Source: an optimization exercise on an open RTL-to-GDS flow (aim: small area and a short achievable clock period). Production flows keep margins and buffers that such runs may drop. Where RTL was checked, it was by simulation tests only, not by an equivalence proof against the original. Not every run is shown, and edits may drop behaviour that the tests do not exercise. For runs 2, 3, 5 to 7 and 10 to 14, only the layout was checked, not whether the RTL still works.

run_1/chip.png
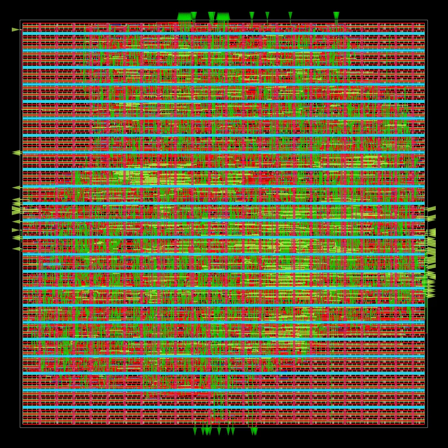
run_1/layer_met4.png
(1 px per µm) Supply wires on this layer in gray.
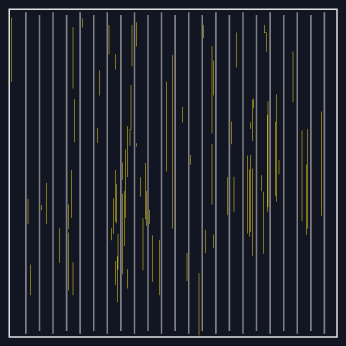
run_1/flops_by_reg.png
(2 px per µm) Other sequential cells in the stronger gray, the rest of the logic in the fainter gray.
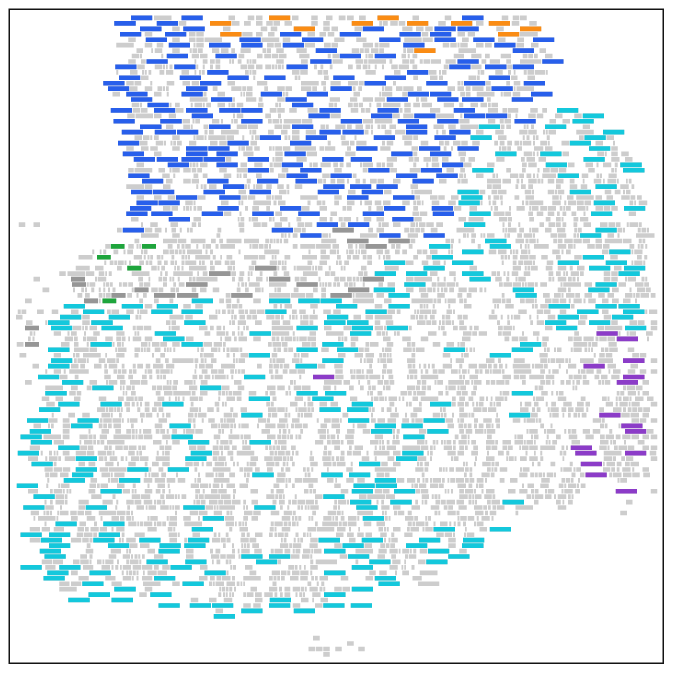
run_1/metal_density.png
(1 px per µm) The die is cut into 33 by 33 equal tiles; white is low, dark blue is high, scaled to the fullest tile. Values are wire area over tile area, all layers added.
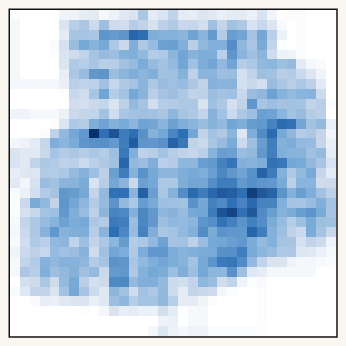
==> design.v <==
`timescale 1ns/1ps
module pifo_reg
#(
    parameter L2_REG_WIDTH = 4,
    parameter RANK_WIDTH = 16,
    parameter META_WIDTH = 12
)
(
    input                       rst,
    input                       clk,
    output reg                  full,
    input                       insert,
    input [RANK_WIDTH-1:0]      rank_in,
    input [META_WIDTH-1:0]      meta_in,
    output reg                  valid_out,
    input                       remove,
    output [RANK_WIDTH-1:0]     rank_out,
    output [META_WIDTH-1:0]     meta_out,
    output reg                  max_valid_out,
    output [RANK_WIDTH-1:0]     max_rank_out,
    output [META_WIDTH-1:0]     max_meta_out,
    output reg [L2_REG_WIDTH:0] num_entries,
    output reg                  empty
);
    localparam REG_WIDTH = 2**L2_REG_WIDTH;
    reg [RANK_WIDTH-1:0] rank[0:REG_WIDTH-1];
    reg [META_WIDTH-1:0] meta[0:REG_WIDTH-1];
    reg valid[0:REG_WIDTH-1];
    wire [L2_REG_WIDTH-1:0] idx;
    wire [L2_REG_WIDTH-1:0] max_idx;
    reg insert_ltch;
    reg calc_min_max;
    integer i;
    reg [RANK_WIDTH-1:0] rank_in_ltch;
    reg [META_WIDTH-1:0] meta_in_ltch;
    wire [2*REG_WIDTH*RANK_WIDTH-1:0]   t_min_rank;
    wire [2*REG_WIDTH*META_WIDTH-1:0]   t_min_meta;
    wire [2*REG_WIDTH*L2_REG_WIDTH-1:0] t_min_idx;
    wire [2*REG_WIDTH*RANK_WIDTH-1:0]   t_max_rank;
    wire [2*REG_WIDTH*META_WIDTH-1:0]   t_max_meta;
    wire [2*REG_WIDTH*L2_REG_WIDTH-1:0] t_max_idx;
    wire [2*REG_WIDTH-1:0]              t_valid;
    assign t_min_rank[RANK_WIDTH-1:0]     = {RANK_WIDTH{1'b0}};
    assign t_min_meta[META_WIDTH-1:0]     = {META_WIDTH{1'b0}};
    assign t_min_idx[L2_REG_WIDTH-1:0]    = {L2_REG_WIDTH{1'b0}};
    assign t_max_rank[RANK_WIDTH-1:0]     = {RANK_WIDTH{1'b0}};
    assign t_max_meta[META_WIDTH-1:0]     = {META_WIDTH{1'b0}};
    assign t_max_idx[L2_REG_WIDTH-1:0]    = {L2_REG_WIDTH{1'b0}};
    assign t_valid[0]                     = 1'b0;
    genvar g;
    generate
        for (g = 0; g < REG_WIDTH; g = g + 1) begin : leaves
            assign t_min_rank[(REG_WIDTH+g)*RANK_WIDTH +: RANK_WIDTH]     = rank[g];
            assign t_min_meta[(REG_WIDTH+g)*META_WIDTH +: META_WIDTH]     = meta[g];
            assign t_min_idx[(REG_WIDTH+g)*L2_REG_WIDTH +: L2_REG_WIDTH]  = g;
            assign t_max_rank[(REG_WIDTH+g)*RANK_WIDTH +: RANK_WIDTH]     = rank[g];
            assign t_max_meta[(REG_WIDTH+g)*META_WIDTH +: META_WIDTH]     = meta[g];
            assign t_max_idx[(REG_WIDTH+g)*L2_REG_WIDTH +: L2_REG_WIDTH]  = g;
            assign t_valid[REG_WIDTH+g]                                   = valid[g];
        end
        for (g = 1; g < REG_WIDTH; g = g + 1) begin : nodes
            wire [RANK_WIDTH-1:0] lmin = t_min_rank[(2*g)*RANK_WIDTH +: RANK_WIDTH];
            wire [RANK_WIDTH-1:0] rmin = t_min_rank[(2*g+1)*RANK_WIDTH +: RANK_WIDTH];
            wire [RANK_WIDTH-1:0] lmax = t_max_rank[(2*g)*RANK_WIDTH +: RANK_WIDTH];
            wire [RANK_WIDTH-1:0] rmax = t_max_rank[(2*g+1)*RANK_WIDTH +: RANK_WIDTH];
            wire lv = t_valid[2*g];
            wire rv = t_valid[2*g+1];
            wire sel_min_l = ((lmin <= rmin) && lv && rv) || (lv && !rv);
            wire sel_max_l = ((lmax >  rmax) && lv && rv) || (lv && !rv);
            assign t_min_rank[g*RANK_WIDTH +: RANK_WIDTH] = sel_min_l ? lmin : rmin;
            assign t_min_meta[g*META_WIDTH +: META_WIDTH] = sel_min_l ?
                t_min_meta[(2*g)*META_WIDTH +: META_WIDTH] : t_min_meta[(2*g+1)*META_WIDTH +: META_WIDTH];
            assign t_min_idx[g*L2_REG_WIDTH +: L2_REG_WIDTH] = sel_min_l ?
                t_min_idx[(2*g)*L2_REG_WIDTH +: L2_REG_WIDTH] : t_min_idx[(2*g+1)*L2_REG_WIDTH +: L2_REG_WIDTH];
            assign t_max_rank[g*RANK_WIDTH +: RANK_WIDTH] = sel_max_l ? lmax : rmax;
            assign t_max_meta[g*META_WIDTH +: META_WIDTH] = sel_max_l ?
                t_max_meta[(2*g)*META_WIDTH +: META_WIDTH] : t_max_meta[(2*g+1)*META_WIDTH +: META_WIDTH];
            assign t_max_idx[g*L2_REG_WIDTH +: L2_REG_WIDTH] = sel_max_l ?
                t_max_idx[(2*g)*L2_REG_WIDTH +: L2_REG_WIDTH] : t_max_idx[(2*g+1)*L2_REG_WIDTH +: L2_REG_WIDTH];
            assign t_valid[g] = lv | rv;
        end
    endgenerate
    assign rank_out     = t_min_rank[RANK_WIDTH +: RANK_WIDTH];
    assign meta_out     = t_min_meta[META_WIDTH +: META_WIDTH];
    assign idx          = t_min_idx[L2_REG_WIDTH +: L2_REG_WIDTH];
    assign max_rank_out = t_max_rank[RANK_WIDTH +: RANK_WIDTH];
    assign max_meta_out = t_max_meta[META_WIDTH +: META_WIDTH];
    assign max_idx      = t_max_idx[L2_REG_WIDTH +: L2_REG_WIDTH];
    always @(posedge clk)
    begin
        if (rst)
        begin
            valid_out <= 1'b0;
            max_valid_out <= 1'b0;
        end
        else
        begin
            if (insert == 1'b1 || remove == 1'b1)
            begin
                valid_out <= 1'b0;
                max_valid_out <= 1'b0;
            end
            if (calc_min_max == 1'b1)
                if (num_entries > 0)
                begin
                    valid_out <= 1'b1;
                    max_valid_out <= 1'b1;
                end
        end
    end
    always @(posedge clk)
    begin
        if (rst)
        begin
            for (i = 0; i < REG_WIDTH; i=i+1)
                valid[i] <= 1'b0;
        end
        else if (remove == 1'b1 && num_entries > 0)
        begin
            for (i = 1; i < REG_WIDTH; i=i+1)
                if (i > idx)
                    valid[i-1] <= valid[i];
            valid[num_entries-1] <= 0;
        end
        else if (insert == 1'b1 || insert_ltch == 1'b1)
        begin
            if (num_entries < REG_WIDTH)
                valid[num_entries[L2_REG_WIDTH-1:0]] <= 1;
        end
    end
    always @(posedge clk)
    begin
        if (rst)
        begin
            num_entries <= 0;
            calc_min_max <= 0;
            insert_ltch <= 0;
            empty <= 1'b0;
            full <= 1'b0;
        end
        else 
        begin
            calc_min_max <= 0;
            if (remove == 1'b1 && num_entries > 0)
            begin
                for (i = 1; i < REG_WIDTH; i=i+1)
                    if (i > idx)
                    begin
                        rank[i-1] <= rank[i];
                        meta[i-1] <= meta[i];
                    end
                if (num_entries == 1)
                    empty <= 1'b1;
                full <= (insert == 0) ? 1'b0 : full;
                num_entries <= num_entries - 1;
                calc_min_max <= 1;
                insert_ltch <= insert;
                rank_in_ltch <= rank_in;
                meta_in_ltch <= meta_in;
            end
            else if (insert == 1'b1 || insert_ltch == 1'b1)
            begin
                if (num_entries < REG_WIDTH)
                begin
                    rank[num_entries[L2_REG_WIDTH-1:0]] <= (insert) ? rank_in : rank_in_ltch;
                    meta[num_entries[L2_REG_WIDTH-1:0]] <= (insert) ? meta_in : meta_in_ltch;
                    if (num_entries == REG_WIDTH-1)
                        full <= 1'b1;
                    else
                        full <= 1'b0;
                    num_entries <= num_entries + 1;
                end
                else
                begin
                    if (insert) begin
                        if (rank_in < max_rank_out) begin
                            rank[max_idx] <= rank_in;
                            meta[max_idx] <= meta_in;
                        end
                    end
                    else begin
                        if (rank_in_ltch < max_rank_out) begin
                            rank[max_idx] <= rank_in_ltch;
                            meta[max_idx] <= meta_in_ltch;
                        end
                    end
                    full <= 1'b1;
                end
                empty <= 1'b0;
                calc_min_max <= 1;
                insert_ltch <= 0;
            end
        end
    end
endmodule
==> run.sh <==
#!/bin/bash
# synth_recipe.tcl (not shown) runs the flow's synth.tcl, then flattens the netlist and writes it again
# the make line also repeats each setting of config.mk as NAME=value (left out here)
make -C /OpenROAD-flow-scripts/flow DESIGN_CONFIG=/design/flow/config.mk WORK_HOME=/design/flow/orfs CLKGATE_MAP_FILE= SYNTH_SCRIPT=/design/flow/synth_recipe.tcl finish
==> config.mk <==
export PLATFORM = sky130hd
export DESIGN_NAME = pifo_reg
export DESIGN_NICKNAME = pifo_reg
export VERILOG_FILES = /design/flow/design.v
export SDC_FILE = /design/flow/constraint.sdc
export NUM_CORES = 4
export LEC_CHECK = 0
export CAP_MARGIN = 20
export CORE_MARGIN = 2
export CORE_UTILIZATION = 40
export SLEW_MARGIN = 20
==> constraint.sdc <==
create_clock -name core_clock -period 16.0 [get_ports {clk}]
set_input_delay 3.2000 -clock core_clock [delete_from_list [all_inputs] [get_ports {clk}]]
set_output_delay 3.2000 -clock core_clock [all_outputs]
set_load 0.01 [all_outputs]
==> flow_metrics.env, run 1 <==
export IMPL_largest_register_ffs=256
export IMPL_final_area_um2=47480
export IMPL_rsz0062_at_grt="true"
export IMPL_start_util_pct=40.26
export IMPL_final_cell_mix="edfxtp_1, mux2_2, ha_1, inv_1, nand2_1"
export IMPL_required_ps=12800
export IMPL_cp_slowest_stage_delay_ps=630
export IMPL_skew_ps=39.10
export IMPL_synth_area_um2=41550
export IMPL_yosys_area_top_type="edfxtp_1"
export IMPL_synth_compound_area_share_pct=13.55
export IMPL_multi_input_area_um2=25120
export IMPL_synth_top_family_by_area="multiplexers"
export IMPL_seq_cell_count=503
export IMPL_post_route_period_util_pct=97.10
export IMPL_cp_endpoint="max_meta_out[7]"
export IMPL_wl_met1_mm=64.09
export IMPL_yosys_top_cells_count="edfxtp_1, mux2_2, ha_1"
export IMPL_num_nets_final=4528
export IMPL_final_antenna_net_count=0
export IMPL_placed_area_um2=44530
export IMPL_grt_max_degree=54
export IMPL_design_core_area_um2=103200
export IMPL_synth_ff_type="edfxtp_1"
export IMPL_synthCells=4040
export IMPL_reg_top3="rank x256, meta x192"
export IMPL_grt_met1_usage_pct=36.92
export IMPL_grt_pass1_vias=31210
export IMPL_r2r_end="meta[13][6]"
export IMPL_r2r_worst_path_cells=60
export IMPL_route_met2_wl_mm=60.98
export IMPL_antenna_found_initial=6
export IMPL_largest_cell_class="multi-input gates"
export IMPL_final_common_cell="edfxtp_1"
export IMPL_ys_ff_latch=503
export IMPL_worstHoldEndpoint="max_valid_out"
export IMPL_layout_drive_gt1_share_pct=21.77
export IMPL_setup_viol=0
export IMPL_synth_area_leaders="edfxtp_1, mux2_2, ha_1"
export IMPL_hold_buffers=0
export IMPL_overflow=0
export IMPL_final_max_slew_viol_count=0
export IMPL_synth_adder_area_share_pct=11.37
export IMPL_clkTransAtPathRegs_ps=60
export IMPL_routed_top_layer="met5"
export IMPL_critPathLaunch="rank[12][13]"
export IMPL_tap_cells=1380
export IMPL_rows=118
export IMPL_die_area_um2=106500
export IMPL_worstHoldPathCells=2
export IMPL_status="no timing/DRC/antenna violations"
export IMPL_io_buffers=96
export IMPL_vias=32560
export IMPL_synth_edf_count=491
export IMPL_worst_path_max_fanout=38
export IMPL_crit_buf_inv=10
export IMPL_yosys_warnings=1
Notes on chip.png above:
final wirelength: 139.1 mm
Die X: 326.3 µm

Notes on layer_met4.png above:
longest straight run: 173 µm
nets with wire on the layer: 51
wire length on this layer: 3520 µm

Notes on flops_by_reg.png above:
[rank_in_ltch] purple | flops: 16
[num_entries] green | flops: 5
[rank] cyan | flops: 256
[meta] blue | flops: 192
[meta_in_ltch] orange | flops: 12
not colored: 22
Reg area: 14980 µm²
Util after Layout: 46.01%
sequential cell area share: 31.56%

Notes on metal_density.png above:
mean over tiles: 0.21
nearly empty tiles: 17%
fullest tile: 0.68
tiles over half the peak: 19%

==> run 2: changes to the inputs <==
==> design.v (replaced) <==
`timescale 1ns/1ps
module pifo_reg
#(
    parameter L2_REG_WIDTH = 4,
    parameter RANK_WIDTH = 16,
    parameter META_WIDTH = 12
)
(
    input                       rst,
    input                       clk,
    output reg                  full,
    input                       insert,
    input [RANK_WIDTH-1:0]      rank_in,
    input [META_WIDTH-1:0]      meta_in,
    output reg                  valid_out,
    input                       remove,
    output [RANK_WIDTH-1:0]     rank_out,
    output [META_WIDTH-1:0]     meta_out,
    output reg                  max_valid_out,
    output [RANK_WIDTH-1:0]     max_rank_out,
    output [META_WIDTH-1:0]     max_meta_out,
    output reg [L2_REG_WIDTH:0] num_entries,
    output reg                  empty
);
    localparam N  = 2**L2_REG_WIDTH;
    localparam RW = RANK_WIDTH;
    localparam MW = META_WIDTH;
    localparam SW = L2_REG_WIDTH;
    localparam EW = RW + MW + SW;       
    function automatic gt_tree(input [RW-1:0] a, input [RW-1:0] b, input cin);
        reg [RW-1:0] g, e;
        integer w, k;
        begin
            g = a & ~b;
            e = ~(a ^ b);
            for (w = RW; w > 1; w = w / 2)
                for (k = 0; k < w / 2; k = k + 1) begin
                    g[k] = g[2*k+1] | (e[2*k+1] & g[2*k]);
                    e[k] = e[2*k+1] & e[2*k];
                end
            gt_tree = g[0] | (e[0] & cin);
        end
    endfunction
    reg [EW-1:0] ent [0:N-1];
    reg [RW-1:0] max_rank;
    reg [MW-1:0] max_meta;
    reg          insert_ltch;
    reg          calc_min_max;
    reg [RW-1:0] rank_in_ltch;
    reg [MW-1:0] meta_in_ltch;
    wire nz      = |num_entries;
    wire do_rem  = remove & nz;
    wire do_ins  = ~do_rem & (insert | insert_ltch);
    wire is_full = num_entries[SW];
    wire [RW-1:0] new_rank = insert ? rank_in : rank_in_ltch;
    wire [MW-1:0] new_meta = insert ? meta_in : meta_in_ltch;
    wire [SW-1:0] s_max    = ent[N-1][RW+MW +: SW];
    wire [SW-1:0] new_slot = is_full ? s_max : num_entries[SW-1:0];
    wire [EW-1:0] new_ent  = {new_slot, new_meta, new_rank};
    wire [N-1:0] v;
    wire [N-1:0] c;
    genvar g;
    generate
        for (g = 0; g < N; g = g + 1) begin : cmp
            wire [SW-1:0] sl = ent[g][RW+MW +: SW];
            wire sg = is_full & (sl > s_max);
            assign v[g] = num_entries > g;
            assign c[g] = ~v[g] | gt_tree(ent[g][RW-1:0], new_rank, sg);
        end
    endgenerate
    wire [N-1:0] ld, up, hold;
    wire         dn = do_rem;
    assign ld   = {N{do_ins}} & c & ~{c[N-2:0], 1'b0};
    assign up   = {N{do_ins}} & {c[N-2:0], 1'b0};
    assign hold = ~(ld | up | {N{dn}});
    integer i;
    reg [EW-1:0] nxt_up, nxt_dn;
    always @(posedge clk) begin
        for (i = 0; i < N; i = i + 1) begin
            nxt_up = (i > 0) ? ent[i-1] : {EW{1'b0}};
            if (i < N-1) begin
                nxt_dn = ent[i+1];
                nxt_dn[RW+MW +: SW] = ent[i+1][RW+MW +: SW] - (ent[i+1][RW+MW +: SW] > ent[0][RW+MW +: SW]);
            end else
                nxt_dn = {EW{1'b0}};
            ent[i] <= ({EW{ld[i]}}   & new_ent)
                    | ({EW{up[i]}}   & nxt_up)
                    | ({EW{dn}}      & nxt_dn)
                    | ({EW{hold[i]}} & ent[i]);
        end
    end
    wire max_new = do_ins & (is_full ? (c[N-1] & ~c[N-2]) : ~|(c & v));
    wire max_sec = do_ins & is_full & c[N-2];
    always @(posedge clk) begin
        if (max_new) begin
            max_rank <= new_rank;
            max_meta <= new_meta;
        end else if (max_sec) begin
            max_rank <= ent[N-2][RW-1:0];
            max_meta <= ent[N-2][RW +: MW];
        end
    end
    assign rank_out     = ent[0][RW-1:0];
    assign meta_out     = ent[0][RW +: MW];
    assign max_rank_out = max_rank;
    assign max_meta_out = max_meta;
    always @(posedge clk) begin
        if (rst) begin
            valid_out <= 1'b0;
            max_valid_out <= 1'b0;
        end else begin
            if (insert | remove) begin
                valid_out <= 1'b0;
                max_valid_out <= 1'b0;
            end
            if (calc_min_max & nz) begin
                valid_out <= 1'b1;
                max_valid_out <= 1'b1;
            end
        end
    end
    always @(posedge clk) begin
        if (rst) begin
            num_entries <= 0;
            calc_min_max <= 0;
            insert_ltch <= 0;
            empty <= 1'b0;
            full <= 1'b0;
        end else begin
            calc_min_max <= 0;
            if (do_rem) begin
                if (num_entries == 1)
                    empty <= 1'b1;
                if (!insert)
                    full <= 1'b0;
                num_entries <= num_entries - 1'b1;
                calc_min_max <= 1;
                insert_ltch <= insert;
            end else if (do_ins) begin
                if (!is_full) begin
                    full <= (num_entries == N-1);
                    num_entries <= num_entries + 1'b1;
                end else
                    full <= 1'b1;
                empty <= 1'b0;
                calc_min_max <= 1;
                insert_ltch <= 0;
            end
        end
    end
    always @(posedge clk) begin
        if (do_rem) begin
            rank_in_ltch <= rank_in;
            meta_in_ltch <= meta_in;
        end
    end
endmodule
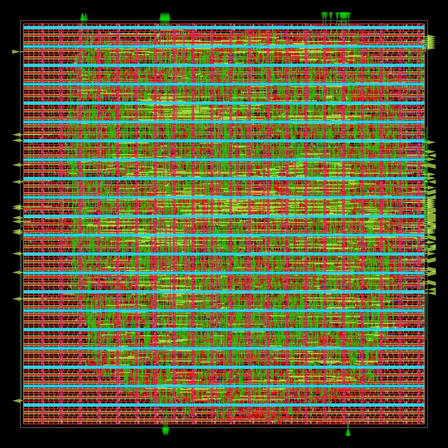
run_2/chip.png
final instance area: 37810 µm²
die height: 293.6 µm
Die X: 293.6 µm
Util after Layout: 45.39%

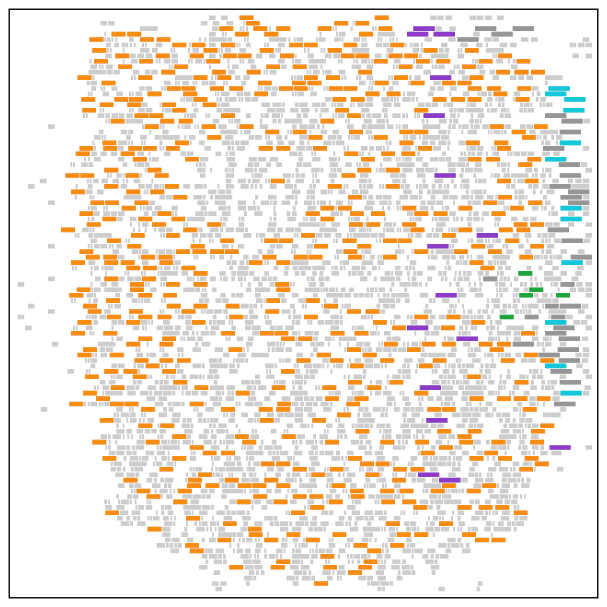
run_2/flops_by_reg.png
(2 px per µm) Other sequential cells in the stronger gray, the rest of the logic in the fainter gray.
[max_meta] cyan | flops: 12
[ent] orange | flops: 512 | where: all over the die
[num_entries] green | flops: 5 | where: middle right
[rank_in_ltch] purple | flops: 16
not colored: 33
Reg area: 12130 µm²
sequential cell area share: 32.09%

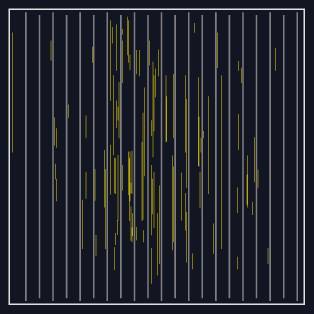
run_2/layer_met4.png
(1 px per µm) Supply wires on this layer in gray.
wire length on this layer: 3970 µm
main direction: vertical
nets with wire on the layer: 70
share of all routed wire: 3.3%
longest straight run: 173 µm

==> flow_metrics.env, run 2 <==
export IMPL_critPathLaunch="insert"
export IMPL_setup_viol=0
export IMPL_synthCells=3691
export IMPL_grt_met1_usage_pct=36.64
export IMPL_skew_ps=29.13
export IMPL_worst_path_max_fanout=45
export IMPL_io_buffers=96
export IMPL_status="no timing/DRC/antenna violations"
export IMPL_seq_cell_count=578
export IMPL_num_nets_final=4077
export IMPL_wirelength_mm=120.5
export IMPL_die_area_um2=86180
export IMPL_design_core_area_um2=83290
export IMPL_synth_top_family_by_area="compound AO/OA/AOI/OAI gates"
export IMPL_routed_top_layer="met4"
export IMPL_worstHoldPathCells=2
export IMPL_crit_buf_inv=4
export IMPL_yosys_top_cells_count="nand2_1, dfxtp_1, ha_1"
export IMPL_cp_endpoint="max_rank[15]"
export IMPL_final_cell_mix="nand2_1, dfxtp_1, ha_1, a222oi_1, a221o_1"
export IMPL_placed_area_um2=35490
export IMPL_layout_drive_gt1_share_pct=7.091
export IMPL_synth_edf_count=56
export IMPL_wl_met1_mm=51.52
export IMPL_grt_pass1_vias=28580
export IMPL_rsz0062_at_grt="false"
export IMPL_yosys_warnings=2
export IMPL_required_ps=16250
export IMPL_final_max_slew_viol_count=0
export IMPL_route_met2_wl_mm=55.08
export IMPL_ys_ff_latch=578
export IMPL_clkTransAtPathRegs_ps=60
export IMPL_tap_cells=1080
export IMPL_rows=106
export IMPL_r2r_worst_path_cells=13
export IMPL_hold_buffers=0
export IMPL_post_route_period_util_pct=57.47
export IMPL_largest_cell_class="multi-input gates"
export IMPL_worstHoldEndpoint="ent[1][20]"
export IMPL_antenna_found_initial=1
export IMPL_synth_adder_area_share_pct=15.11
export IMPL_synth_area_leaders="dfxtp_1, ha_1, a222oi_1"
export IMPL_synth_area_um2=33540
export IMPL_crit_family="compound AO/OA/AOI/OAI gates"
export IMPL_final_common_cell="nand2_1"
export IMPL_synth_ff_type="dfxtp_1"
export IMPL_r2r_end="max_rank[15]"
export IMPL_reg_top3="ent x512, max_rank x16, rank_in_ltch x16"
export IMPL_final_antenna_net_count=0
export IMPL_start_util_pct=40.27
export IMPL_r2r_setup_slack_ps=9840
export IMPL_grt_max_degree=172
export IMPL_vias=30780
==> run 3: changes to the inputs <==
--- a/config.mk
+++ b/config.mk
@@ -6,4 +6,5 @@
 export NUM_CORES = 4
 export LEC_CHECK = 0
+export ABC_CLOCK_PERIOD_IN_PS = 4000
 export CAP_MARGIN = 20
 export CORE_MARGIN = 2
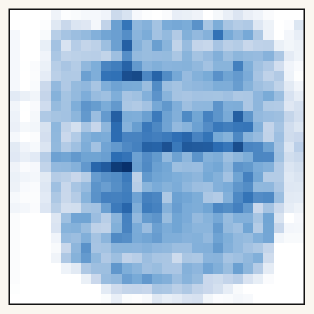
run_3/metal_density.png
(1 px per µm) The die is cut into 29 by 29 equal tiles; white is low, dark blue is high, scaled to the fullest tile. Values are wire area over tile area, all layers added.
emptiest ninth of the die: lower left
nearly empty tiles: 12%
densest ninth of the die: center
Global Route Usage Sum: 27.31%
final wirelength: 120.5 mm
Via Count: 30780

==> flow_metrics.env, run 3 <==
export IMPL_status="no timing/DRC/antenna violations"
export IMPL_route_met2_wl_mm=55.08
export IMPL_synth_top_family_by_area="compound AO/OA/AOI/OAI gates"
export IMPL_synthCells=3691
export IMPL_rows=106
export IMPL_crit_buf_inv=4
export IMPL_final_max_slew_viol_count=0
export IMPL_ys_ff_latch=578
export IMPL_io_buffers=96
export IMPL_clkTransAtPathRegs_ps=60
export IMPL_crit_family="compound AO/OA/AOI/OAI gates"
export IMPL_synth_ff_type="dfxtp_1"
export IMPL_multi_input_area_um2=20160
export IMPL_r2r_end="max_rank[15]"
export IMPL_synth_adder_area_share_pct=15.11
export IMPL_setup_viol=0
export IMPL_rsz0062_at_grt="false"
export IMPL_tap_cells=1080
export IMPL_final_antenna_net_count=0
export IMPL_worstHoldPathCells=2
export IMPL_yosys_warnings=2
export IMPL_design_core_area_um2=83290
export IMPL_num_nets_final=4077
export IMPL_required_ps=16250
export IMPL_seq_area_um2=12130
export IMPL_hold_buffers=0
export IMPL_skew_ps=29.13
export IMPL_cp_endpoint="max_rank[15]"
export IMPL_synth_compound_area_share_pct=25.76
export IMPL_synth_edf_count=56
export IMPL_yosys_top_cells_count="nand2_1, dfxtp_1, ha_1"
export IMPL_grt_pass1_vias=28580
export IMPL_largest_cell_class="multi-input gates"
export IMPL_wl_met1_mm=51.52
export IMPL_die_area_um2=86180
export IMPL_yosys_area_top_type="dfxtp_1"
export IMPL_cp_slowest_stage_delay_ps=890
export IMPL_grt_max_degree=172
export IMPL_grt_met1_usage_pct=36.64
export IMPL_reg_top3="ent x512, max_rank x16, rank_in_ltch x16"
==> run 4: changes to the inputs <==
--- a/design.v
+++ b/design.v
@@ -27,20 +27,7 @@
     localparam MW = META_WIDTH;
     localparam SW = L2_REG_WIDTH;
-    localparam EW = RW + MW + SW;       
-    function automatic gt_tree(input [RW-1:0] a, input [RW-1:0] b, input cin);
-        reg [RW-1:0] g, e;
-        integer w, k;
-        begin
-            g = a & ~b;
-            e = ~(a ^ b);
-            for (w = RW; w > 1; w = w / 2)
-                for (k = 0; k < w / 2; k = k + 1) begin
-                    g[k] = g[2*k+1] | (e[2*k+1] & g[2*k]);
-                    e[k] = e[2*k+1] & e[2*k];
-                end
-            gt_tree = g[0] | (e[0] & cin);
-        end
-    endfunction
-    reg [EW-1:0] ent [0:N-1];
+    reg [RW-1:0] rank [0:N-1];
+    reg [MW-1:0] meta [0:N-1];
+    reg [SW-1:0] slot [0:N-1];
     reg [RW-1:0] max_rank;
     reg [MW-1:0] max_meta;
@@ -55,52 +42,65 @@
     wire [RW-1:0] new_rank = insert ? rank_in : rank_in_ltch;
     wire [MW-1:0] new_meta = insert ? meta_in : meta_in_ltch;
-    wire [SW-1:0] s_max    = ent[N-1][RW+MW +: SW];
-    wire [SW-1:0] new_slot = is_full ? s_max : num_entries[SW-1:0];
-    wire [EW-1:0] new_ent  = {new_slot, new_meta, new_rank};
-    wire [N-1:0] v;
+    wire [SW-1:0] new_slot = is_full ? slot[N-1] : num_entries[SW-1:0];
     wire [N-1:0] c;
+    wire [N-1:0] ld;    
+    wire [N-1:0] up;    
     genvar g;
     generate
         for (g = 0; g < N; g = g + 1) begin : cmp
-            wire [SW-1:0] sl = ent[g][RW+MW +: SW];
-            wire sg = is_full & (sl > s_max);
-            assign v[g] = num_entries > g;
-            assign c[g] = ~v[g] | gt_tree(ent[g][RW-1:0], new_rank, sg);
+            wire v  = num_entries > g;
+            wire sg = is_full & (slot[g] > slot[N-1]);
+            assign c[g] = ~v | (rank[g] > new_rank) | ((rank[g] == new_rank) & sg);
+            if (g == 0) begin : p0
+                assign ld[g] = c[g];
+                assign up[g] = 1'b0;
+            end else begin : pn
+                assign ld[g] = c[g] & ~c[g-1];
+                assign up[g] = c[g-1];
+            end
         end
     endgenerate
-    wire [N-1:0] ld, up, hold;
-    wire         dn = do_rem;
-    assign ld   = {N{do_ins}} & c & ~{c[N-2:0], 1'b0};
-    assign up   = {N{do_ins}} & {c[N-2:0], 1'b0};
-    assign hold = ~(ld | up | {N{dn}});
     integer i;
-    reg [EW-1:0] nxt_up, nxt_dn;
     always @(posedge clk) begin
-        for (i = 0; i < N; i = i + 1) begin
-            nxt_up = (i > 0) ? ent[i-1] : {EW{1'b0}};
-            if (i < N-1) begin
-                nxt_dn = ent[i+1];
-                nxt_dn[RW+MW +: SW] = ent[i+1][RW+MW +: SW] - (ent[i+1][RW+MW +: SW] > ent[0][RW+MW +: SW]);
-            end else
-                nxt_dn = {EW{1'b0}};
-            ent[i] <= ({EW{ld[i]}}   & new_ent)
-                    | ({EW{up[i]}}   & nxt_up)
-                    | ({EW{dn}}      & nxt_dn)
-                    | ({EW{hold[i]}} & ent[i]);
+        if (do_rem) begin
+            for (i = 0; i < N-1; i = i + 1) begin
+                rank[i] <= rank[i+1];
+                meta[i] <= meta[i+1];
+                slot[i] <= slot[i+1] - (slot[i+1] > slot[0]);
+            end
+        end else if (do_ins) begin
+            for (i = 0; i < N; i = i + 1) begin
+                if (ld[i]) begin
+                    rank[i] <= new_rank;
+                    meta[i] <= new_meta;
+                    slot[i] <= new_slot;
+                end else if (up[i]) begin
+                    rank[i] <= rank[i-1];
+                    meta[i] <= meta[i-1];
+                    slot[i] <= slot[i-1];
+                end
+            end
         end
     end
-    wire max_new = do_ins & (is_full ? (c[N-1] & ~c[N-2]) : ~|(c & v));
-    wire max_sec = do_ins & is_full & c[N-2];
     always @(posedge clk) begin
-        if (max_new) begin
-            max_rank <= new_rank;
-            max_meta <= new_meta;
-        end else if (max_sec) begin
-            max_rank <= ent[N-2][RW-1:0];
-            max_meta <= ent[N-2][RW +: MW];
+        if (do_ins) begin
+            if (is_full) begin
+                if (c[N-1]) begin
+                    if (c[N-2]) begin
+                        max_rank <= rank[N-2];
+                        max_meta <= meta[N-2];
+                    end else begin
+                        max_rank <= new_rank;
+                        max_meta <= new_meta;
+                    end
+                end
+            end else if (num_entries == 0 || !c[num_entries[SW-1:0]-1'b1]) begin
+                max_rank <= new_rank;
+                max_meta <= new_meta;
+            end
         end
     end
-    assign rank_out     = ent[0][RW-1:0];
-    assign meta_out     = ent[0][RW +: MW];
+    assign rank_out     = rank[0];
+    assign meta_out     = meta[0];
     assign max_rank_out = max_rank;
     assign max_meta_out = max_meta;
--- a/config.mk
+++ b/config.mk
@@ -6,5 +6,4 @@
 export NUM_CORES = 4
 export LEC_CHECK = 0
-export ABC_CLOCK_PERIOD_IN_PS = 4000
 export CAP_MARGIN = 20
 export CORE_MARGIN = 2
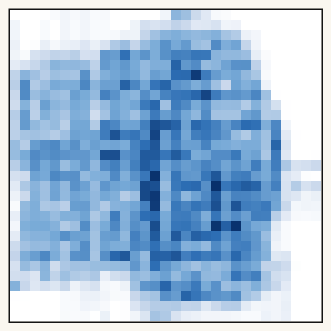
run_4/metal_density.png
(1 px per µm) The die is cut into 31 by 31 equal tiles; white is low, dark blue is high, scaled to the fullest tile. Values are wire area over tile area, all layers added.
fullest tile: 0.46
mean over tiles: 0.18
nearly empty tiles: 15%
tiles over half the peak: 38%

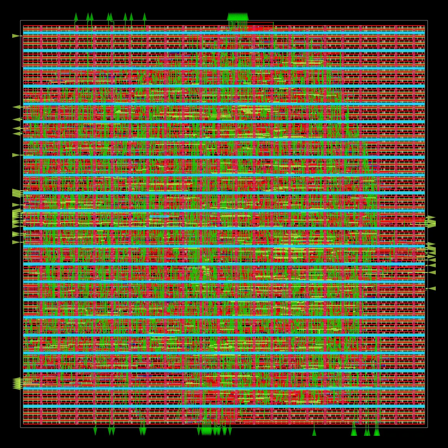
run_4/chip.png
Die X: 311.4 µm
final instance area: 42350 µm²
final wirelength: 108.2 mm
boundary pin count: 97
Die ar.: 96980 µm²

==> flow_metrics.env, run 4 <==
export IMPL_status="no timing/DRC/antenna violations"
export IMPL_seq_area_um2=17260
export IMPL_clkTransAtPathRegs_ps=50
export IMPL_sh_seq_area_pct=40.75
export IMPL_final_util_pct=45.31
export IMPL_final_common_cell="nand2_1"
export IMPL_synth_compound_area_share_pct=14.60
export IMPL_worst_path_max_fanout=33
export IMPL_cp_slowest_stage_delay_ps=1020
export IMPL_wl_met1_mm=48.67
export IMPL_required_ps=16270
export IMPL_final_cell_mix="nand2_1, edfxtp_1, o21ai_0, ha_1, mux2i_1"
export IMPL_post_route_period_util_pct=55.33
export IMPL_grt_total_usage_pct=21.93
export IMPL_synthCells=3725
export IMPL_worstHoldPathCells=2
export IMPL_synth_adder_area_share_pct=13.44
export IMPL_worstHoldEndpoint="meta[14][6]"
export IMPL_critPathLaunch="insert"
export IMPL_yosys_area_top_type="edfxtp_1"
export IMPL_io_buffers=96
export IMPL_rows=112
export IMPL_skew_ps=26.91
export IMPL_layout_drive_gt1_share_pct=7.289
export IMPL_final_max_slew_viol_count=0
export IMPL_setup_viol=0
export IMPL_cp_endpoint="max_meta[4]"
export IMPL_r2r_setup_slack_ps=10100
export IMPL_design_core_area_um2=93470
export IMPL_final_antenna_net_count=0
export IMPL_largest_register_ffs=256
export IMPL_crit_family="buffers and inverters"
export IMPL_yosys_top_cells_count="nand2_1, edfxtp_1, o21ai_0"
export IMPL_hold_buffers=0
export IMPL_grt_pass1_vias=28480
export IMPL_r2r_end="max_meta[4]"
export IMPL_placed_area_um2=39910
export IMPL_route_met2_wl_mm=51.88
export IMPL_crit_buf_inv=4
export IMPL_grt_met1_usage_pct=29.64
export IMPL_rsz0062_at_grt="false"
export IMPL_num_nets_final=4157
export IMPL_yosys_warnings=4
export IMPL_synth_area_um2=37800
export IMPL_grt_max_degree=272
export IMPL_vias=28670
export IMPL_largest_cell_class="multi-input gates"
export IMPL_start_util_pct=40.44
export IMPL_overflow=0
export IMPL_synth_ff_type="edfxtp_1"
export IMPL_antenna_found_initial=1
export IMPL_ys_ff_latch=578
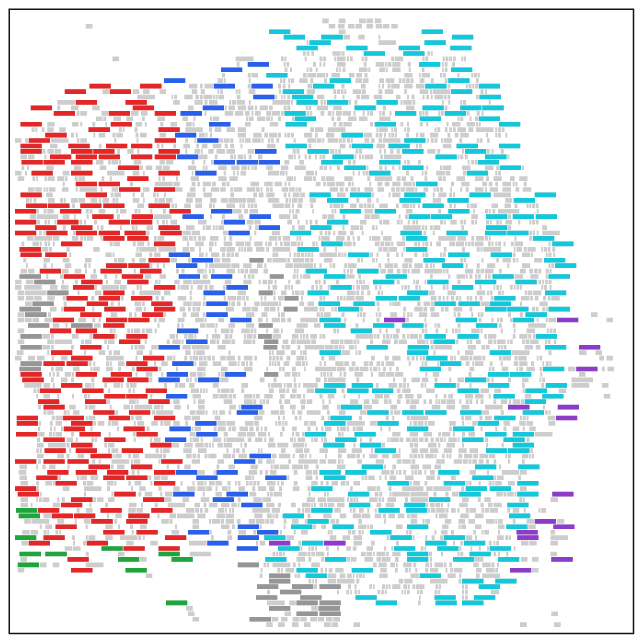
run_4/flops_by_reg.png
(2 px per µm) Other sequential cells in the stronger gray, the rest of the logic in the fainter gray.
[meta] red | flops: 192
[max_meta] green | flops: 12 | where: lower left
[slot] blue | flops: 64
[rank_in_ltch] purple | flops: 16 | where: lower right
[rank] cyan | flops: 256

run_4/layer_met4.png
(1 px per µm) Supply wires on this layer in gray.
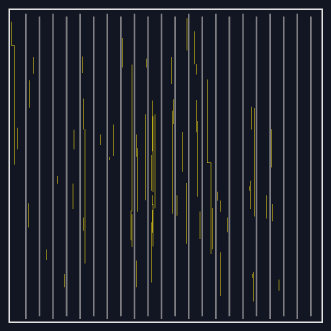

--- run 5 (changed files replaced; the others as in run 4) ---
==> design.v <==
`timescale 1ns/1ps
module pifo_reg
#(
    parameter L2_REG_WIDTH = 4,
    parameter RANK_WIDTH = 16,
    parameter META_WIDTH = 12
)
(
    input                       rst,
    input                       clk,
    output reg                  full,
    input                       insert,
    input [RANK_WIDTH-1:0]      rank_in,
    input [META_WIDTH-1:0]      meta_in,
    output reg                  valid_out,
    input                       remove,
    output [RANK_WIDTH-1:0]     rank_out,
    output [META_WIDTH-1:0]     meta_out,
    output reg                  max_valid_out,
    output [RANK_WIDTH-1:0]     max_rank_out,
    output [META_WIDTH-1:0]     max_meta_out,
    output reg [L2_REG_WIDTH:0] num_entries,
    output reg                  empty
);
    localparam N  = 2**L2_REG_WIDTH;
    localparam RW = RANK_WIDTH;
    localparam MW = META_WIDTH;
    localparam SW = L2_REG_WIDTH;
    localparam DW = RW + MW;            
    localparam EW = DW + SW;            
    function automatic gt_tree(input [RW-1:0] a, input [RW-1:0] b, input cin);
        reg [RW-1:0] g, e;
        integer w, k;
        begin
            g = a & ~b;
            e = ~(a ^ b);
            for (w = RW; w > 1; w = w / 2)
                for (k = 0; k < w / 2; k = k + 1) begin
                    g[k] = g[2*k+1] | (e[2*k+1] & g[2*k]);
                    e[k] = e[2*k+1] & e[2*k];
                end
            gt_tree = g[0] | (e[0] & cin);
        end
    endfunction
    reg [EW-1:0] ent [0:N-1];
    reg [DW-1:0] max_d;
    reg          op_ins, op_rep, op_rem;
    reg [DW-1:0] p_d;
    reg [N-1:0]  c;       
    reg          cm;      
    reg          insert_ltch;
    reg          calc_min_max;
    wire          op_any = op_ins | op_rep;
    wire [N-1:0]  ld   = {N{op_any}} & c & ~{c[N-2:0], 1'b0};
    wire [N-1:0]  up   = {N{op_any}} & {c[N-2:0], 1'b0};
    wire [N-1:0]  hold = ~(ld | up | {N{op_rem}});
    wire [SW-1:0] s_top    = ent[N-1][DW +: SW];
    wire [SW-1:0] new_slot = op_rep ? s_top : (num_entries[SW-1:0] - 1'b1);
    wire [EW-1:0] new_ent  = {new_slot, p_d};
    reg [EW-1:0] cur [0:N-1];
    reg [EW-1:0] nxt_up, nxt_dn;
    integer i;
    always @(*) begin
        for (i = 0; i < N; i = i + 1) begin
            nxt_up = (i > 0) ? ent[i-1] : {EW{1'b0}};
            if (i < N-1) begin
                nxt_dn = ent[i+1];
                nxt_dn[DW +: SW] = ent[i+1][DW +: SW] - (ent[i+1][DW +: SW] > ent[0][DW +: SW]);
            end else
                nxt_dn = {EW{1'b0}};
            cur[i] = ({EW{ld[i]}}   & new_ent)
                   | ({EW{up[i]}}   & nxt_up)
                   | ({EW{op_rem}}  & nxt_dn)
                   | ({EW{hold[i]}} & ent[i]);
        end
    end
    wire max_new = op_ins ? ~cm : (op_rep & c[N-1] & ~c[N-2]);
    wire max_sec = op_rep & c[N-2];
    wire max_keep = ~(max_new | max_sec);
    wire [DW-1:0] cur_max = ({DW{max_new}}  & p_d)
                          | ({DW{max_sec}}  & ent[N-2][DW-1:0])
                          | ({DW{max_keep}} & max_d);
    assign rank_out     = cur[0][RW-1:0];
    assign meta_out     = cur[0][RW +: MW];
    assign max_rank_out = cur_max[RW-1:0];
    assign max_meta_out = cur_max[RW +: MW];
    always @(posedge clk) begin
        for (i = 0; i < N; i = i + 1)
            ent[i] <= cur[i];
        max_d <= cur_max;
    end
    wire nz      = |num_entries;
    wire is_full = num_entries[SW];
    wire do_rem  = remove & nz;
    wire do_ins  = ~do_rem & (insert | insert_ltch);
    wire [SW-1:0] cs_top = cur[N-1][DW +: SW];
    wire          rep_ok = is_full & ~remove;
    wire [N-1:0]  c_in;
    genvar g;
    generate
        for (g = 0; g < N; g = g + 1) begin : cmp
            wire v  = num_entries > g;
            wire sg = rep_ok & (cur[g][DW +: SW] > cs_top);
            assign c_in[g] = ~v | gt_tree(cur[g][RW-1:0], rank_in, sg);
        end
    endgenerate
    wire cm_in = nz & gt_tree(cur_max[RW-1:0], rank_in, 1'b0);
    always @(posedge clk) begin
        if (insert) begin
            p_d <= {meta_in, rank_in};
            c   <= c_in;
            cm  <= cm_in;
        end else begin
            c   <= {1'b1, c[N-1:1]};
            cm  <= cm & nz;
        end
    end
    always @(posedge clk) begin
        if (rst) begin
            op_ins <= 1'b0;
            op_rep <= 1'b0;
            op_rem <= 1'b0;
        end else begin
            op_ins <= do_ins & ~is_full;
            op_rep <= do_ins & is_full;
            op_rem <= do_rem;
        end
    end
    always @(posedge clk) begin
        if (rst) begin
            valid_out <= 1'b0;
            max_valid_out <= 1'b0;
        end else begin
            if (insert | remove) begin
                valid_out <= 1'b0;
                max_valid_out <= 1'b0;
            end
            if (calc_min_max & nz) begin
                valid_out <= 1'b1;
                max_valid_out <= 1'b1;
            end
        end
    end
    always @(posedge clk) begin
        if (rst) begin
            num_entries <= 0;
            calc_min_max <= 0;
            insert_ltch <= 0;
            empty <= 1'b0;
            full <= 1'b0;
        end else begin
            calc_min_max <= 0;
            if (do_rem) begin
                if (num_entries == 1)
                    empty <= 1'b1;
                if (!insert)
                    full <= 1'b0;
                num_entries <= num_entries - 1'b1;
                calc_min_max <= 1;
                insert_ltch <= insert;
            end else if (do_ins) begin
                if (!is_full) begin
                    full <= (num_entries == N-1);
                    num_entries <= num_entries + 1'b1;
                end else
                    full <= 1'b1;
                empty <= 1'b0;
                calc_min_max <= 1;
                insert_ltch <= 0;
            end
        end
    end
endmodule
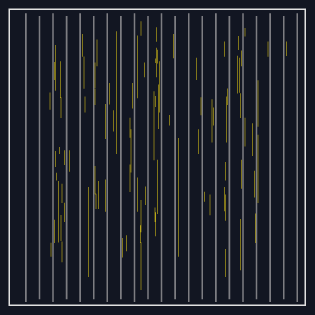
run_5/layer_met4.png
(1 px per µm) Supply wires on this layer in gray.
longest straight run: 122 µm
main direction: vertical
nets with wire on the layer: 45
wire length on this layer: 2590 µm
Via Count: 29720
final wirelength: 104.4 mm

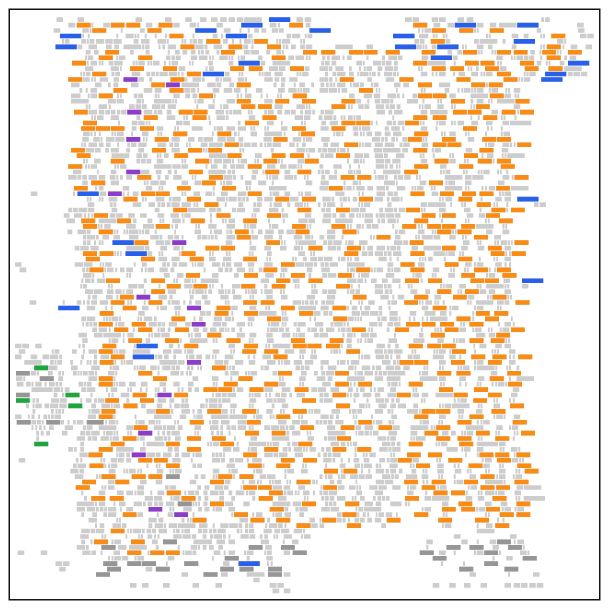
run_5/flops_by_reg.png
(2 px per µm) Other sequential cells in the stronger gray, the rest of the logic in the fainter gray.
[ent] orange | flops: 512 | where: all over the die
[num_entries] green | flops: 5
[c] purple | flops: 16
[p_d] blue | flops: 28
Util after Layout: 45.05%
Reg area: 12260 µm²

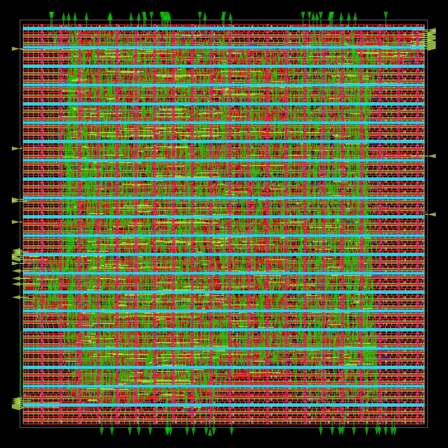
run_5/chip.png
# rows: 106
die height: 294.5 µm
final instance area: 37640 µm²
Die X: 294.5 µm
Final Non-Filler Cells: 4859

==> flow_metrics.env, run 5 <==
export IMPL_final_max_slew_viol_count=0
export IMPL_crit_family="buffers and inverters"
export IMPL_hold_buffers=0
export IMPL_synth_top_family_by_area="compound AO/OA/AOI/OAI gates"
export IMPL_largest_register_ffs=512
export IMPL_ioPinCount=97
export IMPL_io_buffers=96
export IMPL_tap_cells=1080
export IMPL_worstHoldEndpoint="ent[5][23]"
export IMPL_grt_total_usage_pct=23.47
export IMPL_setup_viol=0
export IMPL_required_ps=12800
export IMPL_synth_adder_area_share_pct=15.75
export IMPL_critPathLaunch="op_rep"
export IMPL_r2r_worst_path_cells=14
export IMPL_synth_area_leaders="dfxtp_1, ha_1, a222oi_1"
export IMPL_antenna_found_initial=1
export IMPL_clkTransAtPathRegs_ps=60
export IMPL_crit_buf_inv=4
export IMPL_r2r_end="c[4]"
export IMPL_final_antenna_net_count=0
export IMPL_cp_endpoint="rank_out[3]"
export IMPL_status="no timing/DRC/antenna violations"
export IMPL_placed_area_um2=35200
export IMPL_r2r_setup_slack_ps=10170
export IMPL_reg_top3="ent x512, max_d x28, p_d x28"
export IMPL_layout_drive_gt1_share_pct=7.065
export IMPL_start_util_pct=40.40
export IMPL_synth_compound_area_share_pct=23.89
export IMPL_worst_path_max_fanout=64
export IMPL_grt_met1_usage_pct=29.21
export IMPL_yosys_warnings=3
export IMPL_design_core_area_um2=83560
export IMPL_overflow=0
export IMPL_rsz0062_at_grt="false"
export IMPL_seq_cell_count=598
export IMPL_route_met2_wl_mm=53.01
run_5/metal_density.png
(1 px per µm) The die is cut into 29 by 29 equal tiles; white is low, dark blue is high, scaled to the fullest tile. Values are wire area over tile area, all layers added.
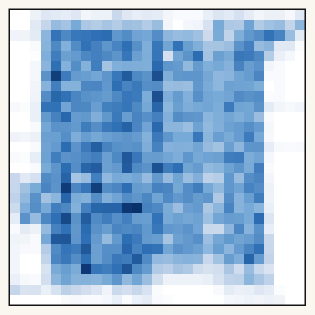

==> run 6: changes to the inputs <==
--- a/config.mk
+++ b/config.mk
@@ -6,6 +6,6 @@
 export NUM_CORES = 4
 export LEC_CHECK = 0
-export CAP_MARGIN = 20
+export CAP_MARGIN = 50
 export CORE_MARGIN = 2
-export CORE_UTILIZATION = 40
-export SLEW_MARGIN = 20
+export CORE_UTILIZATION = 55
+export SLEW_MARGIN = 70
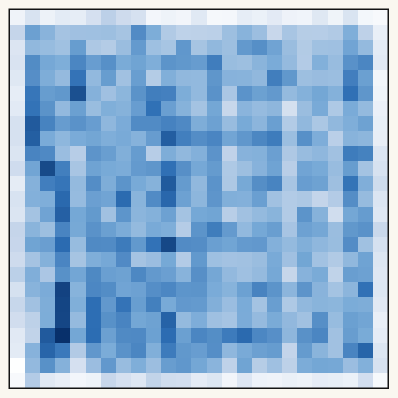
run_6/metal_density.png
(1.5 px per µm) The die is cut into 25 by 25 equal tiles; white is low, dark blue is high, scaled to the fullest tile. Values are wire area over tile area, all layers added.
mean over tiles: 0.27
tiles over half the peak: 41%
fullest tile: 0.60
nearly empty tiles: 0.20%

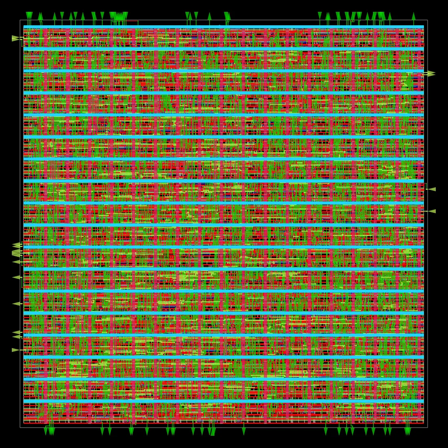
run_6/chip.png
# rows: 90
Util after Layout: 62.71%
Die ar.: 63380 µm²
final instance area: 37920 µm²
Die X: 251.7 µm

==> flow_metrics.env, run 6 <==
export IMPL_route_met2_wl_mm=51.58
export IMPL_synth_area_um2=33760
export IMPL_wl_met1_mm=42.32
export IMPL_ys_ff_latch=598
export IMPL_design_core_area_um2=60470
export IMPL_cp_slowest_stage_delay_ps=540
export IMPL_ioPinCount=97
export IMPL_seq_area_um2=12270
export IMPL_grt_total_usage_pct=31.67
export IMPL_synthCells=3793
export IMPL_final_common_cell="nand2_1"
export IMPL_io_buffers=96
export IMPL_synth_edf_count=28
export IMPL_clkTransAtPathRegs_ps=60
export IMPL_crit_family="buffers and inverters"
export IMPL_status="no timing/DRC/antenna violations"
export IMPL_r2r_worst_path_cells=16
export IMPL_grt_met1_usage_pct=39.86
export IMPL_multi_input_area_um2=19580
export IMPL_crit_buf_inv=7
export IMPL_critPathLaunch="op_rem"
export IMPL_layoutNonFillerInstCount=4592
export IMPL_tap_cells=782
export IMPL_synth_compound_area_share_pct=23.89
export IMPL_largest_register_ffs=512
export IMPL_overflow=0
export IMPL_post_route_period_util_pct=41.20
export IMPL_worst_path_max_fanout=63
export IMPL_required_ps=12800
export IMPL_antenna_found_initial=1
export IMPL_hold_buffers=0
export IMPL_vias=30780
export IMPL_r2r_end="c[14]"
export IMPL_reg_top3="ent x512, max_d x28, p_d x28"
export IMPL_seq_cell_count=598
export IMPL_grt_max_degree=84
export IMPL_start_util_pct=55.82
export IMPL_synth_adder_area_share_pct=15.75
export IMPL_largest_cell_class="multi-input gates"
export IMPL_skew_ps=15.64
export IMPL_yosys_top_cells_count="nand2_1, dfxtp_1, a222oi_1"
export IMPL_placed_area_um2=35260
export IMPL_grt_pass1_vias=30550
export IMPL_setup_viol=0
export IMPL_synth_area_leaders="dfxtp_1, ha_1, a222oi_1"
export IMPL_routed_top_layer="met4"
export IMPL_yosys_warnings=3
export IMPL_cp_endpoint="meta_out[5]"
export IMPL_wirelength_mm=104.0
export IMPL_rsz0062_at_grt="false"
export IMPL_final_max_slew_viol_count=0
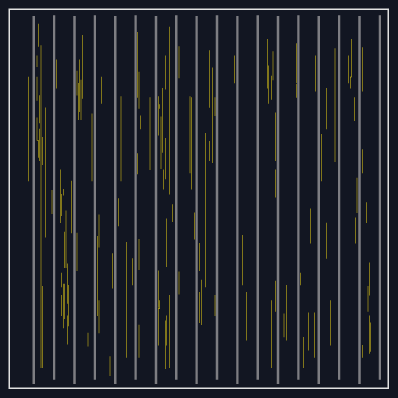
run_6/layer_met4.png
(1.5 px per µm) Supply wires on this layer in gray.
wire length on this layer: 3520 µm
nets with wire on the layer: 75
longest straight run: 215 µm

run_6/flops_by_reg.png
(3 px per µm) Other sequential cells in the stronger gray, the rest of the logic in the fainter gray.
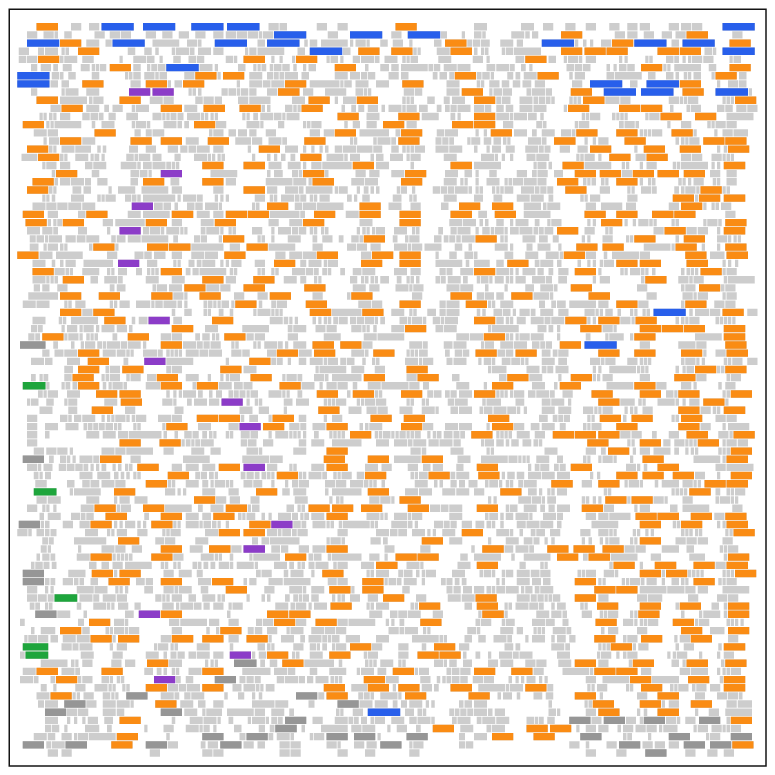

==> run 7: changes to the inputs <==
==> flow/run.sh (new file) <==
#!/bin/bash
# Standard ORFS layout, with timing repair aiming well below the clock period.
set -euo pipefail
bash standard.sh SETUP_SLACK_MARGIN=11 TNS_END_PERCENT=100 finish > standard_flow.log 2>&1
==> standard.sh (new file) <==
#!/bin/bash
# synth_recipe.tcl (not shown) runs the flow's synth.tcl, then flattens the netlist and writes it again
# the make line also repeats each setting of config.mk as NAME=value (left out here)
make -C /OpenROAD-flow-scripts/flow DESIGN_CONFIG=/design/flow/config.mk WORK_HOME=/design/flow/orfs CLKGATE_MAP_FILE= SYNTH_SCRIPT=/design/flow/synth_recipe.tcl "${@:-finish}"
--- a/config.mk
+++ b/config.mk
@@ -6,6 +6,6 @@
 export NUM_CORES = 4
 export LEC_CHECK = 0
-export CAP_MARGIN = 50
+export CAP_MARGIN = 20
 export CORE_MARGIN = 2
-export CORE_UTILIZATION = 55
-export SLEW_MARGIN = 70
+export CORE_UTILIZATION = 40
+export SLEW_MARGIN = 20
removed: run.sh
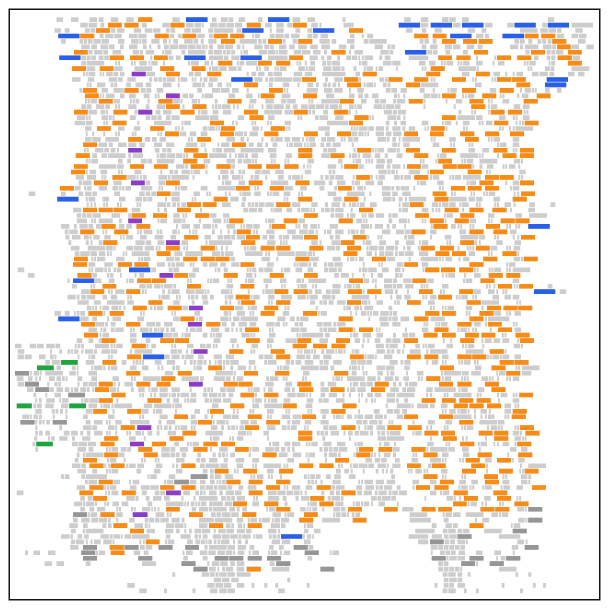
run_7/flops_by_reg.png
(2 px per µm) Other sequential cells in the stronger gray, the rest of the logic in the fainter gray.
[ent] orange | flops: 512 | where: all over the die
[num_entries] green | flops: 5
[c] purple | flops: 16
[p_d] blue | flops: 28
sequential cell area share: 30.78%
Util after Layout: 47.75%
Reg area: 12280 µm²

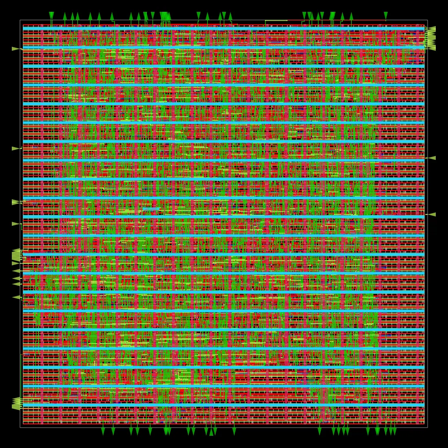
run_7/chip.png
Die X: 294.5 µm
final instance area: 39890 µm²
Die ar.: 86730 µm²
final wirelength: 110.3 mm

==> flow_metrics.env, run 7 <==
export IMPL_status="no timing/DRC/antenna violations"
export IMPL_skew_ps=27.15
export IMPL_clkTransAtPathRegs_ps=60
export IMPL_cp_slowest_stage_delay_ps=360
export IMPL_final_common_cell="nand2_1"
export IMPL_num_nets_final=4337
export IMPL_wl_met1_mm=46.45
export IMPL_worstHoldEndpoint="ent[1][18]"
export IMPL_synth_area_leaders="dfxtp_1, ha_1, a222oi_1"
export IMPL_design_core_area_um2=83560
export IMPL_final_antenna_net_count=0
export IMPL_required_ps=16510
export IMPL_largest_cell_class="multi-input gates"
export IMPL_start_util_pct=40.40
export IMPL_r2r_worst_path_cells=42
export IMPL_layout_drive_gt1_share_pct=14.83
export IMPL_yosys_area_top_type="dfxtp_1"
export IMPL_grt_total_usage_pct=24.63
export IMPL_cp_endpoint="max_d[25]"
export IMPL_largest_register_ffs=512
export IMPL_hold_buffers=0
export IMPL_multi_input_area_um2=19850
export IMPL_synth_top_family_by_area="compound AO/OA/AOI/OAI gates"
export IMPL_seq_cell_count=598
export IMPL_final_max_slew_viol_count=0
export IMPL_r2r_end="max_d[25]"
export IMPL_route_met2_wl_mm=54.75
export IMPL_grt_met1_usage_pct=31.23
export IMPL_io_buffers=96
export IMPL_synth_edf_count=28
export IMPL_yosys_top_cells_count="nand2_1, dfxtp_1, a222oi_1"
export IMPL_final_cell_mix="nand2_1, dfxtp_1, a222oi_1, ha_1, buf_4"
export IMPL_rsz0062_at_grt="true"
export IMPL_yosys_warnings=3
export IMPL_placed_area_um2=35170
export IMPL_ioPinCount=97
export IMPL_synth_area_um2=33760
export IMPL_ys_ff_latch=598
export IMPL_synth_ff_type="dfxtp_1"
export IMPL_synthCells=3793
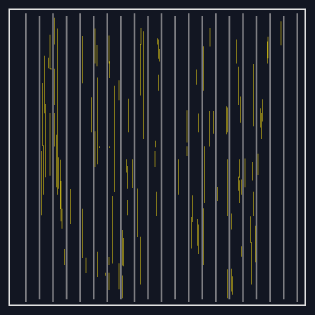
run_7/layer_met4.png
(1 px per µm) Supply wires on this layer in gray.
share of all routed wire: 3.0%
main direction: vertical
nets with wire on the layer: 58
longest straight run: 166 µm

run_7/metal_density.png
(1 px per µm) The die is cut into 29 by 29 equal tiles; white is low, dark blue is high, scaled to the fullest tile. Values are wire area over tile area, all layers added.
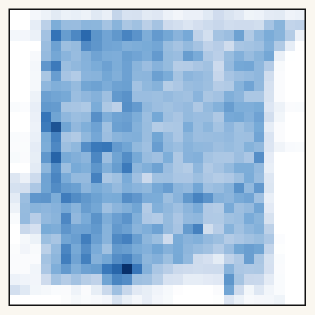

==> run 8: changes to the inputs <==
--- a/design.v
+++ b/design.v
@@ -45,17 +45,14 @@
     reg [EW-1:0] ent [0:N-1];
     reg [DW-1:0] max_d;
-    reg          op_ins, op_rep, op_rem;
     reg [DW-1:0] p_d;
+    reg [SW-1:0] p_slot;
     reg [N-1:0]  c;       
     reg          cm;      
+    reg [N-1:0]  ld, up, hold;
+    reg          op_rem;
+    reg          max_new, max_sec, max_keep;
     reg          insert_ltch;
     reg          calc_min_max;
-    wire          op_any = op_ins | op_rep;
-    wire [N-1:0]  ld   = {N{op_any}} & c & ~{c[N-2:0], 1'b0};
-    wire [N-1:0]  up   = {N{op_any}} & {c[N-2:0], 1'b0};
-    wire [N-1:0]  hold = ~(ld | up | {N{op_rem}});
-    wire [SW-1:0] s_top    = ent[N-1][DW +: SW];
-    wire [SW-1:0] new_slot = op_rep ? s_top : (num_entries[SW-1:0] - 1'b1);
-    wire [EW-1:0] new_ent  = {new_slot, p_d};
+    wire [EW-1:0] new_ent  = {p_slot, p_d};
     reg [EW-1:0] cur [0:N-1];
     reg [EW-1:0] nxt_up, nxt_dn;
@@ -75,7 +72,4 @@
         end
     end
-    wire max_new = op_ins ? ~cm : (op_rep & c[N-1] & ~c[N-2]);
-    wire max_sec = op_rep & c[N-2];
-    wire max_keep = ~(max_new | max_sec);
     wire [DW-1:0] cur_max = ({DW{max_new}}  & p_d)
                           | ({DW{max_sec}}  & ent[N-2][DW-1:0])
@@ -106,24 +100,25 @@
     endgenerate
     wire cm_in = nz & gt_tree(cur_max[RW-1:0], rank_in, 1'b0);
+    wire [N-1:0] c_nx  = insert ? c_in : {1'b1, c[N-1:1]};
+    wire         cm_nx = insert ? cm_in : (cm & nz);
+    wire         go_ins = do_ins & ~rst;
+    wire         go_rem = do_rem & ~rst;
+    wire [N-1:0] ld_nx  = {N{go_ins}} & c_nx & ~{c_nx[N-2:0], 1'b0};
+    wire [N-1:0] up_nx  = {N{go_ins}} & {c_nx[N-2:0], 1'b0};
+    wire mn_nx = go_ins & (is_full ? (c_nx[N-1] & ~c_nx[N-2]) : ~cm_nx);
+    wire ms_nx = go_ins & is_full & c_nx[N-2];
     always @(posedge clk) begin
-        if (insert) begin
+        if (insert)
             p_d <= {meta_in, rank_in};
-            c   <= c_in;
-            cm  <= cm_in;
-        end else begin
-            c   <= {1'b1, c[N-1:1]};
-            cm  <= cm & nz;
-        end
-    end
-    always @(posedge clk) begin
-        if (rst) begin
-            op_ins <= 1'b0;
-            op_rep <= 1'b0;
-            op_rem <= 1'b0;
-        end else begin
-            op_ins <= do_ins & ~is_full;
-            op_rep <= do_ins & is_full;
-            op_rem <= do_rem;
-        end
+        c  <= c_nx;
+        cm <= cm_nx;
+        p_slot   <= is_full ? cs_top : num_entries[SW-1:0];
+        ld       <= ld_nx;
+        up       <= up_nx;
+        hold     <= ~(ld_nx | up_nx | {N{go_rem}});
+        op_rem   <= go_rem;
+        max_new  <= mn_nx;
+        max_sec  <= ms_nx;
+        max_keep <= ~(mn_nx | ms_nx);
     end
     always @(posedge clk) begin
--- a/config.mk
+++ b/config.mk
@@ -6,4 +6,5 @@
 export NUM_CORES = 4
 export LEC_CHECK = 0
+export ABC_AREA = 1
 export CAP_MARGIN = 20
 export CORE_MARGIN = 2
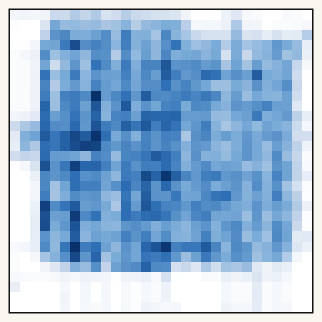
run_8/metal_density.png
(1 px per µm) The die is cut into 30 by 30 equal tiles; white is low, dark blue is high, scaled to the fullest tile. Values are wire area over tile area, all layers added.
fullest tile: 0.54
tiles over half the peak: 46%
densest ninth of the die: center
nearly empty tiles: 10%

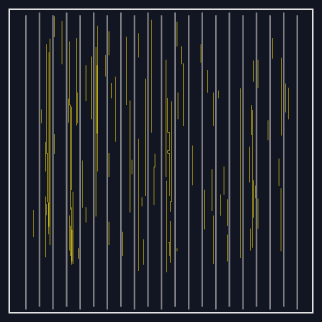
run_8/layer_met4.png
(1 px per µm) Supply wires on this layer in gray.
main direction: vertical
nets with wire on the layer: 54
share of all routed wire: 3.6%
longest straight run: 206 µm
final wirelength: 125.9 mm
Via Count: 33500

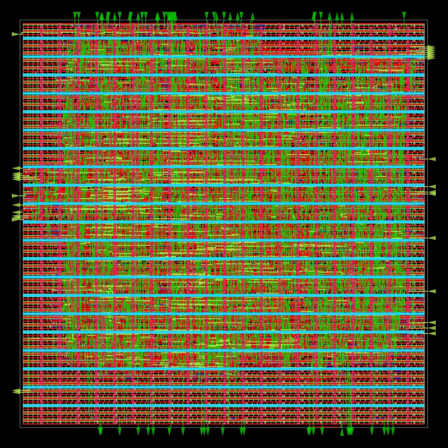
run_8/chip.png
# rows: 109
Util after Layout: 47.47%
die height: 301.9 µm
Die X: 301.9 µm

==> flow_metrics.env, run 8 <==
export IMPL_clkTransAtPathRegs_ps=60
export IMPL_setup_viol=0
export IMPL_route_met2_wl_mm=57.73
export IMPL_largest_cell_class="multi-input gates"
export IMPL_crit_buf_inv=2
export IMPL_synth_adder_area_share_pct=14.95
export IMPL_cp_slowest_stage_delay_ps=570
export IMPL_synth_top_family_by_area="compound AO/OA/AOI/OAI gates"
export IMPL_num_nets_final=5150
export IMPL_yosys_top_cells_count="nand2_1, dfxtp_1, inv_1"
export IMPL_die_area_um2=91140
export IMPL_synth_compound_area_share_pct=25.19
export IMPL_critPathLaunch="max_keep"
export IMPL_final_max_slew_viol_count=0
export IMPL_routed_top_layer="met4"
export IMPL_multi_input_area_um2=19150
export IMPL_design_core_area_um2=88100
export IMPL_start_util_pct=40.29
export IMPL_synth_edf_count=28
export IMPL_status="no timing/DRC/antenna violations"
export IMPL_crit_family="buffers and inverters"
export IMPL_final_area_um2=41820
export IMPL_seq_cell_count=648
export IMPL_final_cell_mix="nand2_1, dfxtp_1, inv_1, a21oi_1, o21ai_0"
export IMPL_grt_max_degree=103
export IMPL_r2r_setup_slack_ps=11890
export IMPL_wl_met1_mm=55.80
export IMPL_antenna_found_initial=2
export IMPL_required_ps=12800
export IMPL_ys_ff_latch=648
export IMPL_layoutNonFillerInstCount=5920
run_8/flops_by_reg.png
(2 px per µm) Other sequential cells in the stronger gray, the rest of the logic in the fainter gray.
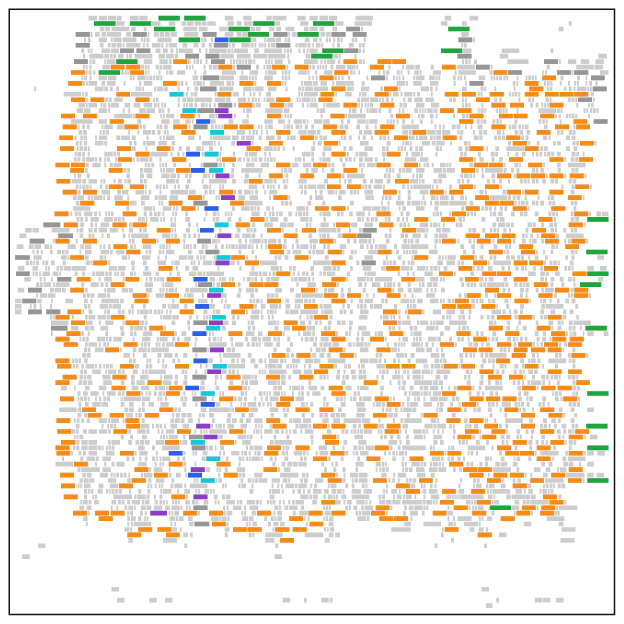

==> run 9: changes to the inputs <==
--- a/config.mk
+++ b/config.mk
@@ -6,5 +6,4 @@
 export NUM_CORES = 4
 export LEC_CHECK = 0
-export ABC_AREA = 1
 export CAP_MARGIN = 20
 export CORE_MARGIN = 2
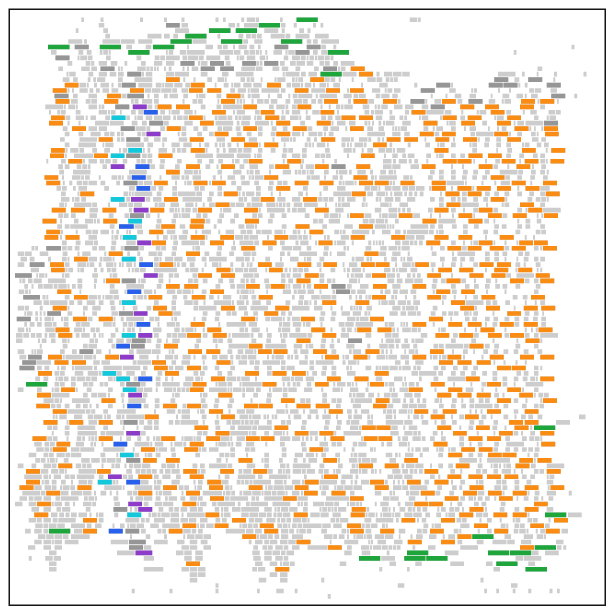
run_9/flops_by_reg.png
(2 px per µm) Other sequential cells in the stronger gray, the rest of the logic in the fainter gray.
[up] blue | flops: 14
[c] cyan | flops: 15
[ent] orange | flops: 512 | where: all over the die
[p_d] green | flops: 28 | where: all over the die
[ld] purple | flops: 16

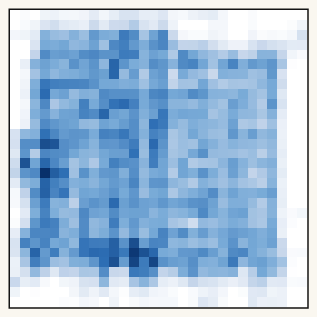
run_9/metal_density.png
(1 px per µm) The die is cut into 30 by 30 equal tiles; white is low, dark blue is high, scaled to the fullest tile. Values are wire area over tile area, all layers added.
emptiest ninth of the die: upper right
fullest tile: 0.55
mean over tiles: 0.21
nearly empty tiles: 11%
tiles over half the peak: 35%
Global Route Usage Sum: 24.84%
final wirelength: 113.9 mm

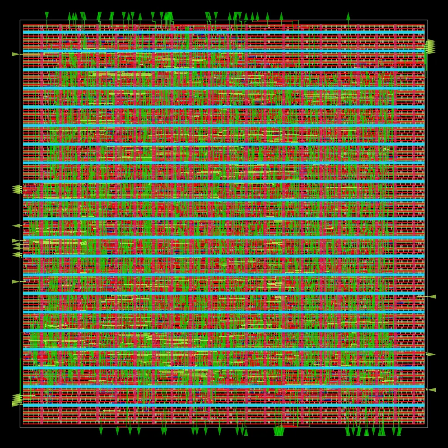
run_9/chip.png
Die X: 297.3 µm
die height: 297.3 µm

==> flow_metrics.env, run 9 <==
export IMPL_crit_family="buffers and inverters"
export IMPL_reg_top3="ent x512, max_d x28, p_d x28"
export IMPL_final_common_cell="a22oi_1"
export IMPL_synthCells=3752
export IMPL_synth_ff_type="dfxtp_1"
export IMPL_io_buffers=96
export IMPL_vias=30990
export IMPL_overflow=0
export IMPL_rows=107
export IMPL_yosys_top_cells_count="a22oi_1, dfxtp_1, nand2_1"
export IMPL_setup_viol=0
export IMPL_largest_cell_class="multi-input gates"
export IMPL_status="no timing/DRC/antenna violations"
export IMPL_grt_pass1_vias=31700
export IMPL_final_util_pct=50.31
export IMPL_grt_met1_usage_pct=30.49
export IMPL_final_area_um2=42840
export IMPL_largest_register_ffs=512
export IMPL_r2r_end="ld[1]"
export IMPL_yosys_area_top_type="dfxtp_1"
export IMPL_final_cell_mix="a22oi_1, dfxtp_1, nand2_1, ha_1, buf_4"
export IMPL_design_core_area_um2=85150
export IMPL_required_ps=12800
export IMPL_clkTransAtPathRegs_ps=60
export IMPL_worst_path_max_fanout=4
export IMPL_die_area_um2=88380
export IMPL_critPathLaunch="ld[0]"
export IMPL_sh_seq_area_pct=31.00
export IMPL_cp_slowest_stage_delay_ps=380
export IMPL_final_antenna_net_count=0
export IMPL_routed_top_layer="met4"
export IMPL_wl_met1_mm=47.65
export IMPL_rsz0062_at_grt="true"
export IMPL_synth_adder_area_share_pct=15.42
export IMPL_layoutNonFillerInstCount=5206
export IMPL_yosys_warnings=3
export IMPL_cp_endpoint="rank_out[15]"
export IMPL_worstHoldPathCells=2
export IMPL_final_max_slew_viol_count=0
export IMPL_route_met2_wl_mm=55.82
export IMPL_start_util_pct=40.41
export IMPL_seq_area_um2=13280
export IMPL_synth_top_family_by_area="compound AO/OA/AOI/OAI gates"
export IMPL_skew_ps=22.44
export IMPL_synth_area_leaders="dfxtp_1, a22oi_1, ha_1"
export IMPL_ys_ff_latch=648
export IMPL_synth_area_um2=34410
run_9/layer_met4.png
(1 px per µm) Supply wires on this layer in gray.
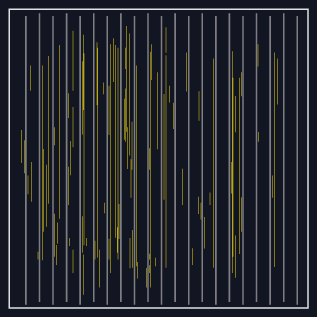

==> run 10: changes to the inputs <==
--- a/design.v
+++ b/design.v
@@ -116,9 +116,9 @@
         ld       <= ld_nx;
         up       <= up_nx;
-        hold     <= ~(ld_nx | up_nx | {N{go_rem}});
+        hold     <= ~(({N{go_ins}} & c_nx) | {N{go_rem}});
         op_rem   <= go_rem;
         max_new  <= mn_nx;
         max_sec  <= ms_nx;
-        max_keep <= ~(mn_nx | ms_nx);
+        max_keep <= ~(go_ins & (is_full ? c_nx[N-1] : ~cm_nx));
     end
     always @(posedge clk) begin
--- a/config.mk
+++ b/config.mk
@@ -6,4 +6,5 @@
 export NUM_CORES = 4
 export LEC_CHECK = 0
+export ABC_AREA = 1
 export CAP_MARGIN = 20
 export CORE_MARGIN = 2
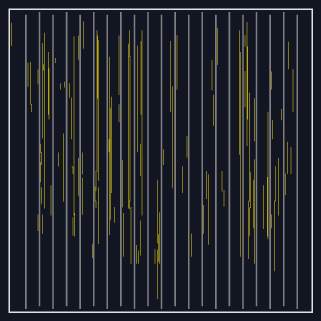
run_10/layer_met4.png
(1 px per µm) Supply wires on this layer in gray.
wire length on this layer: 5440 µm
main direction: vertical
share of all routed wire: 4.3%
Via Count: 33540
final wirelength: 127.2 mm

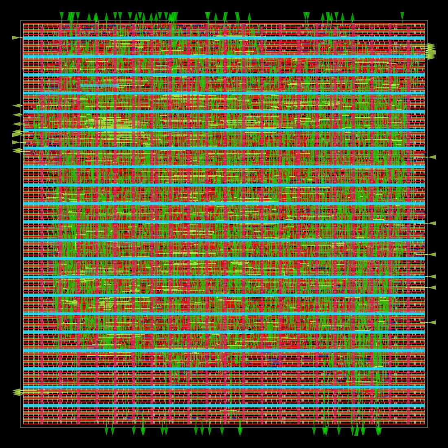
run_10/chip.png
Die ar.: 90880 µm²
final instance area: 41980 µm²
Die X: 301.5 µm

==> flow_metrics.env, run 10 <==
export IMPL_status="no timing/DRC/antenna violations"
export IMPL_routed_top_layer="met5"
export IMPL_synth_compound_area_share_pct=25.68
export IMPL_crit_buf_inv=5
export IMPL_crit_family="buffers and inverters"
export IMPL_grt_pass1_vias=32580
export IMPL_yosys_top_cells_count="nand2_1, dfxtp_1, a21oi_1"
export IMPL_seq_area_um2=13280
export IMPL_setup_viol=0
export IMPL_critPathLaunch="op_rem"
export IMPL_hold_buffers=0
export IMPL_required_ps=12800
export IMPL_synth_top_family_by_area="compound AO/OA/AOI/OAI gates"
export IMPL_rows=109
export IMPL_layout_drive_gt1_share_pct=10.57
export IMPL_multi_input_area_um2=19090
export IMPL_synth_ff_type="dfxtp_1"
export IMPL_overflow=0
export IMPL_ioPinCount=97
export IMPL_placed_area_um2=37040
export IMPL_skew_ps=25.52
export IMPL_seq_cell_count=648
export IMPL_rsz0062_at_grt="true"
export IMPL_final_util_pct=47.65
export IMPL_final_cell_mix="nand2_1, dfxtp_1, a21oi_1, inv_1, o21ai_0"
export IMPL_worstHoldPathCells=2
export IMPL_cp_slowest_stage_delay_ps=400
export IMPL_layoutNonFillerInstCount=5896
export IMPL_design_core_area_um2=88100
export IMPL_yosys_area_top_type="dfxtp_1"
export IMPL_final_max_slew_viol_count=0
export IMPL_r2r_end="ld[2]"
export IMPL_tap_cells=1165
export IMPL_clkTransAtPathRegs_ps=60
export IMPL_num_nets_final=5128
export IMPL_largest_register_ffs=512
export IMPL_synth_area_leaders="dfxtp_1, ha_1, a21oi_1"
export IMPL_route_met2_wl_mm=58.45
export IMPL_io_buffers=96
export IMPL_largest_cell_class="multi-input gates"
export IMPL_synthCells=4546
export IMPL_yosys_warnings=3
export IMPL_reg_top3="ent x512, max_d x28, p_d x28"
export IMPL_r2r_worst_path_cells=20
export IMPL_grt_total_usage_pct=27.13
export IMPL_final_common_cell="nand2_1"
export IMPL_start_util_pct=40.17
export IMPL_synth_area_um2=35390
export IMPL_worst_path_max_fanout=5
export IMPL_ys_ff_latch=648
export IMPL_cp_endpoint="rank_out[1]"
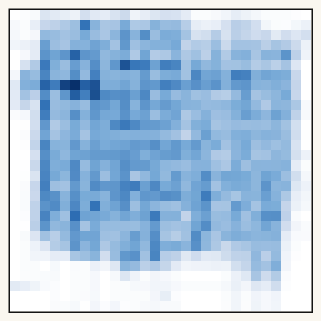
run_10/metal_density.png
(1 px per µm) The die is cut into 30 by 30 equal tiles; white is low, dark blue is high, scaled to the fullest tile. Values are wire area over tile area, all layers added.
mean over tiles: 0.23
densest ninth of the die: center
fullest tile: 0.68
emptiest ninth of the die: lower left
tiles over half the peak: 23%

run_10/flops_by_reg.png
(2 px per µm) Other sequential cells in the stronger gray, the rest of the logic in the fainter gray.
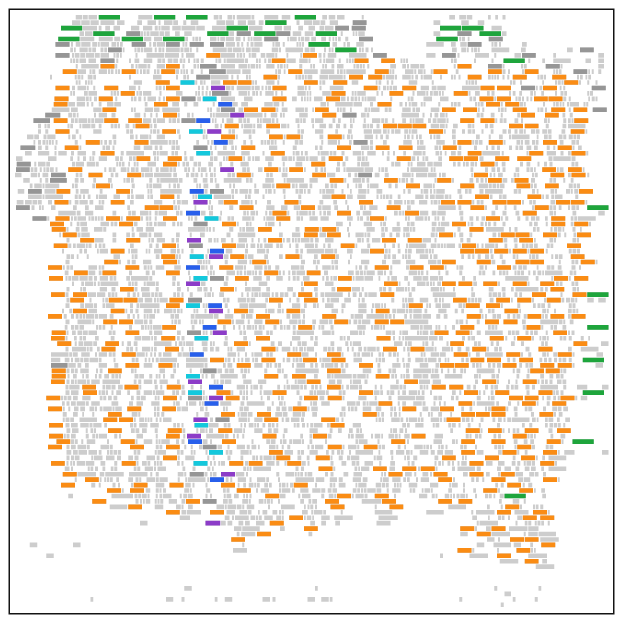

==> run 11: changes to the inputs <==
--- a/config.mk
+++ b/config.mk
@@ -9,4 +9,5 @@
 export CAP_MARGIN = 20
 export CORE_MARGIN = 2
-export CORE_UTILIZATION = 40
+export CORE_UTILIZATION = 50
+export CTS_BUF_LIST = sky130_fd_sc_hd__clkbuf_4 sky130_fd_sc_hd__clkbuf_8
 export SLEW_MARGIN = 20
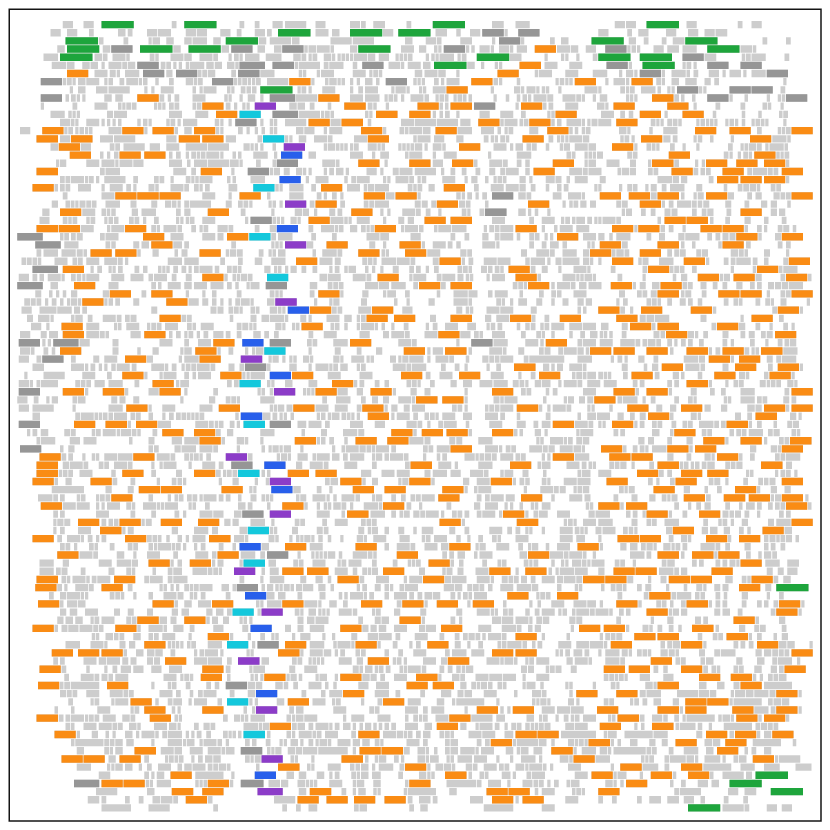
run_11/flops_by_reg.png
(3 px per µm) Other sequential cells in the stronger gray, the rest of the logic in the fainter gray.
[p_d] green | flops: 28 | where: all over the die
[c] cyan | flops: 15
[up] blue | flops: 14
[ent] orange | flops: 512 | where: all over the die
[ld] purple | flops: 16
not colored: 63

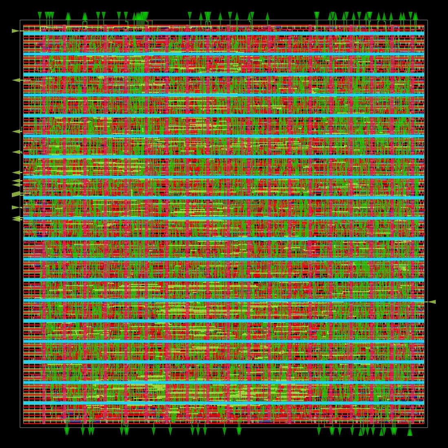
run_11/chip.png
# rows: 97
Util after Layout: 58.90%

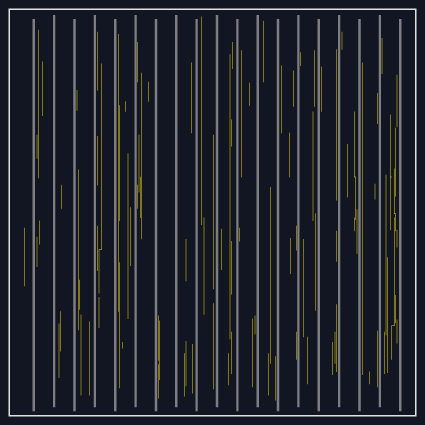
run_11/layer_met4.png
(1.5 px per µm) Supply wires on this layer in gray.
share of all routed wire: 3.7%
wire length on this layer: 4590 µm
nets with wire on the layer: 67
final wirelength: 123.3 mm
Via Count: 33470

==> flow_metrics.env, run 11 <==
export IMPL_worst_path_max_fanout=6
export IMPL_ioPinCount=97
export IMPL_yosys_top_cells_count="nand2_1, dfxtp_1, a21oi_1"
export IMPL_grt_pass1_vias=32330
export IMPL_layoutNonFillerInstCount=5728
export IMPL_wl_met1_mm=54.21
export IMPL_post_route_period_util_pct=33.25
export IMPL_final_antenna_net_count=0
export IMPL_seq_cell_count=648
export IMPL_crit_buf_inv=5
export IMPL_clkTransAtPathRegs_ps=70
export IMPL_grt_met1_usage_pct=42.65
export IMPL_largest_cell_class="multi-input gates"
export IMPL_status="no timing/DRC/antenna violations"
export IMPL_tap_cells=940
export IMPL_skew_ps=23.99
export IMPL_critPathLaunch="ld[0]"
export IMPL_synth_adder_area_share_pct=14.99
export IMPL_rsz0062_at_grt="true"
export IMPL_synth_top_family_by_area="compound AO/OA/AOI/OAI gates"
export IMPL_die_area_um2=72930
export IMPL_fp_dieW_um=270.1
export IMPL_synth_ff_type="dfxtp_1"
export IMPL_worstHoldEndpoint="max_valid_out"
export IMPL_synth_edf_count=28
export IMPL_required_ps=12800
export IMPL_grt_max_degree=170
export IMPL_num_nets_final=5141
export IMPL_antenna_found_initial=1
export IMPL_cp_slowest_stage_delay_ps=360
export IMPL_crit_family="buffers and inverters"
export IMPL_final_area_um2=41250
export IMPL_final_cell_mix="nand2_1, dfxtp_1, a21oi_1, inv_1, o21ai_0"
run_11/metal_density.png
(1.5 px per µm) The die is cut into 27 by 27 equal tiles; white is low, dark blue is high, scaled to the fullest tile. Values are wire area over tile area, all layers added.
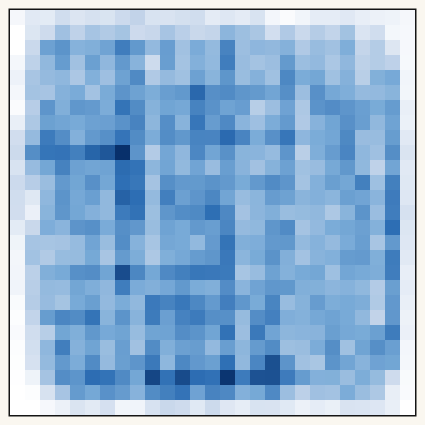

==> run 12: changes to the inputs <==
==> flow/run.sh (replaced) <==
#!/bin/bash
# Standard ORFS layout, with plain buffers on the ports and timing repair
# aiming well below the clock period.
set -euo pipefail
bash standard.sh SETUP_SLACK_MARGIN=11 TNS_END_PERCENT=100 \
  "BUFFER_PORTS_ARGS=-buffer_cell sky130_fd_sc_hd__buf_4" finish > standard_flow.log 2>&1
--- a/config.mk
+++ b/config.mk
@@ -9,5 +9,4 @@
 export CAP_MARGIN = 20
 export CORE_MARGIN = 2
-export CORE_UTILIZATION = 50
-export CTS_BUF_LIST = sky130_fd_sc_hd__clkbuf_4 sky130_fd_sc_hd__clkbuf_8
+export CORE_UTILIZATION = 40
 export SLEW_MARGIN = 20
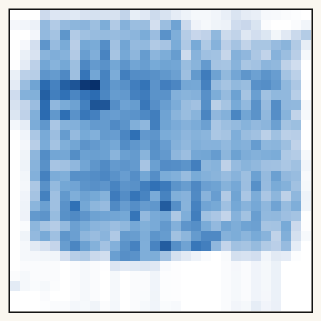
run_12/metal_density.png
(1 px per µm) The die is cut into 30 by 30 equal tiles; white is low, dark blue is high, scaled to the fullest tile. Values are wire area over tile area, all layers added.
densest ninth of the die: center
mean over tiles: 0.22
tiles over half the peak: 31%
fullest tile: 0.62
Global Route Usage Sum: 26.30%
average routed wire per standard cell: 20.98 µm
final wirelength: 121.9 mm

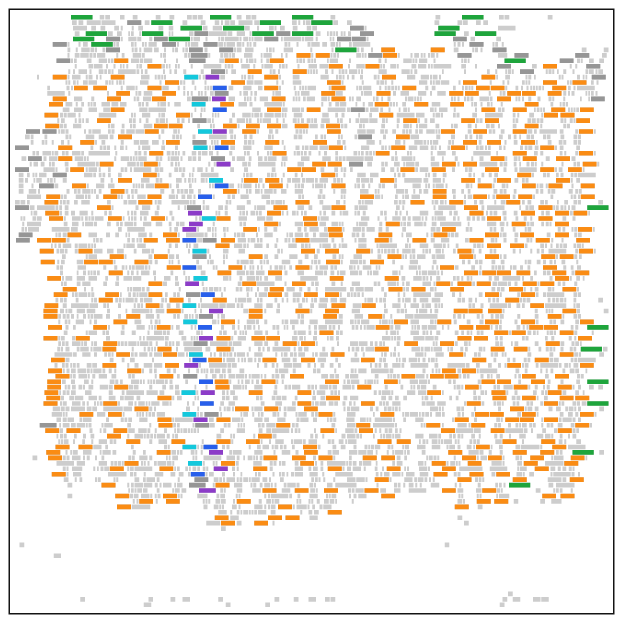
run_12/flops_by_reg.png
(2 px per µm) Other sequential cells in the stronger gray, the rest of the logic in the fainter gray.
[c] cyan | flops: 15
[ent] orange | flops: 512
[p_d] green | flops: 28 | where: all over the die
[ld] purple | flops: 16
[up] blue | flops: 14
not colored: 63
Util after Layout: 45.75%
Reg area: 13280 µm²
sequential cell area share: 32.94%

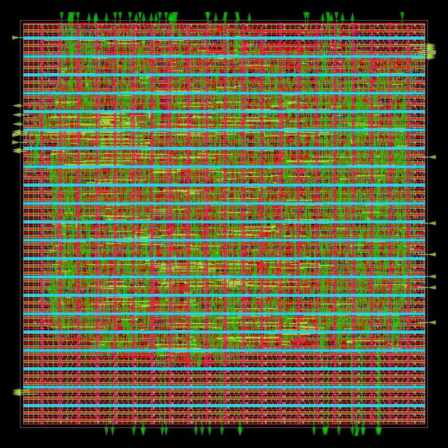
run_12/chip.png
die height: 301.5 µm
final instance area: 40310 µm²
# rows: 109
Final Non-Filler Cells: 5810

==> flow_metrics.env, run 12 <==
export IMPL_crit_family="buffers and inverters"
export IMPL_synth_area_leaders="dfxtp_1, ha_1, a21oi_1"
export IMPL_ioPinCount=97
export IMPL_synth_area_um2=35390
export IMPL_vias=33030
export IMPL_clkTransAtPathRegs_ps=60
export IMPL_synth_ff_type="dfxtp_1"
export IMPL_r2r_setup_slack_ps=11930
export IMPL_antenna_found_initial=1
export IMPL_r2r_worst_path_cells=20
export IMPL_grt_met1_usage_pct=35.69
export IMPL_largest_cell_class="multi-input gates"
export IMPL_reg_top3="ent x512, max_d x28, p_d x28"
export IMPL_final_common_cell="nand2_1"
export IMPL_routed_top_layer="met4"
export IMPL_overflow=0
export IMPL_num_nets_final=5041
export IMPL_synth_top_family_by_area="compound AO/OA/AOI/OAI gates"
export IMPL_yosys_area_top_type="dfxtp_1"
export IMPL_final_max_slew_viol_count=0
export IMPL_hold_buffers=0
export IMPL_worstHoldEndpoint="max_d[17]"
export IMPL_r2r_end="ld[2]"
export IMPL_rsz0062_at_grt="true"
export IMPL_final_antenna_net_count=0
export IMPL_start_util_pct=40.17
export IMPL_grt_pass1_vias=32060
export IMPL_skew_ps=19.45
export IMPL_fp_dieW_um=301.5
export IMPL_seq_cell_count=648
export IMPL_synthCells=4546
export IMPL_status="no timing/DRC/antenna violations"
export IMPL_required_ps=12800
export IMPL_route_met2_wl_mm=55.82
export IMPL_grt_max_degree=94
export IMPL_yosys_warnings=3
export IMPL_largest_register_ffs=512
export IMPL_worstHoldPathCells=2
export IMPL_multi_input_area_um2=18900
export IMPL_cp_endpoint="rank_out[12]"
export IMPL_post_route_period_util_pct=32.29
export IMPL_final_cell_mix="nand2_1, dfxtp_1, a21oi_1, inv_1, o21ai_0"
export IMPL_wl_met1_mm=54.78
export IMPL_die_area_um2=90880
run_12/layer_met4.png
(1 px per µm) Supply wires on this layer in gray.
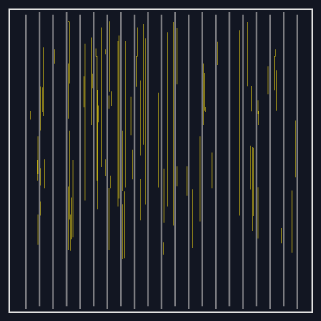

==> run 13: changes to the inputs <==
==> flow/run.sh (replaced) <==
#!/bin/bash
# Standard ORFS layout, with plain buffers on the ports and timing repair
# aiming well below the clock period.
set -euo pipefail
bash standard.sh SETUP_SLACK_MARGIN=12 TNS_END_PERCENT=100 \
  "BUFFER_PORTS_ARGS=-buffer_cell sky130_fd_sc_hd__buf_4" finish > standard_flow.log 2>&1
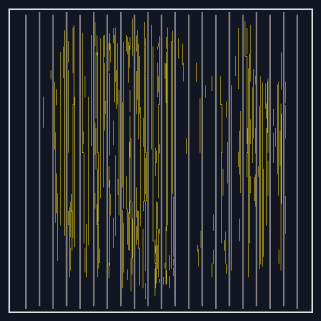
run_13/layer_met4.png
(1 px per µm) Supply wires on this layer in gray.
share of all routed wire: 8.0%
main direction: vertical

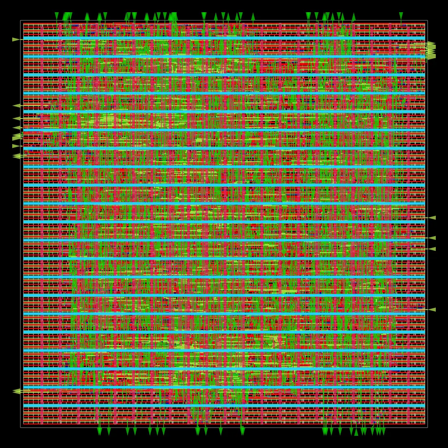
run_13/chip.png
final wirelength: 141.4 mm
final instance area: 46730 µm²
Util after Layout: 53.04%
Final Non-Filler Cells: 6106

==> flow_metrics.env, run 13 <==
export IMPL_ioPinCount=97
export IMPL_largest_cell_class="multi-input gates"
export IMPL_synth_adder_area_share_pct=14.99
export IMPL_r2r_setup_slack_ps=11070
export IMPL_wl_per_cell_um=23.15
export IMPL_status="no timing/DRC/antenna violations"
export IMPL_synth_compound_area_share_pct=25.68
export IMPL_r2r_worst_path_cells=37
export IMPL_seq_area_um2=13300
export IMPL_synth_area_um2=35390
export IMPL_synth_top_family_by_area="compound AO/OA/AOI/OAI gates"
export IMPL_yosys_warnings=3
export IMPL_ys_ff_latch=648
export IMPL_cp_endpoint="meta_out[0]"
export IMPL_r2r_end="max_d[25]"
export IMPL_reg_top3="ent x512, max_d x28, p_d x28"
export IMPL_largest_register_ffs=512
export IMPL_critPathLaunch="p_d[16]"
export IMPL_final_cell_mix="dfxtp_1, nand2_1, a21oi_1, inv_1, o21ai_0"
export IMPL_cp_slowest_stage_delay_ps=460
export IMPL_sh_seq_area_pct=28.46
export IMPL_clkTransAtPathRegs_ps=60
export IMPL_rows=109
export IMPL_overflow=0
export IMPL_multi_input_area_um2=21470
export IMPL_final_common_cell="dfxtp_1"
export IMPL_final_max_slew_viol_count=0
export IMPL_yosys_area_top_type="dfxtp_1"
export IMPL_setup_viol=0
export IMPL_synthCells=4546
export IMPL_crit_buf_inv=2
export IMPL_antenna_found_initial=2
export IMPL_grt_met1_usage_pct=34.96
export IMPL_grt_pass1_vias=35060
export IMPL_synth_ff_type="dfxtp_1"
export IMPL_start_util_pct=40.17
export IMPL_worstHoldPathCells=2
export IMPL_routed_top_layer="met4"
export IMPL_fp_dieW_um=301.5
export IMPL_num_nets_final=5337
export IMPL_post_route_period_util_pct=31.41
export IMPL_synth_area_leaders="dfxtp_1, ha_1, a21oi_1"
export IMPL_synth_edf_count=28
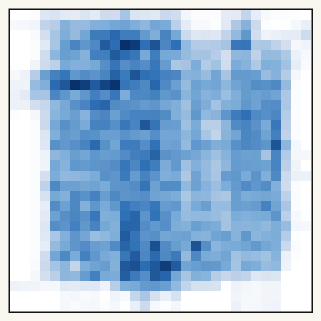
run_13/metal_density.png
(1 px per µm) The die is cut into 30 by 30 equal tiles; white is low, dark blue is high, scaled to the fullest tile. Values are wire area over tile area, all layers added.
nearly empty tiles: 12%
fullest tile: 0.67
densest ninth of the die: center
tiles over half the peak: 41%
mean over tiles: 0.26
Via Count: 35470
Global Route Usage Sum: 29.39%

run_13/flops_by_reg.png
(2 px per µm) Other sequential cells in the stronger gray, the rest of the logic in the fainter gray.
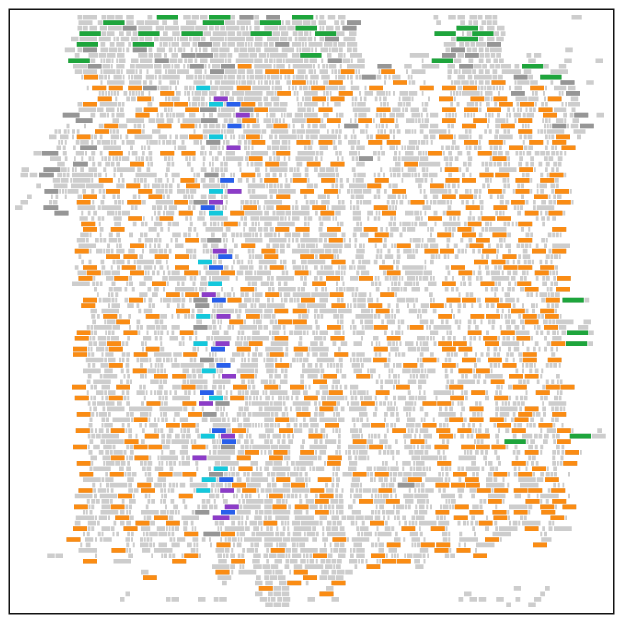

==> run 14: changes to the inputs <==
--- a/design.v
+++ b/design.v
@@ -51,4 +51,5 @@
     reg [N-1:0]  ld, up, hold;
     reg          op_rem;
+    reg          op_rem0;     
     reg          max_new, max_sec, max_keep;
     reg          insert_ltch;
@@ -68,5 +69,5 @@
             cur[i] = ({EW{ld[i]}}   & new_ent)
                    | ({EW{up[i]}}   & nxt_up)
-                   | ({EW{op_rem}}  & nxt_dn)
+                   | ({EW{(i == 0) ? op_rem0 : op_rem}} & nxt_dn)
                    | ({EW{hold[i]}} & ent[i]);
         end
@@ -104,4 +105,5 @@
     wire         go_ins = do_ins & ~rst;
     wire         go_rem = do_rem & ~rst;
+    wire         go_rem0 = go_rem & (num_entries != 1);
     wire [N-1:0] ld_nx  = {N{go_ins}} & c_nx & ~{c_nx[N-2:0], 1'b0};
     wire [N-1:0] up_nx  = {N{go_ins}} & {c_nx[N-2:0], 1'b0};
@@ -116,6 +118,7 @@
         ld       <= ld_nx;
         up       <= up_nx;
-        hold     <= ~(({N{go_ins}} & c_nx) | {N{go_rem}});
+        hold     <= ~(({N{go_ins}} & c_nx) | {{(N-1){go_rem}}, go_rem0});
         op_rem   <= go_rem;
+        op_rem0  <= go_rem0;
         max_new  <= mn_nx;
         max_sec  <= ms_nx;
==> flow/run.sh (replaced) <==
#!/bin/bash
# Standard ORFS layout, with plain buffers on the ports and timing repair
# aiming well below the clock period.
set -euo pipefail
bash standard.sh SETUP_SLACK_MARGIN=11 TNS_END_PERCENT=100 \
  "BUFFER_PORTS_ARGS=-buffer_cell sky130_fd_sc_hd__buf_4" finish > standard_flow.log 2>&1
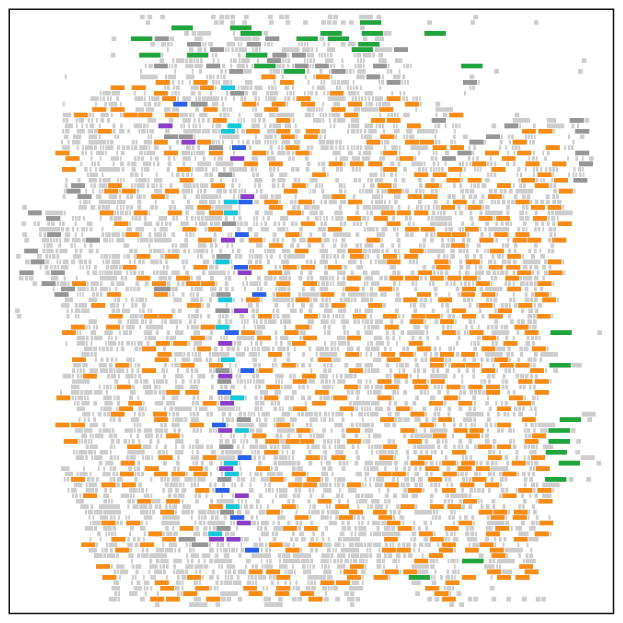
run_14/flops_by_reg.png
(2 px per µm) Other sequential cells in the stronger gray, the rest of the logic in the fainter gray.
[ent] orange | flops: 512 | where: all over the die
[ld] purple | flops: 16
[up] blue | flops: 14
[c] cyan | flops: 15
[p_d] green | flops: 28 | where: all over the die
not colored: 64

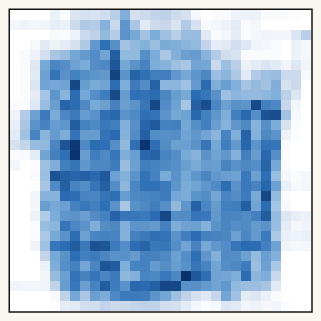
run_14/metal_density.png
(1 px per µm) The die is cut into 30 by 30 equal tiles; white is low, dark blue is high, scaled to the fullest tile. Values are wire area over tile area, all layers added.
fullest tile: 0.51
tiles over half the peak: 51%
emptiest ninth of the die: upper right
mean over tiles: 0.22
nearly empty tiles: 11%

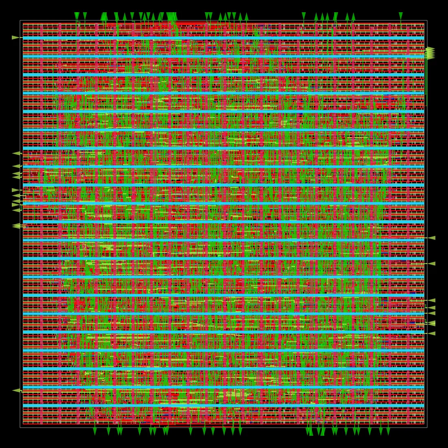
run_14/chip.png
final wirelength: 124.7 mm
Die ar.: 90820 µm²

==> flow_metrics.env, run 14 <==
export IMPL_sh_seq_area_pct=32.88
export IMPL_synth_edf_count=28
export IMPL_placed_area_um2=36840
export IMPL_synthCells=4534
export IMPL_fp_dieW_um=301.4
export IMPL_r2r_setup_slack_ps=11780
export IMPL_rows=109
export IMPL_required_ps=12800
export IMPL_wl_per_cell_um=21.47
export IMPL_routed_top_layer="met4"
export IMPL_status="no timing/DRC/antenna violations"
export IMPL_crit_family="flip-flops"
export IMPL_antenna_found_initial=0
export IMPL_critPathLaunch="p_d[0]"
export IMPL_yosys_area_top_type="dfxtp_1"
export IMPL_synth_ff_type="dfxtp_1"
export IMPL_cp_slowest_stage_delay_ps=530
export IMPL_final_cell_mix="nand2_1, dfxtp_1, a21oi_1, inv_1, o21ai_0"
export IMPL_yosys_warnings=3
export IMPL_die_h_um=301.4
export IMPL_skew_ps=36.91
export IMPL_seq_cell_count=649
export IMPL_io_buffers=96
export IMPL_grt_pass1_vias=32670
export IMPL_route_met2_wl_mm=59.50
export IMPL_cp_endpoint="rank_out[0]"
export IMPL_grt_max_degree=144
export IMPL_worstHoldPathCells=2
export IMPL_num_nets_final=5043
export IMPL_vias=33010
export IMPL_synth_adder_area_share_pct=15.00
export IMPL_ys_ff_latch=649
export IMPL_seq_area_um2=13290
export IMPL_design_core_area_um2=87970
export IMPL_tap_cells=1165
export IMPL_worstHoldEndpoint="ent[14][23]"
export IMPL_start_util_pct=40.21
export IMPL_largest_cell_class="multi-input gates"
export IMPL_final_max_slew_viol_count=0
export IMPL_layout_drive_gt1_share_pct=9.559
export IMPL_wl_met1_mm=53.86
export IMPL_setup_viol=0
export IMPL_clkTransAtPathRegs_ps=60
export IMPL_synth_compound_area_share_pct=25.67
run_14/layer_met4.png
(1 px per µm) Supply wires on this layer in gray.
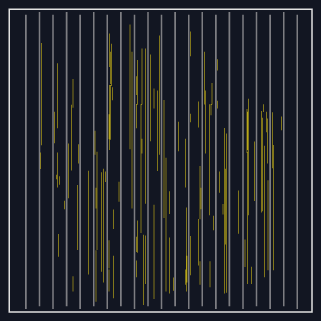

==> run 15: changes to the inputs <==
--- a/design.v
+++ b/design.v
@@ -49,11 +49,15 @@
     reg [N-1:0]  c;       
     reg          cm;      
-    reg [N-1:0]  ld, up, hold;
-    reg          op_rem;
-    reg          op_rem0;     
+    reg          op_any;      
+    reg          op_rem;      
+    reg          ld0, dn0, hold0;
     reg          max_new, max_sec, max_keep;
     reg          insert_ltch;
     reg          calc_min_max;
     wire [EW-1:0] new_ent  = {p_slot, p_d};
+    wire [N-1:0] ld   = {{(N-1){op_any}} & c[N-1:1] & ~c[N-2:0], ld0};
+    wire [N-1:0] up   = {{(N-1){op_any}} & c[N-2:0], 1'b0};
+    wire [N-1:0] dn   = {{(N-1){op_rem}}, dn0};
+    wire [N-1:0] hold = {~(({(N-1){op_any}} & c[N-1:1]) | {(N-1){op_rem}}), hold0};
     reg [EW-1:0] cur [0:N-1];
     reg [EW-1:0] nxt_up, nxt_dn;
@@ -69,5 +73,5 @@
             cur[i] = ({EW{ld[i]}}   & new_ent)
                    | ({EW{up[i]}}   & nxt_up)
-                   | ({EW{(i == 0) ? op_rem0 : op_rem}} & nxt_dn)
+                   | ({EW{dn[i]}}     & nxt_dn)
                    | ({EW{hold[i]}} & ent[i]);
         end
@@ -106,6 +110,4 @@
     wire         go_rem = do_rem & ~rst;
     wire         go_rem0 = go_rem & (num_entries != 1);
-    wire [N-1:0] ld_nx  = {N{go_ins}} & c_nx & ~{c_nx[N-2:0], 1'b0};
-    wire [N-1:0] up_nx  = {N{go_ins}} & {c_nx[N-2:0], 1'b0};
     wire mn_nx = go_ins & (is_full ? (c_nx[N-1] & ~c_nx[N-2]) : ~cm_nx);
     wire ms_nx = go_ins & is_full & c_nx[N-2];
@@ -116,9 +118,9 @@
         cm <= cm_nx;
         p_slot   <= is_full ? cs_top : num_entries[SW-1:0];
-        ld       <= ld_nx;
-        up       <= up_nx;
-        hold     <= ~(({N{go_ins}} & c_nx) | {{(N-1){go_rem}}, go_rem0});
+        op_any   <= go_ins;
         op_rem   <= go_rem;
-        op_rem0  <= go_rem0;
+        ld0      <= go_ins & c_nx[0];
+        dn0      <= go_rem0;
+        hold0    <= ~((go_ins & c_nx[0]) | go_rem0);
         max_new  <= mn_nx;
         max_sec  <= ms_nx;
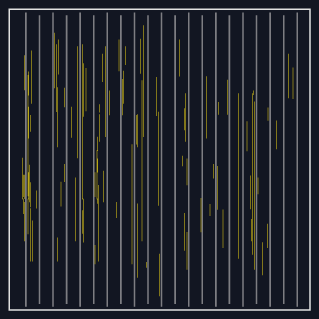
run_15/layer_met4.png
(1 px per µm) Supply wires on this layer in gray.
nets with wire on the layer: 51
longest straight run: 168 µm
wire length on this layer: 4010 µm

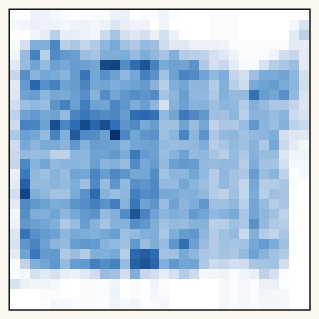
run_15/metal_density.png
(1 px per µm) The die is cut into 30 by 30 equal tiles; white is low, dark blue is high, scaled to the fullest tile. Values are wire area over tile area, all layers added.
nearly empty tiles: 10%
mean over tiles: 0.21
tiles over half the peak: 28%
fullest tile: 0.60

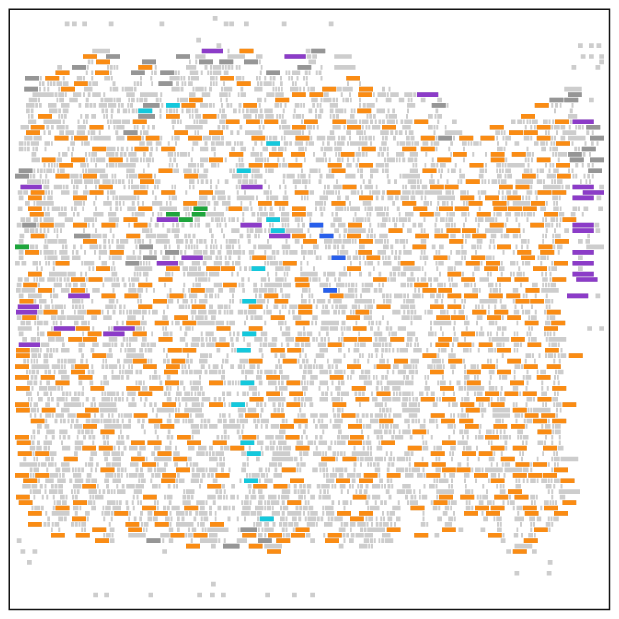
run_15/flops_by_reg.png
(2 px per µm) Other sequential cells in the stronger gray, the rest of the logic in the fainter gray.
[p_d] purple | flops: 28
[c] cyan | flops: 16
[ent] orange | flops: 512 | where: all over the die
[p_slot] blue | flops: 4 | where: center
[num_entries] green | flops: 5
Reg area: 12450 µm²
sequential cell area share: 31.49%
Util after Layout: 45.65%

==> flow_metrics.env, run 15 <==
export IMPL_status="no timing/DRC/antenna violations"
export IMPL_route_met2_wl_mm=53.62
export IMPL_yosys_area_top_type="dfxtp_1"
export IMPL_final_area_um2=39540
export IMPL_design_core_area_um2=86620
export IMPL_fp_dieW_um=299.3
export IMPL_multi_input_area_um2=20010
export IMPL_largest_register_ffs=512
export IMPL_cp_slowest_stage_delay_ps=360
export IMPL_final_max_slew_viol_count=0
export IMPL_r2r_worst_path_cells=16
export IMPL_synth_area_um2=34890
export IMPL_final_cell_mix="nand2_1, dfxtp_1, ha_1, o2111ai_1, a21oi_1"
export IMPL_grt_max_degree=90
export IMPL_cp_endpoint="rank_out[8]"
export IMPL_worst_path_max_fanout=4
export IMPL_wirelength_mm=115.6
export IMPL_layoutNonFillerInstCount=5737
export IMPL_r2r_setup_slack_ps=11330
export IMPL_largest_cell_class="multi-input gates"
export IMPL_wl_met1_mm=52.18
export IMPL_start_util_pct=40.28
export IMPL_wl_per_cell_um=20.15
export IMPL_num_nets_final=4981
export IMPL_die_area_um2=89590
export IMPL_final_antenna_net_count=0
export IMPL_synthCells=4480
export IMPL_critPathLaunch="ld0"
export IMPL_skew_ps=23.53
export IMPL_synth_edf_count=28
export IMPL_rsz0062_at_grt="true"
export IMPL_layout_drive_gt1_share_pct=10.57
export IMPL_crit_buf_inv=4
export IMPL_crit_family="buffers and inverters"
export IMPL_synth_top_family_by_area="compound AO/OA/AOI/OAI gates"
export IMPL_hold_buffers=0
export IMPL_post_route_period_util_pct=31.62
export IMPL_vias=32630
export IMPL_ys_ff_latch=607
export IMPL_clkTransAtPathRegs_ps=60
export IMPL_placed_area_um2=36190
export IMPL_ioPinCount=97
export IMPL_rows=108
run_15/chip.png
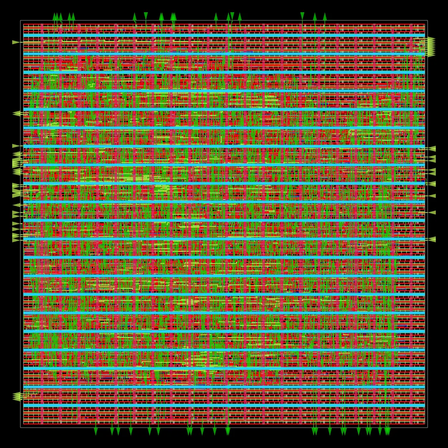

==> run 16: changes to the inputs <==
--- a/config.mk
+++ b/config.mk
@@ -9,4 +9,5 @@
 export CAP_MARGIN = 20
 export CORE_MARGIN = 2
-export CORE_UTILIZATION = 40
+export CORE_UTILIZATION = 65
+export CTS_CLUSTER_SIZE = 30
 export SLEW_MARGIN = 20
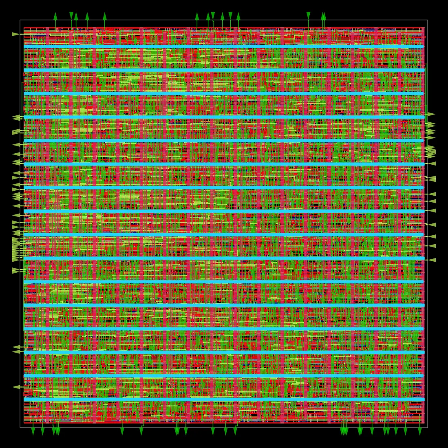
run_16/chip.png
# rows: 84
Final Non-Filler Cells: 5236

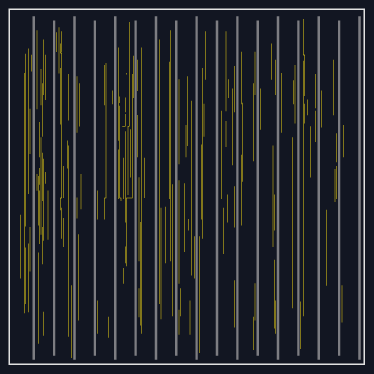
run_16/layer_met4.png
(1.5 px per µm) Supply wires on this layer in gray.
share of all routed wire: 5.4%
nets with wire on the layer: 103

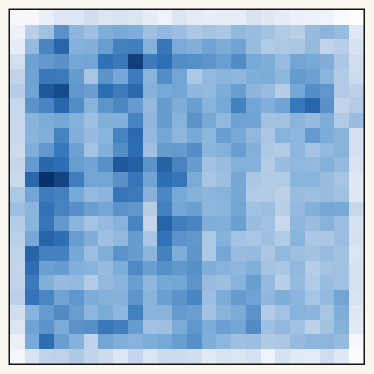
run_16/metal_density.png
(1.5 px per µm) The die is cut into 24 by 24 equal tiles; white is low, dark blue is high, scaled to the fullest tile. Values are wire area over tile area, all layers added.
fullest tile: 0.75
mean over tiles: 0.34
tiles over half the peak: 36%
nearly empty tiles: 0.20%
Via Count: 33510
final wirelength: 111.2 mm
Global Route Usage Sum: 39.09%

==> flow_metrics.env, run 16 <==
export IMPL_synth_area_leaders="dfxtp_1, nand2_1, ha_1"
export IMPL_synth_ff_type="dfxtp_1"
export IMPL_largest_cell_class="multi-input gates"
export IMPL_r2r_worst_path_cells=15
export IMPL_tap_cells=688
export IMPL_synth_compound_area_share_pct=21.52
export IMPL_crit_family="flip-flops"
export IMPL_wl_per_cell_um=21.23
export IMPL_setup_viol=0
export IMPL_num_nets_final=4954
export IMPL_io_buffers=96
export IMPL_seq_area_um2=12440
export IMPL_synth_adder_area_share_pct=15.21
export IMPL_ioPinCount=97
export IMPL_rsz0062_at_grt="true"
export IMPL_worstHoldPathCells=2
export IMPL_critPathLaunch="p_d[15]"
export IMPL_synth_edf_count=28
export IMPL_yosys_warnings=3
export IMPL_grt_pass1_vias=32380
export IMPL_post_route_period_util_pct=31.87
export IMPL_status="no timing/DRC/antenna violations"
export IMPL_cp_endpoint="rank_out[15]"
export IMPL_worstHoldEndpoint="max_d[18]"
export IMPL_die_area_um2=55540
export IMPL_fp_dieW_um=235.7
export IMPL_reg_top3="ent x512, max_d x28, p_d x28"
export IMPL_synth_area_um2=34890
export IMPL_ys_ff_latch=607
export IMPL_final_util_pct=72.90
export IMPL_die_h_um=235.7
export IMPL_placed_area_um2=35600
export IMPL_r2r_end="max_new"
export IMPL_final_antenna_net_count=0
export IMPL_routed_top_layer="met4"
run_16/flops_by_reg.png
(3 px per µm) Other sequential cells in the stronger gray, the rest of the logic in the fainter gray.
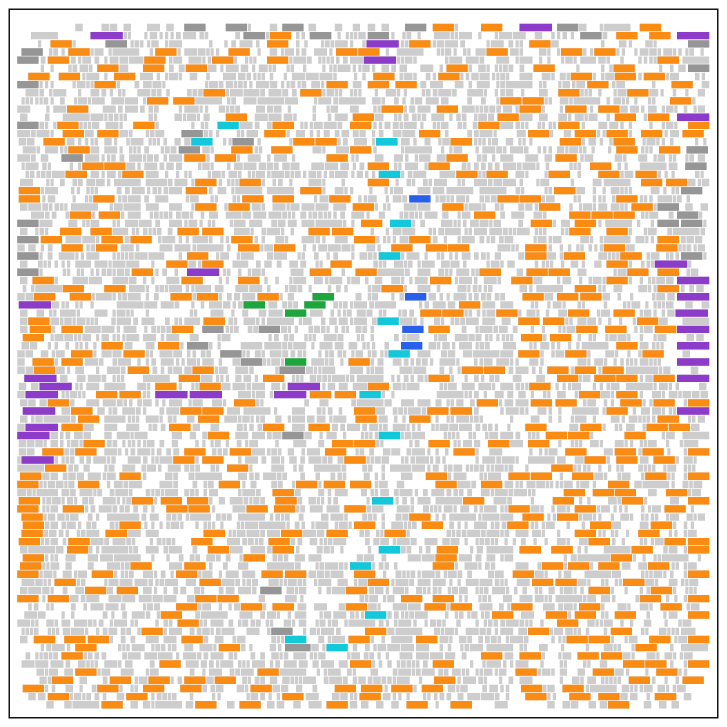

==> run 17: changes to the inputs <==
--- a/config.mk
+++ b/config.mk
@@ -9,5 +9,5 @@
 export CAP_MARGIN = 20
 export CORE_MARGIN = 2
-export CORE_UTILIZATION = 65
+export CORE_UTILIZATION = 55
 export CTS_CLUSTER_SIZE = 30
 export SLEW_MARGIN = 20
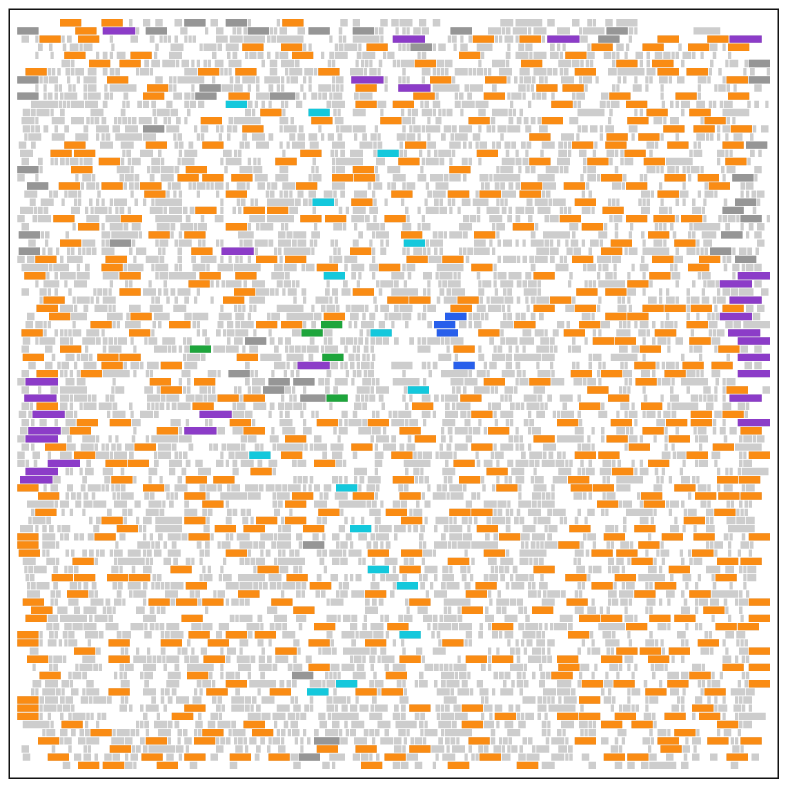
run_17/flops_by_reg.png
(3 px per µm) Other sequential cells in the stronger gray, the rest of the logic in the fainter gray.
[ent] orange | flops: 512 | where: all over the die
[p_d] purple | flops: 28
[p_slot] blue | flops: 4 | where: center
[c] cyan | flops: 16
[num_entries] green | flops: 5 | where: center

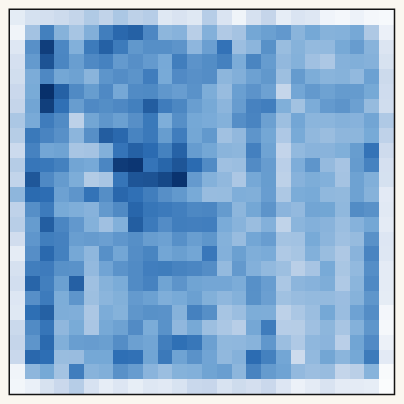
run_17/metal_density.png
(1.5 px per µm) The die is cut into 26 by 26 equal tiles; white is low, dark blue is high, scaled to the fullest tile. Values are wire area over tile area, all layers added.
mean over tiles: 0.29
tiles over half the peak: 50%
fullest tile: 0.59
Via Count: 32690
Global Route Usage Sum: 34.25%
average routed wire per standard cell: 21.30 µm
final wirelength: 115.0 mm

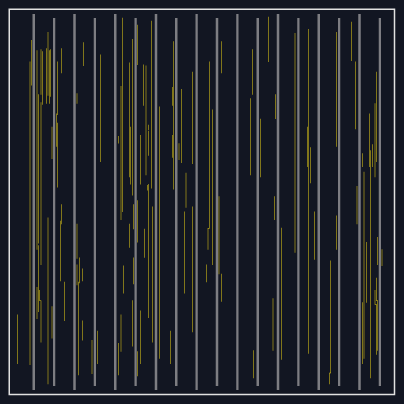
run_17/layer_met4.png
(1.5 px per µm) Supply wires on this layer in gray.
nets with wire on the layer: 77
wire length on this layer: 5320 µm
share of all routed wire: 4.6%
main direction: vertical
longest straight run: 216 µm

==> flow_metrics.env, run 17 <==
export IMPL_status="no timing/DRC/antenna violations"
export IMPL_crit_family="flip-flops"
export IMPL_grt_max_degree=87
export IMPL_num_nets_final=4958
export IMPL_worstHoldPathCells=2
export IMPL_cp_endpoint="rank_out[12]"
export IMPL_start_util_pct=55.51
export IMPL_synth_compound_area_share_pct=21.52
export IMPL_die_h_um=255.9
export IMPL_die_area_um2=65460
export IMPL_synth_top_family_by_area="compound AO/OA/AOI/OAI gates"
export IMPL_final_area_um2=38760
export IMPL_post_route_period_util_pct=31.22
export IMPL_synthCells=4480
export IMPL_synth_edf_count=28
export IMPL_seq_cell_count=607
export IMPL_hold_buffers=0
export IMPL_setup_viol=0
export IMPL_r2r_worst_path_cells=16
export IMPL_multi_input_area_um2=20010
export IMPL_r2r_end="c[13]"
export IMPL_seq_area_um2=12440
export IMPL_rsz0062_at_grt="true"
export IMPL_ys_ff_latch=607
export IMPL_clkTransAtPathRegs_ps=60
export IMPL_largest_register_ffs=512
export IMPL_critPathLaunch="p_d[12]"
export IMPL_yosys_top_cells_count="nand2_1, dfxtp_1, ha_1"
export IMPL_skew_ps=27.00
export IMPL_final_antenna_net_count=0
export IMPL_antenna_found_initial=1
export IMPL_final_util_pct=61.67
export IMPL_sh_seq_area_pct=32.10
export IMPL_synth_area_leaders="dfxtp_1, nand2_1, ha_1"
export IMPL_worst_path_max_fanout=3
export IMPL_final_common_cell="nand2_1"
export IMPL_ioPinCount=97
export IMPL_crit_buf_inv=2
export IMPL_placed_area_um2=35850
export IMPL_rows=92
export IMPL_layout_drive_gt1_share_pct=9.767
export IMPL_layoutNonFillerInstCount=5402
export IMPL_cp_slowest_stage_delay_ps=480
export IMPL_reg_top3="ent x512, max_d x28, p_d x28"
export IMPL_fp_dieW_um=255.9
export IMPL_overflow=0
export IMPL_worstHoldEndpoint="max_d[18]"
export IMPL_final_cell_mix="nand2_1, dfxtp_1, ha_1, o2111ai_1, a21oi_1"
export IMPL_largest_cell_class="multi-input gates"
export IMPL_r2r_setup_slack_ps=11260
export IMPL_synth_ff_type="dfxtp_1"
export IMPL_wl_met1_mm=49.23
export IMPL_final_max_slew_viol_count=0
export IMPL_yosys_warnings=3
export IMPL_routed_top_layer="met5"
run_17/chip.png
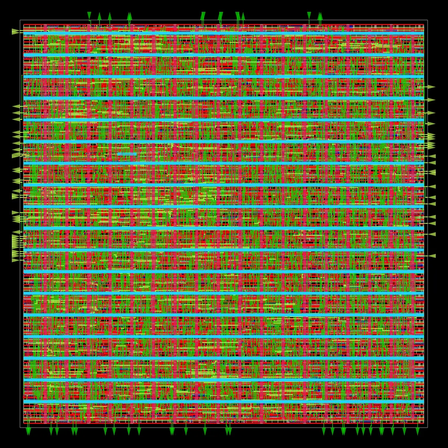

==> run 18: changes to the inputs <==
==> flow/run.sh (replaced) <==
#!/bin/bash
# Standard ORFS layout, with plain buffers on the ports and timing repair
# aiming well below the clock period.
set -euo pipefail
bash standard.sh SETUP_SLACK_MARGIN=11.3 TNS_END_PERCENT=100 \
  "BUFFER_PORTS_ARGS=-buffer_cell sky130_fd_sc_hd__buf_4" finish > standard_flow.log 2>&1
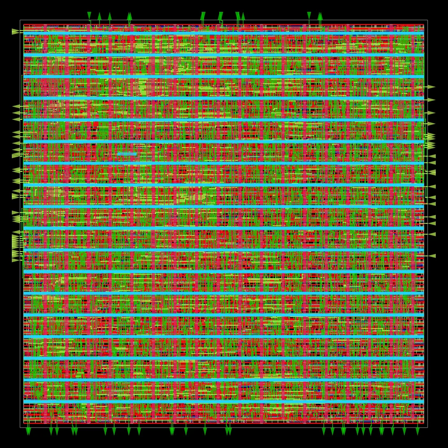
run_18/chip.png
Final Non-Filler Cells: 5585
# rows: 92
die height: 255.9 µm
final instance area: 41660 µm²
final wirelength: 123.9 mm

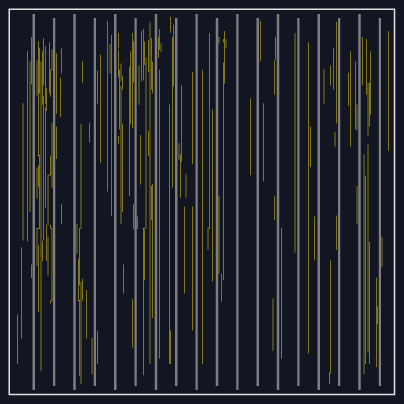
run_18/layer_met4.png
(1.5 px per µm) Supply wires on this layer in gray.
main direction: vertical
nets with wire on the layer: 109
longest straight run: 228 µm
wire length on this layer: 7270 µm
share of all routed wire: 5.9%
Via Count: 34040

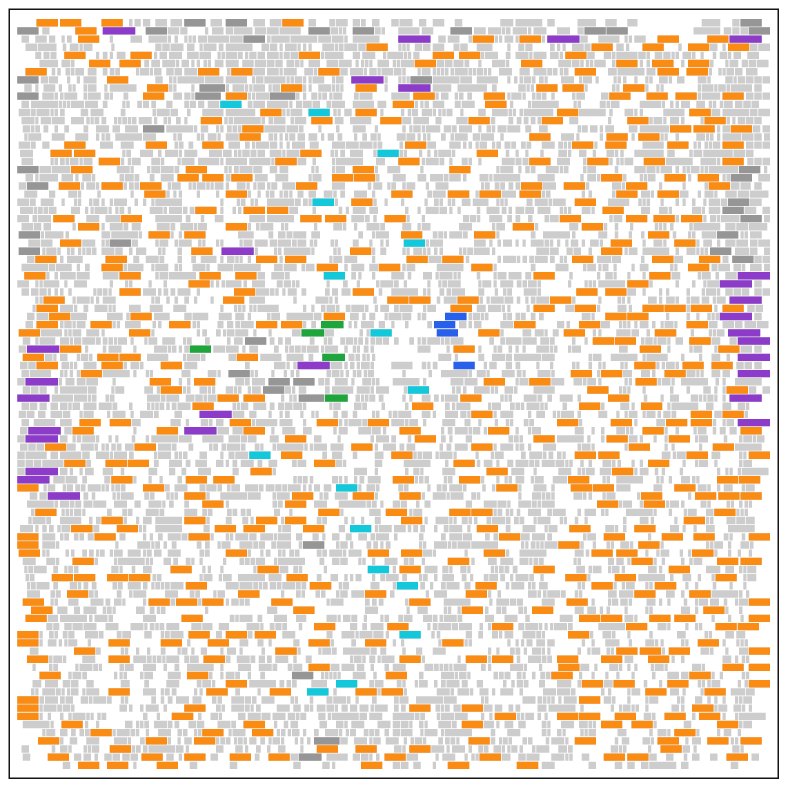
run_18/flops_by_reg.png
(3 px per µm) Other sequential cells in the stronger gray, the rest of the logic in the fainter gray.
[p_d] purple | flops: 28
[ent] orange | flops: 512 | where: all over the die
[c] cyan | flops: 16
[num_entries] green | flops: 5 | where: center
[p_slot] blue | flops: 4 | where: center
sequential cell area share: 29.90%
Reg area: 12460 µm²
Util after Layout: 66.28%

==> flow_metrics.env, run 18 <==
export IMPL_placed_area_um2=35850
export IMPL_worstHoldPathCells=2
export IMPL_synth_area_leaders="dfxtp_1, nand2_1, ha_1"
export IMPL_yosys_top_cells_count="nand2_1, dfxtp_1, ha_1"
export IMPL_antenna_found_initial=1
export IMPL_final_max_slew_viol_count=0
export IMPL_final_common_cell="nand2_1"
export IMPL_slew_headroom_pct=31.22
export IMPL_design_core_area_um2=62850
export IMPL_wl_met1_mm=50.50
export IMPL_largest_cell_class="multi-input gates"
export IMPL_synth_top_family_by_area="compound AO/OA/AOI/OAI gates"
export IMPL_crit_buf_inv=2
export IMPL_overflow=0
export IMPL_setup_viol=0
export IMPL_largest_register_ffs=512
export IMPL_seq_cell_count=607
export IMPL_grt_max_degree=87
export IMPL_final_antenna_net_count=0
export IMPL_ys_ff_latch=607
export IMPL_r2r_worst_path_cells=37
export IMPL_grt_total_usage_pct=36.22
export IMPL_synthCells=4480
export IMPL_cp_endpoint="rank_out[10]"
export IMPL_reg_top3="ent x512, max_d x28, p_d x28"
export IMPL_grt_pass1_vias=32910
export IMPL_layout_drive_gt1_share_pct=15.68
export IMPL_worst_path_max_fanout=2
export IMPL_die_area_um2=65460
export IMPL_wl_per_cell_um=22.19
export IMPL_route_met2_wl_mm=57.60
export IMPL_synth_area_um2=34890
export IMPL_synth_ff_type="dfxtp_1"
export IMPL_skew_ps=31.62
export IMPL_yosys_area_top_type="dfxtp_1"
export IMPL_r2r_setup_slack_ps=11040
export IMPL_routed_top_layer="met5"
export IMPL_synth_edf_count=28
export IMPL_status="no timing/DRC/antenna violations"
export IMPL_final_cell_mix="nand2_1, dfxtp_1, ha_1, o2111ai_1, a21oi_1"
export IMPL_dr_pass1_iters=7
export IMPL_use_met3_pct=4.674
export IMPL_critPathLaunch="p_d[10]"
export IMPL_start_util_pct=55.51
export IMPL_required_ps=12800
export IMPL_min_period_ps=4989
export IMPL_crit_family="flip-flops"
export IMPL_multi_input_area_um2=20620
export IMPL_clkTransAtPathRegs_ps=60
export IMPL_rsz0062_at_grt="true"
export IMPL_clock_buffers=120
export IMPL_cp_slowest_stage_delay_ps=440
export IMPL_post_route_period_util_pct=31.18
export IMPL_r2r_end="max_d[20]"
export IMPL_grt_met1_usage_pct=45.92

static timing again, ports no longer ideal:
The flow's constraints put no driver on any port. The routed layouts listed below were extracted and timed again, unchanged, in two steps.
Step 1: set_driving_cell puts a clkbuf_16 on clk and a buf_2 on each other input, an assumption about the parent block.
Step 2 also shifts input and output timing later by t, the mid clock arrival at the registers, as if the neighbouring blocks saw the same clock.
Three values: no drivers, after step 1, after step 2; two values: the first two.
run | shift t [ns] | setup slack, ns | worst hold slack (ns) | worst setup path after step 2 | worst slew at a driven data input, ns
run 1 | 0.696 | 0.464 / 0.395 / 0.648 | 0.460 / 0.460 / 0.460 | register to register | 0.05
run 2 | 0.693 | 6.805 / 6.850 / 6.157 | 0.455 / 0.455 / 0.455 | input to register | 0.05
run 3 | 0.693 | 6.805 / 6.850 / 6.157 | 0.455 / 0.455 / 0.455 | input to register | 0.05
run 4 | 0.687 | 7.147 / 7.187 / 6.500 | 0.521 / 0.521 / 0.521 | input to register | 0.11
run 5 | 0.682 | 9.211 / 9.140 / 9.822 | 0.469 / 0.469 / 0.469 | register to output | 0.06
run 6 | 0.669 | 9.407 / 9.345 / 10.013 | 0.465 / 0.465 / 0.465 | register to output | 0.05
run 7 | 0.681 | 10.399 / 10.334 / 10.348 | 0.465 / 0.465 / 0.465 | input to register | 0.07
run 8 | 0.694 | 10.779 / 10.709 / 10.485 | 0.450 / 0.450 / 0.450 | input to register | 0.03
run 9 | 0.690 | 10.783 / 10.715 / 10.250 | 0.464 / 0.464 / 0.464 | input to register | 0.05
run 10 | 0.698 | 10.934 / 10.861 / 10.508 | 0.453 / 0.453 / 0.453 | input to register | 0.06
run 11 | 0.804 | 10.680 / 10.615 / 10.348 | 0.447 / 0.447 / 0.447 | input to register | 0.06
run 12 | 0.693 | 10.834 / 10.764 / 10.479 | 0.459 / 0.459 / 0.459 | input to register | 0.04
run 13 | 0.699 | 10.974 / 10.900 / 10.746 | 0.444 / 0.444 / 0.444 | input to register | 0.06
run 14 | 0.679 | 10.962 / 10.895 / 10.547 | 0.451 / 0.451 / 0.451 | input to register | 0.07
run 15 | 0.681 | 10.941 / 10.880 / 10.521 | 0.458 / 0.458 / 0.458 | input to register | 0.05
run 16 | 0.677 | 10.900 / 10.834 / 10.363 | 0.460 / 0.460 / 0.460 | input to register | 0.07
run 17 | 0.680 | 11.005 / 10.937 / 10.471 | 0.455 / 0.455 / 0.455 | input to register | 0.04
run 18 | 0.679 | 11.011 / 10.944 / 10.742 | 0.466 / 0.466 / 0.466 | input to register | 0.04
After both steps every run listed still meets setup and hold.
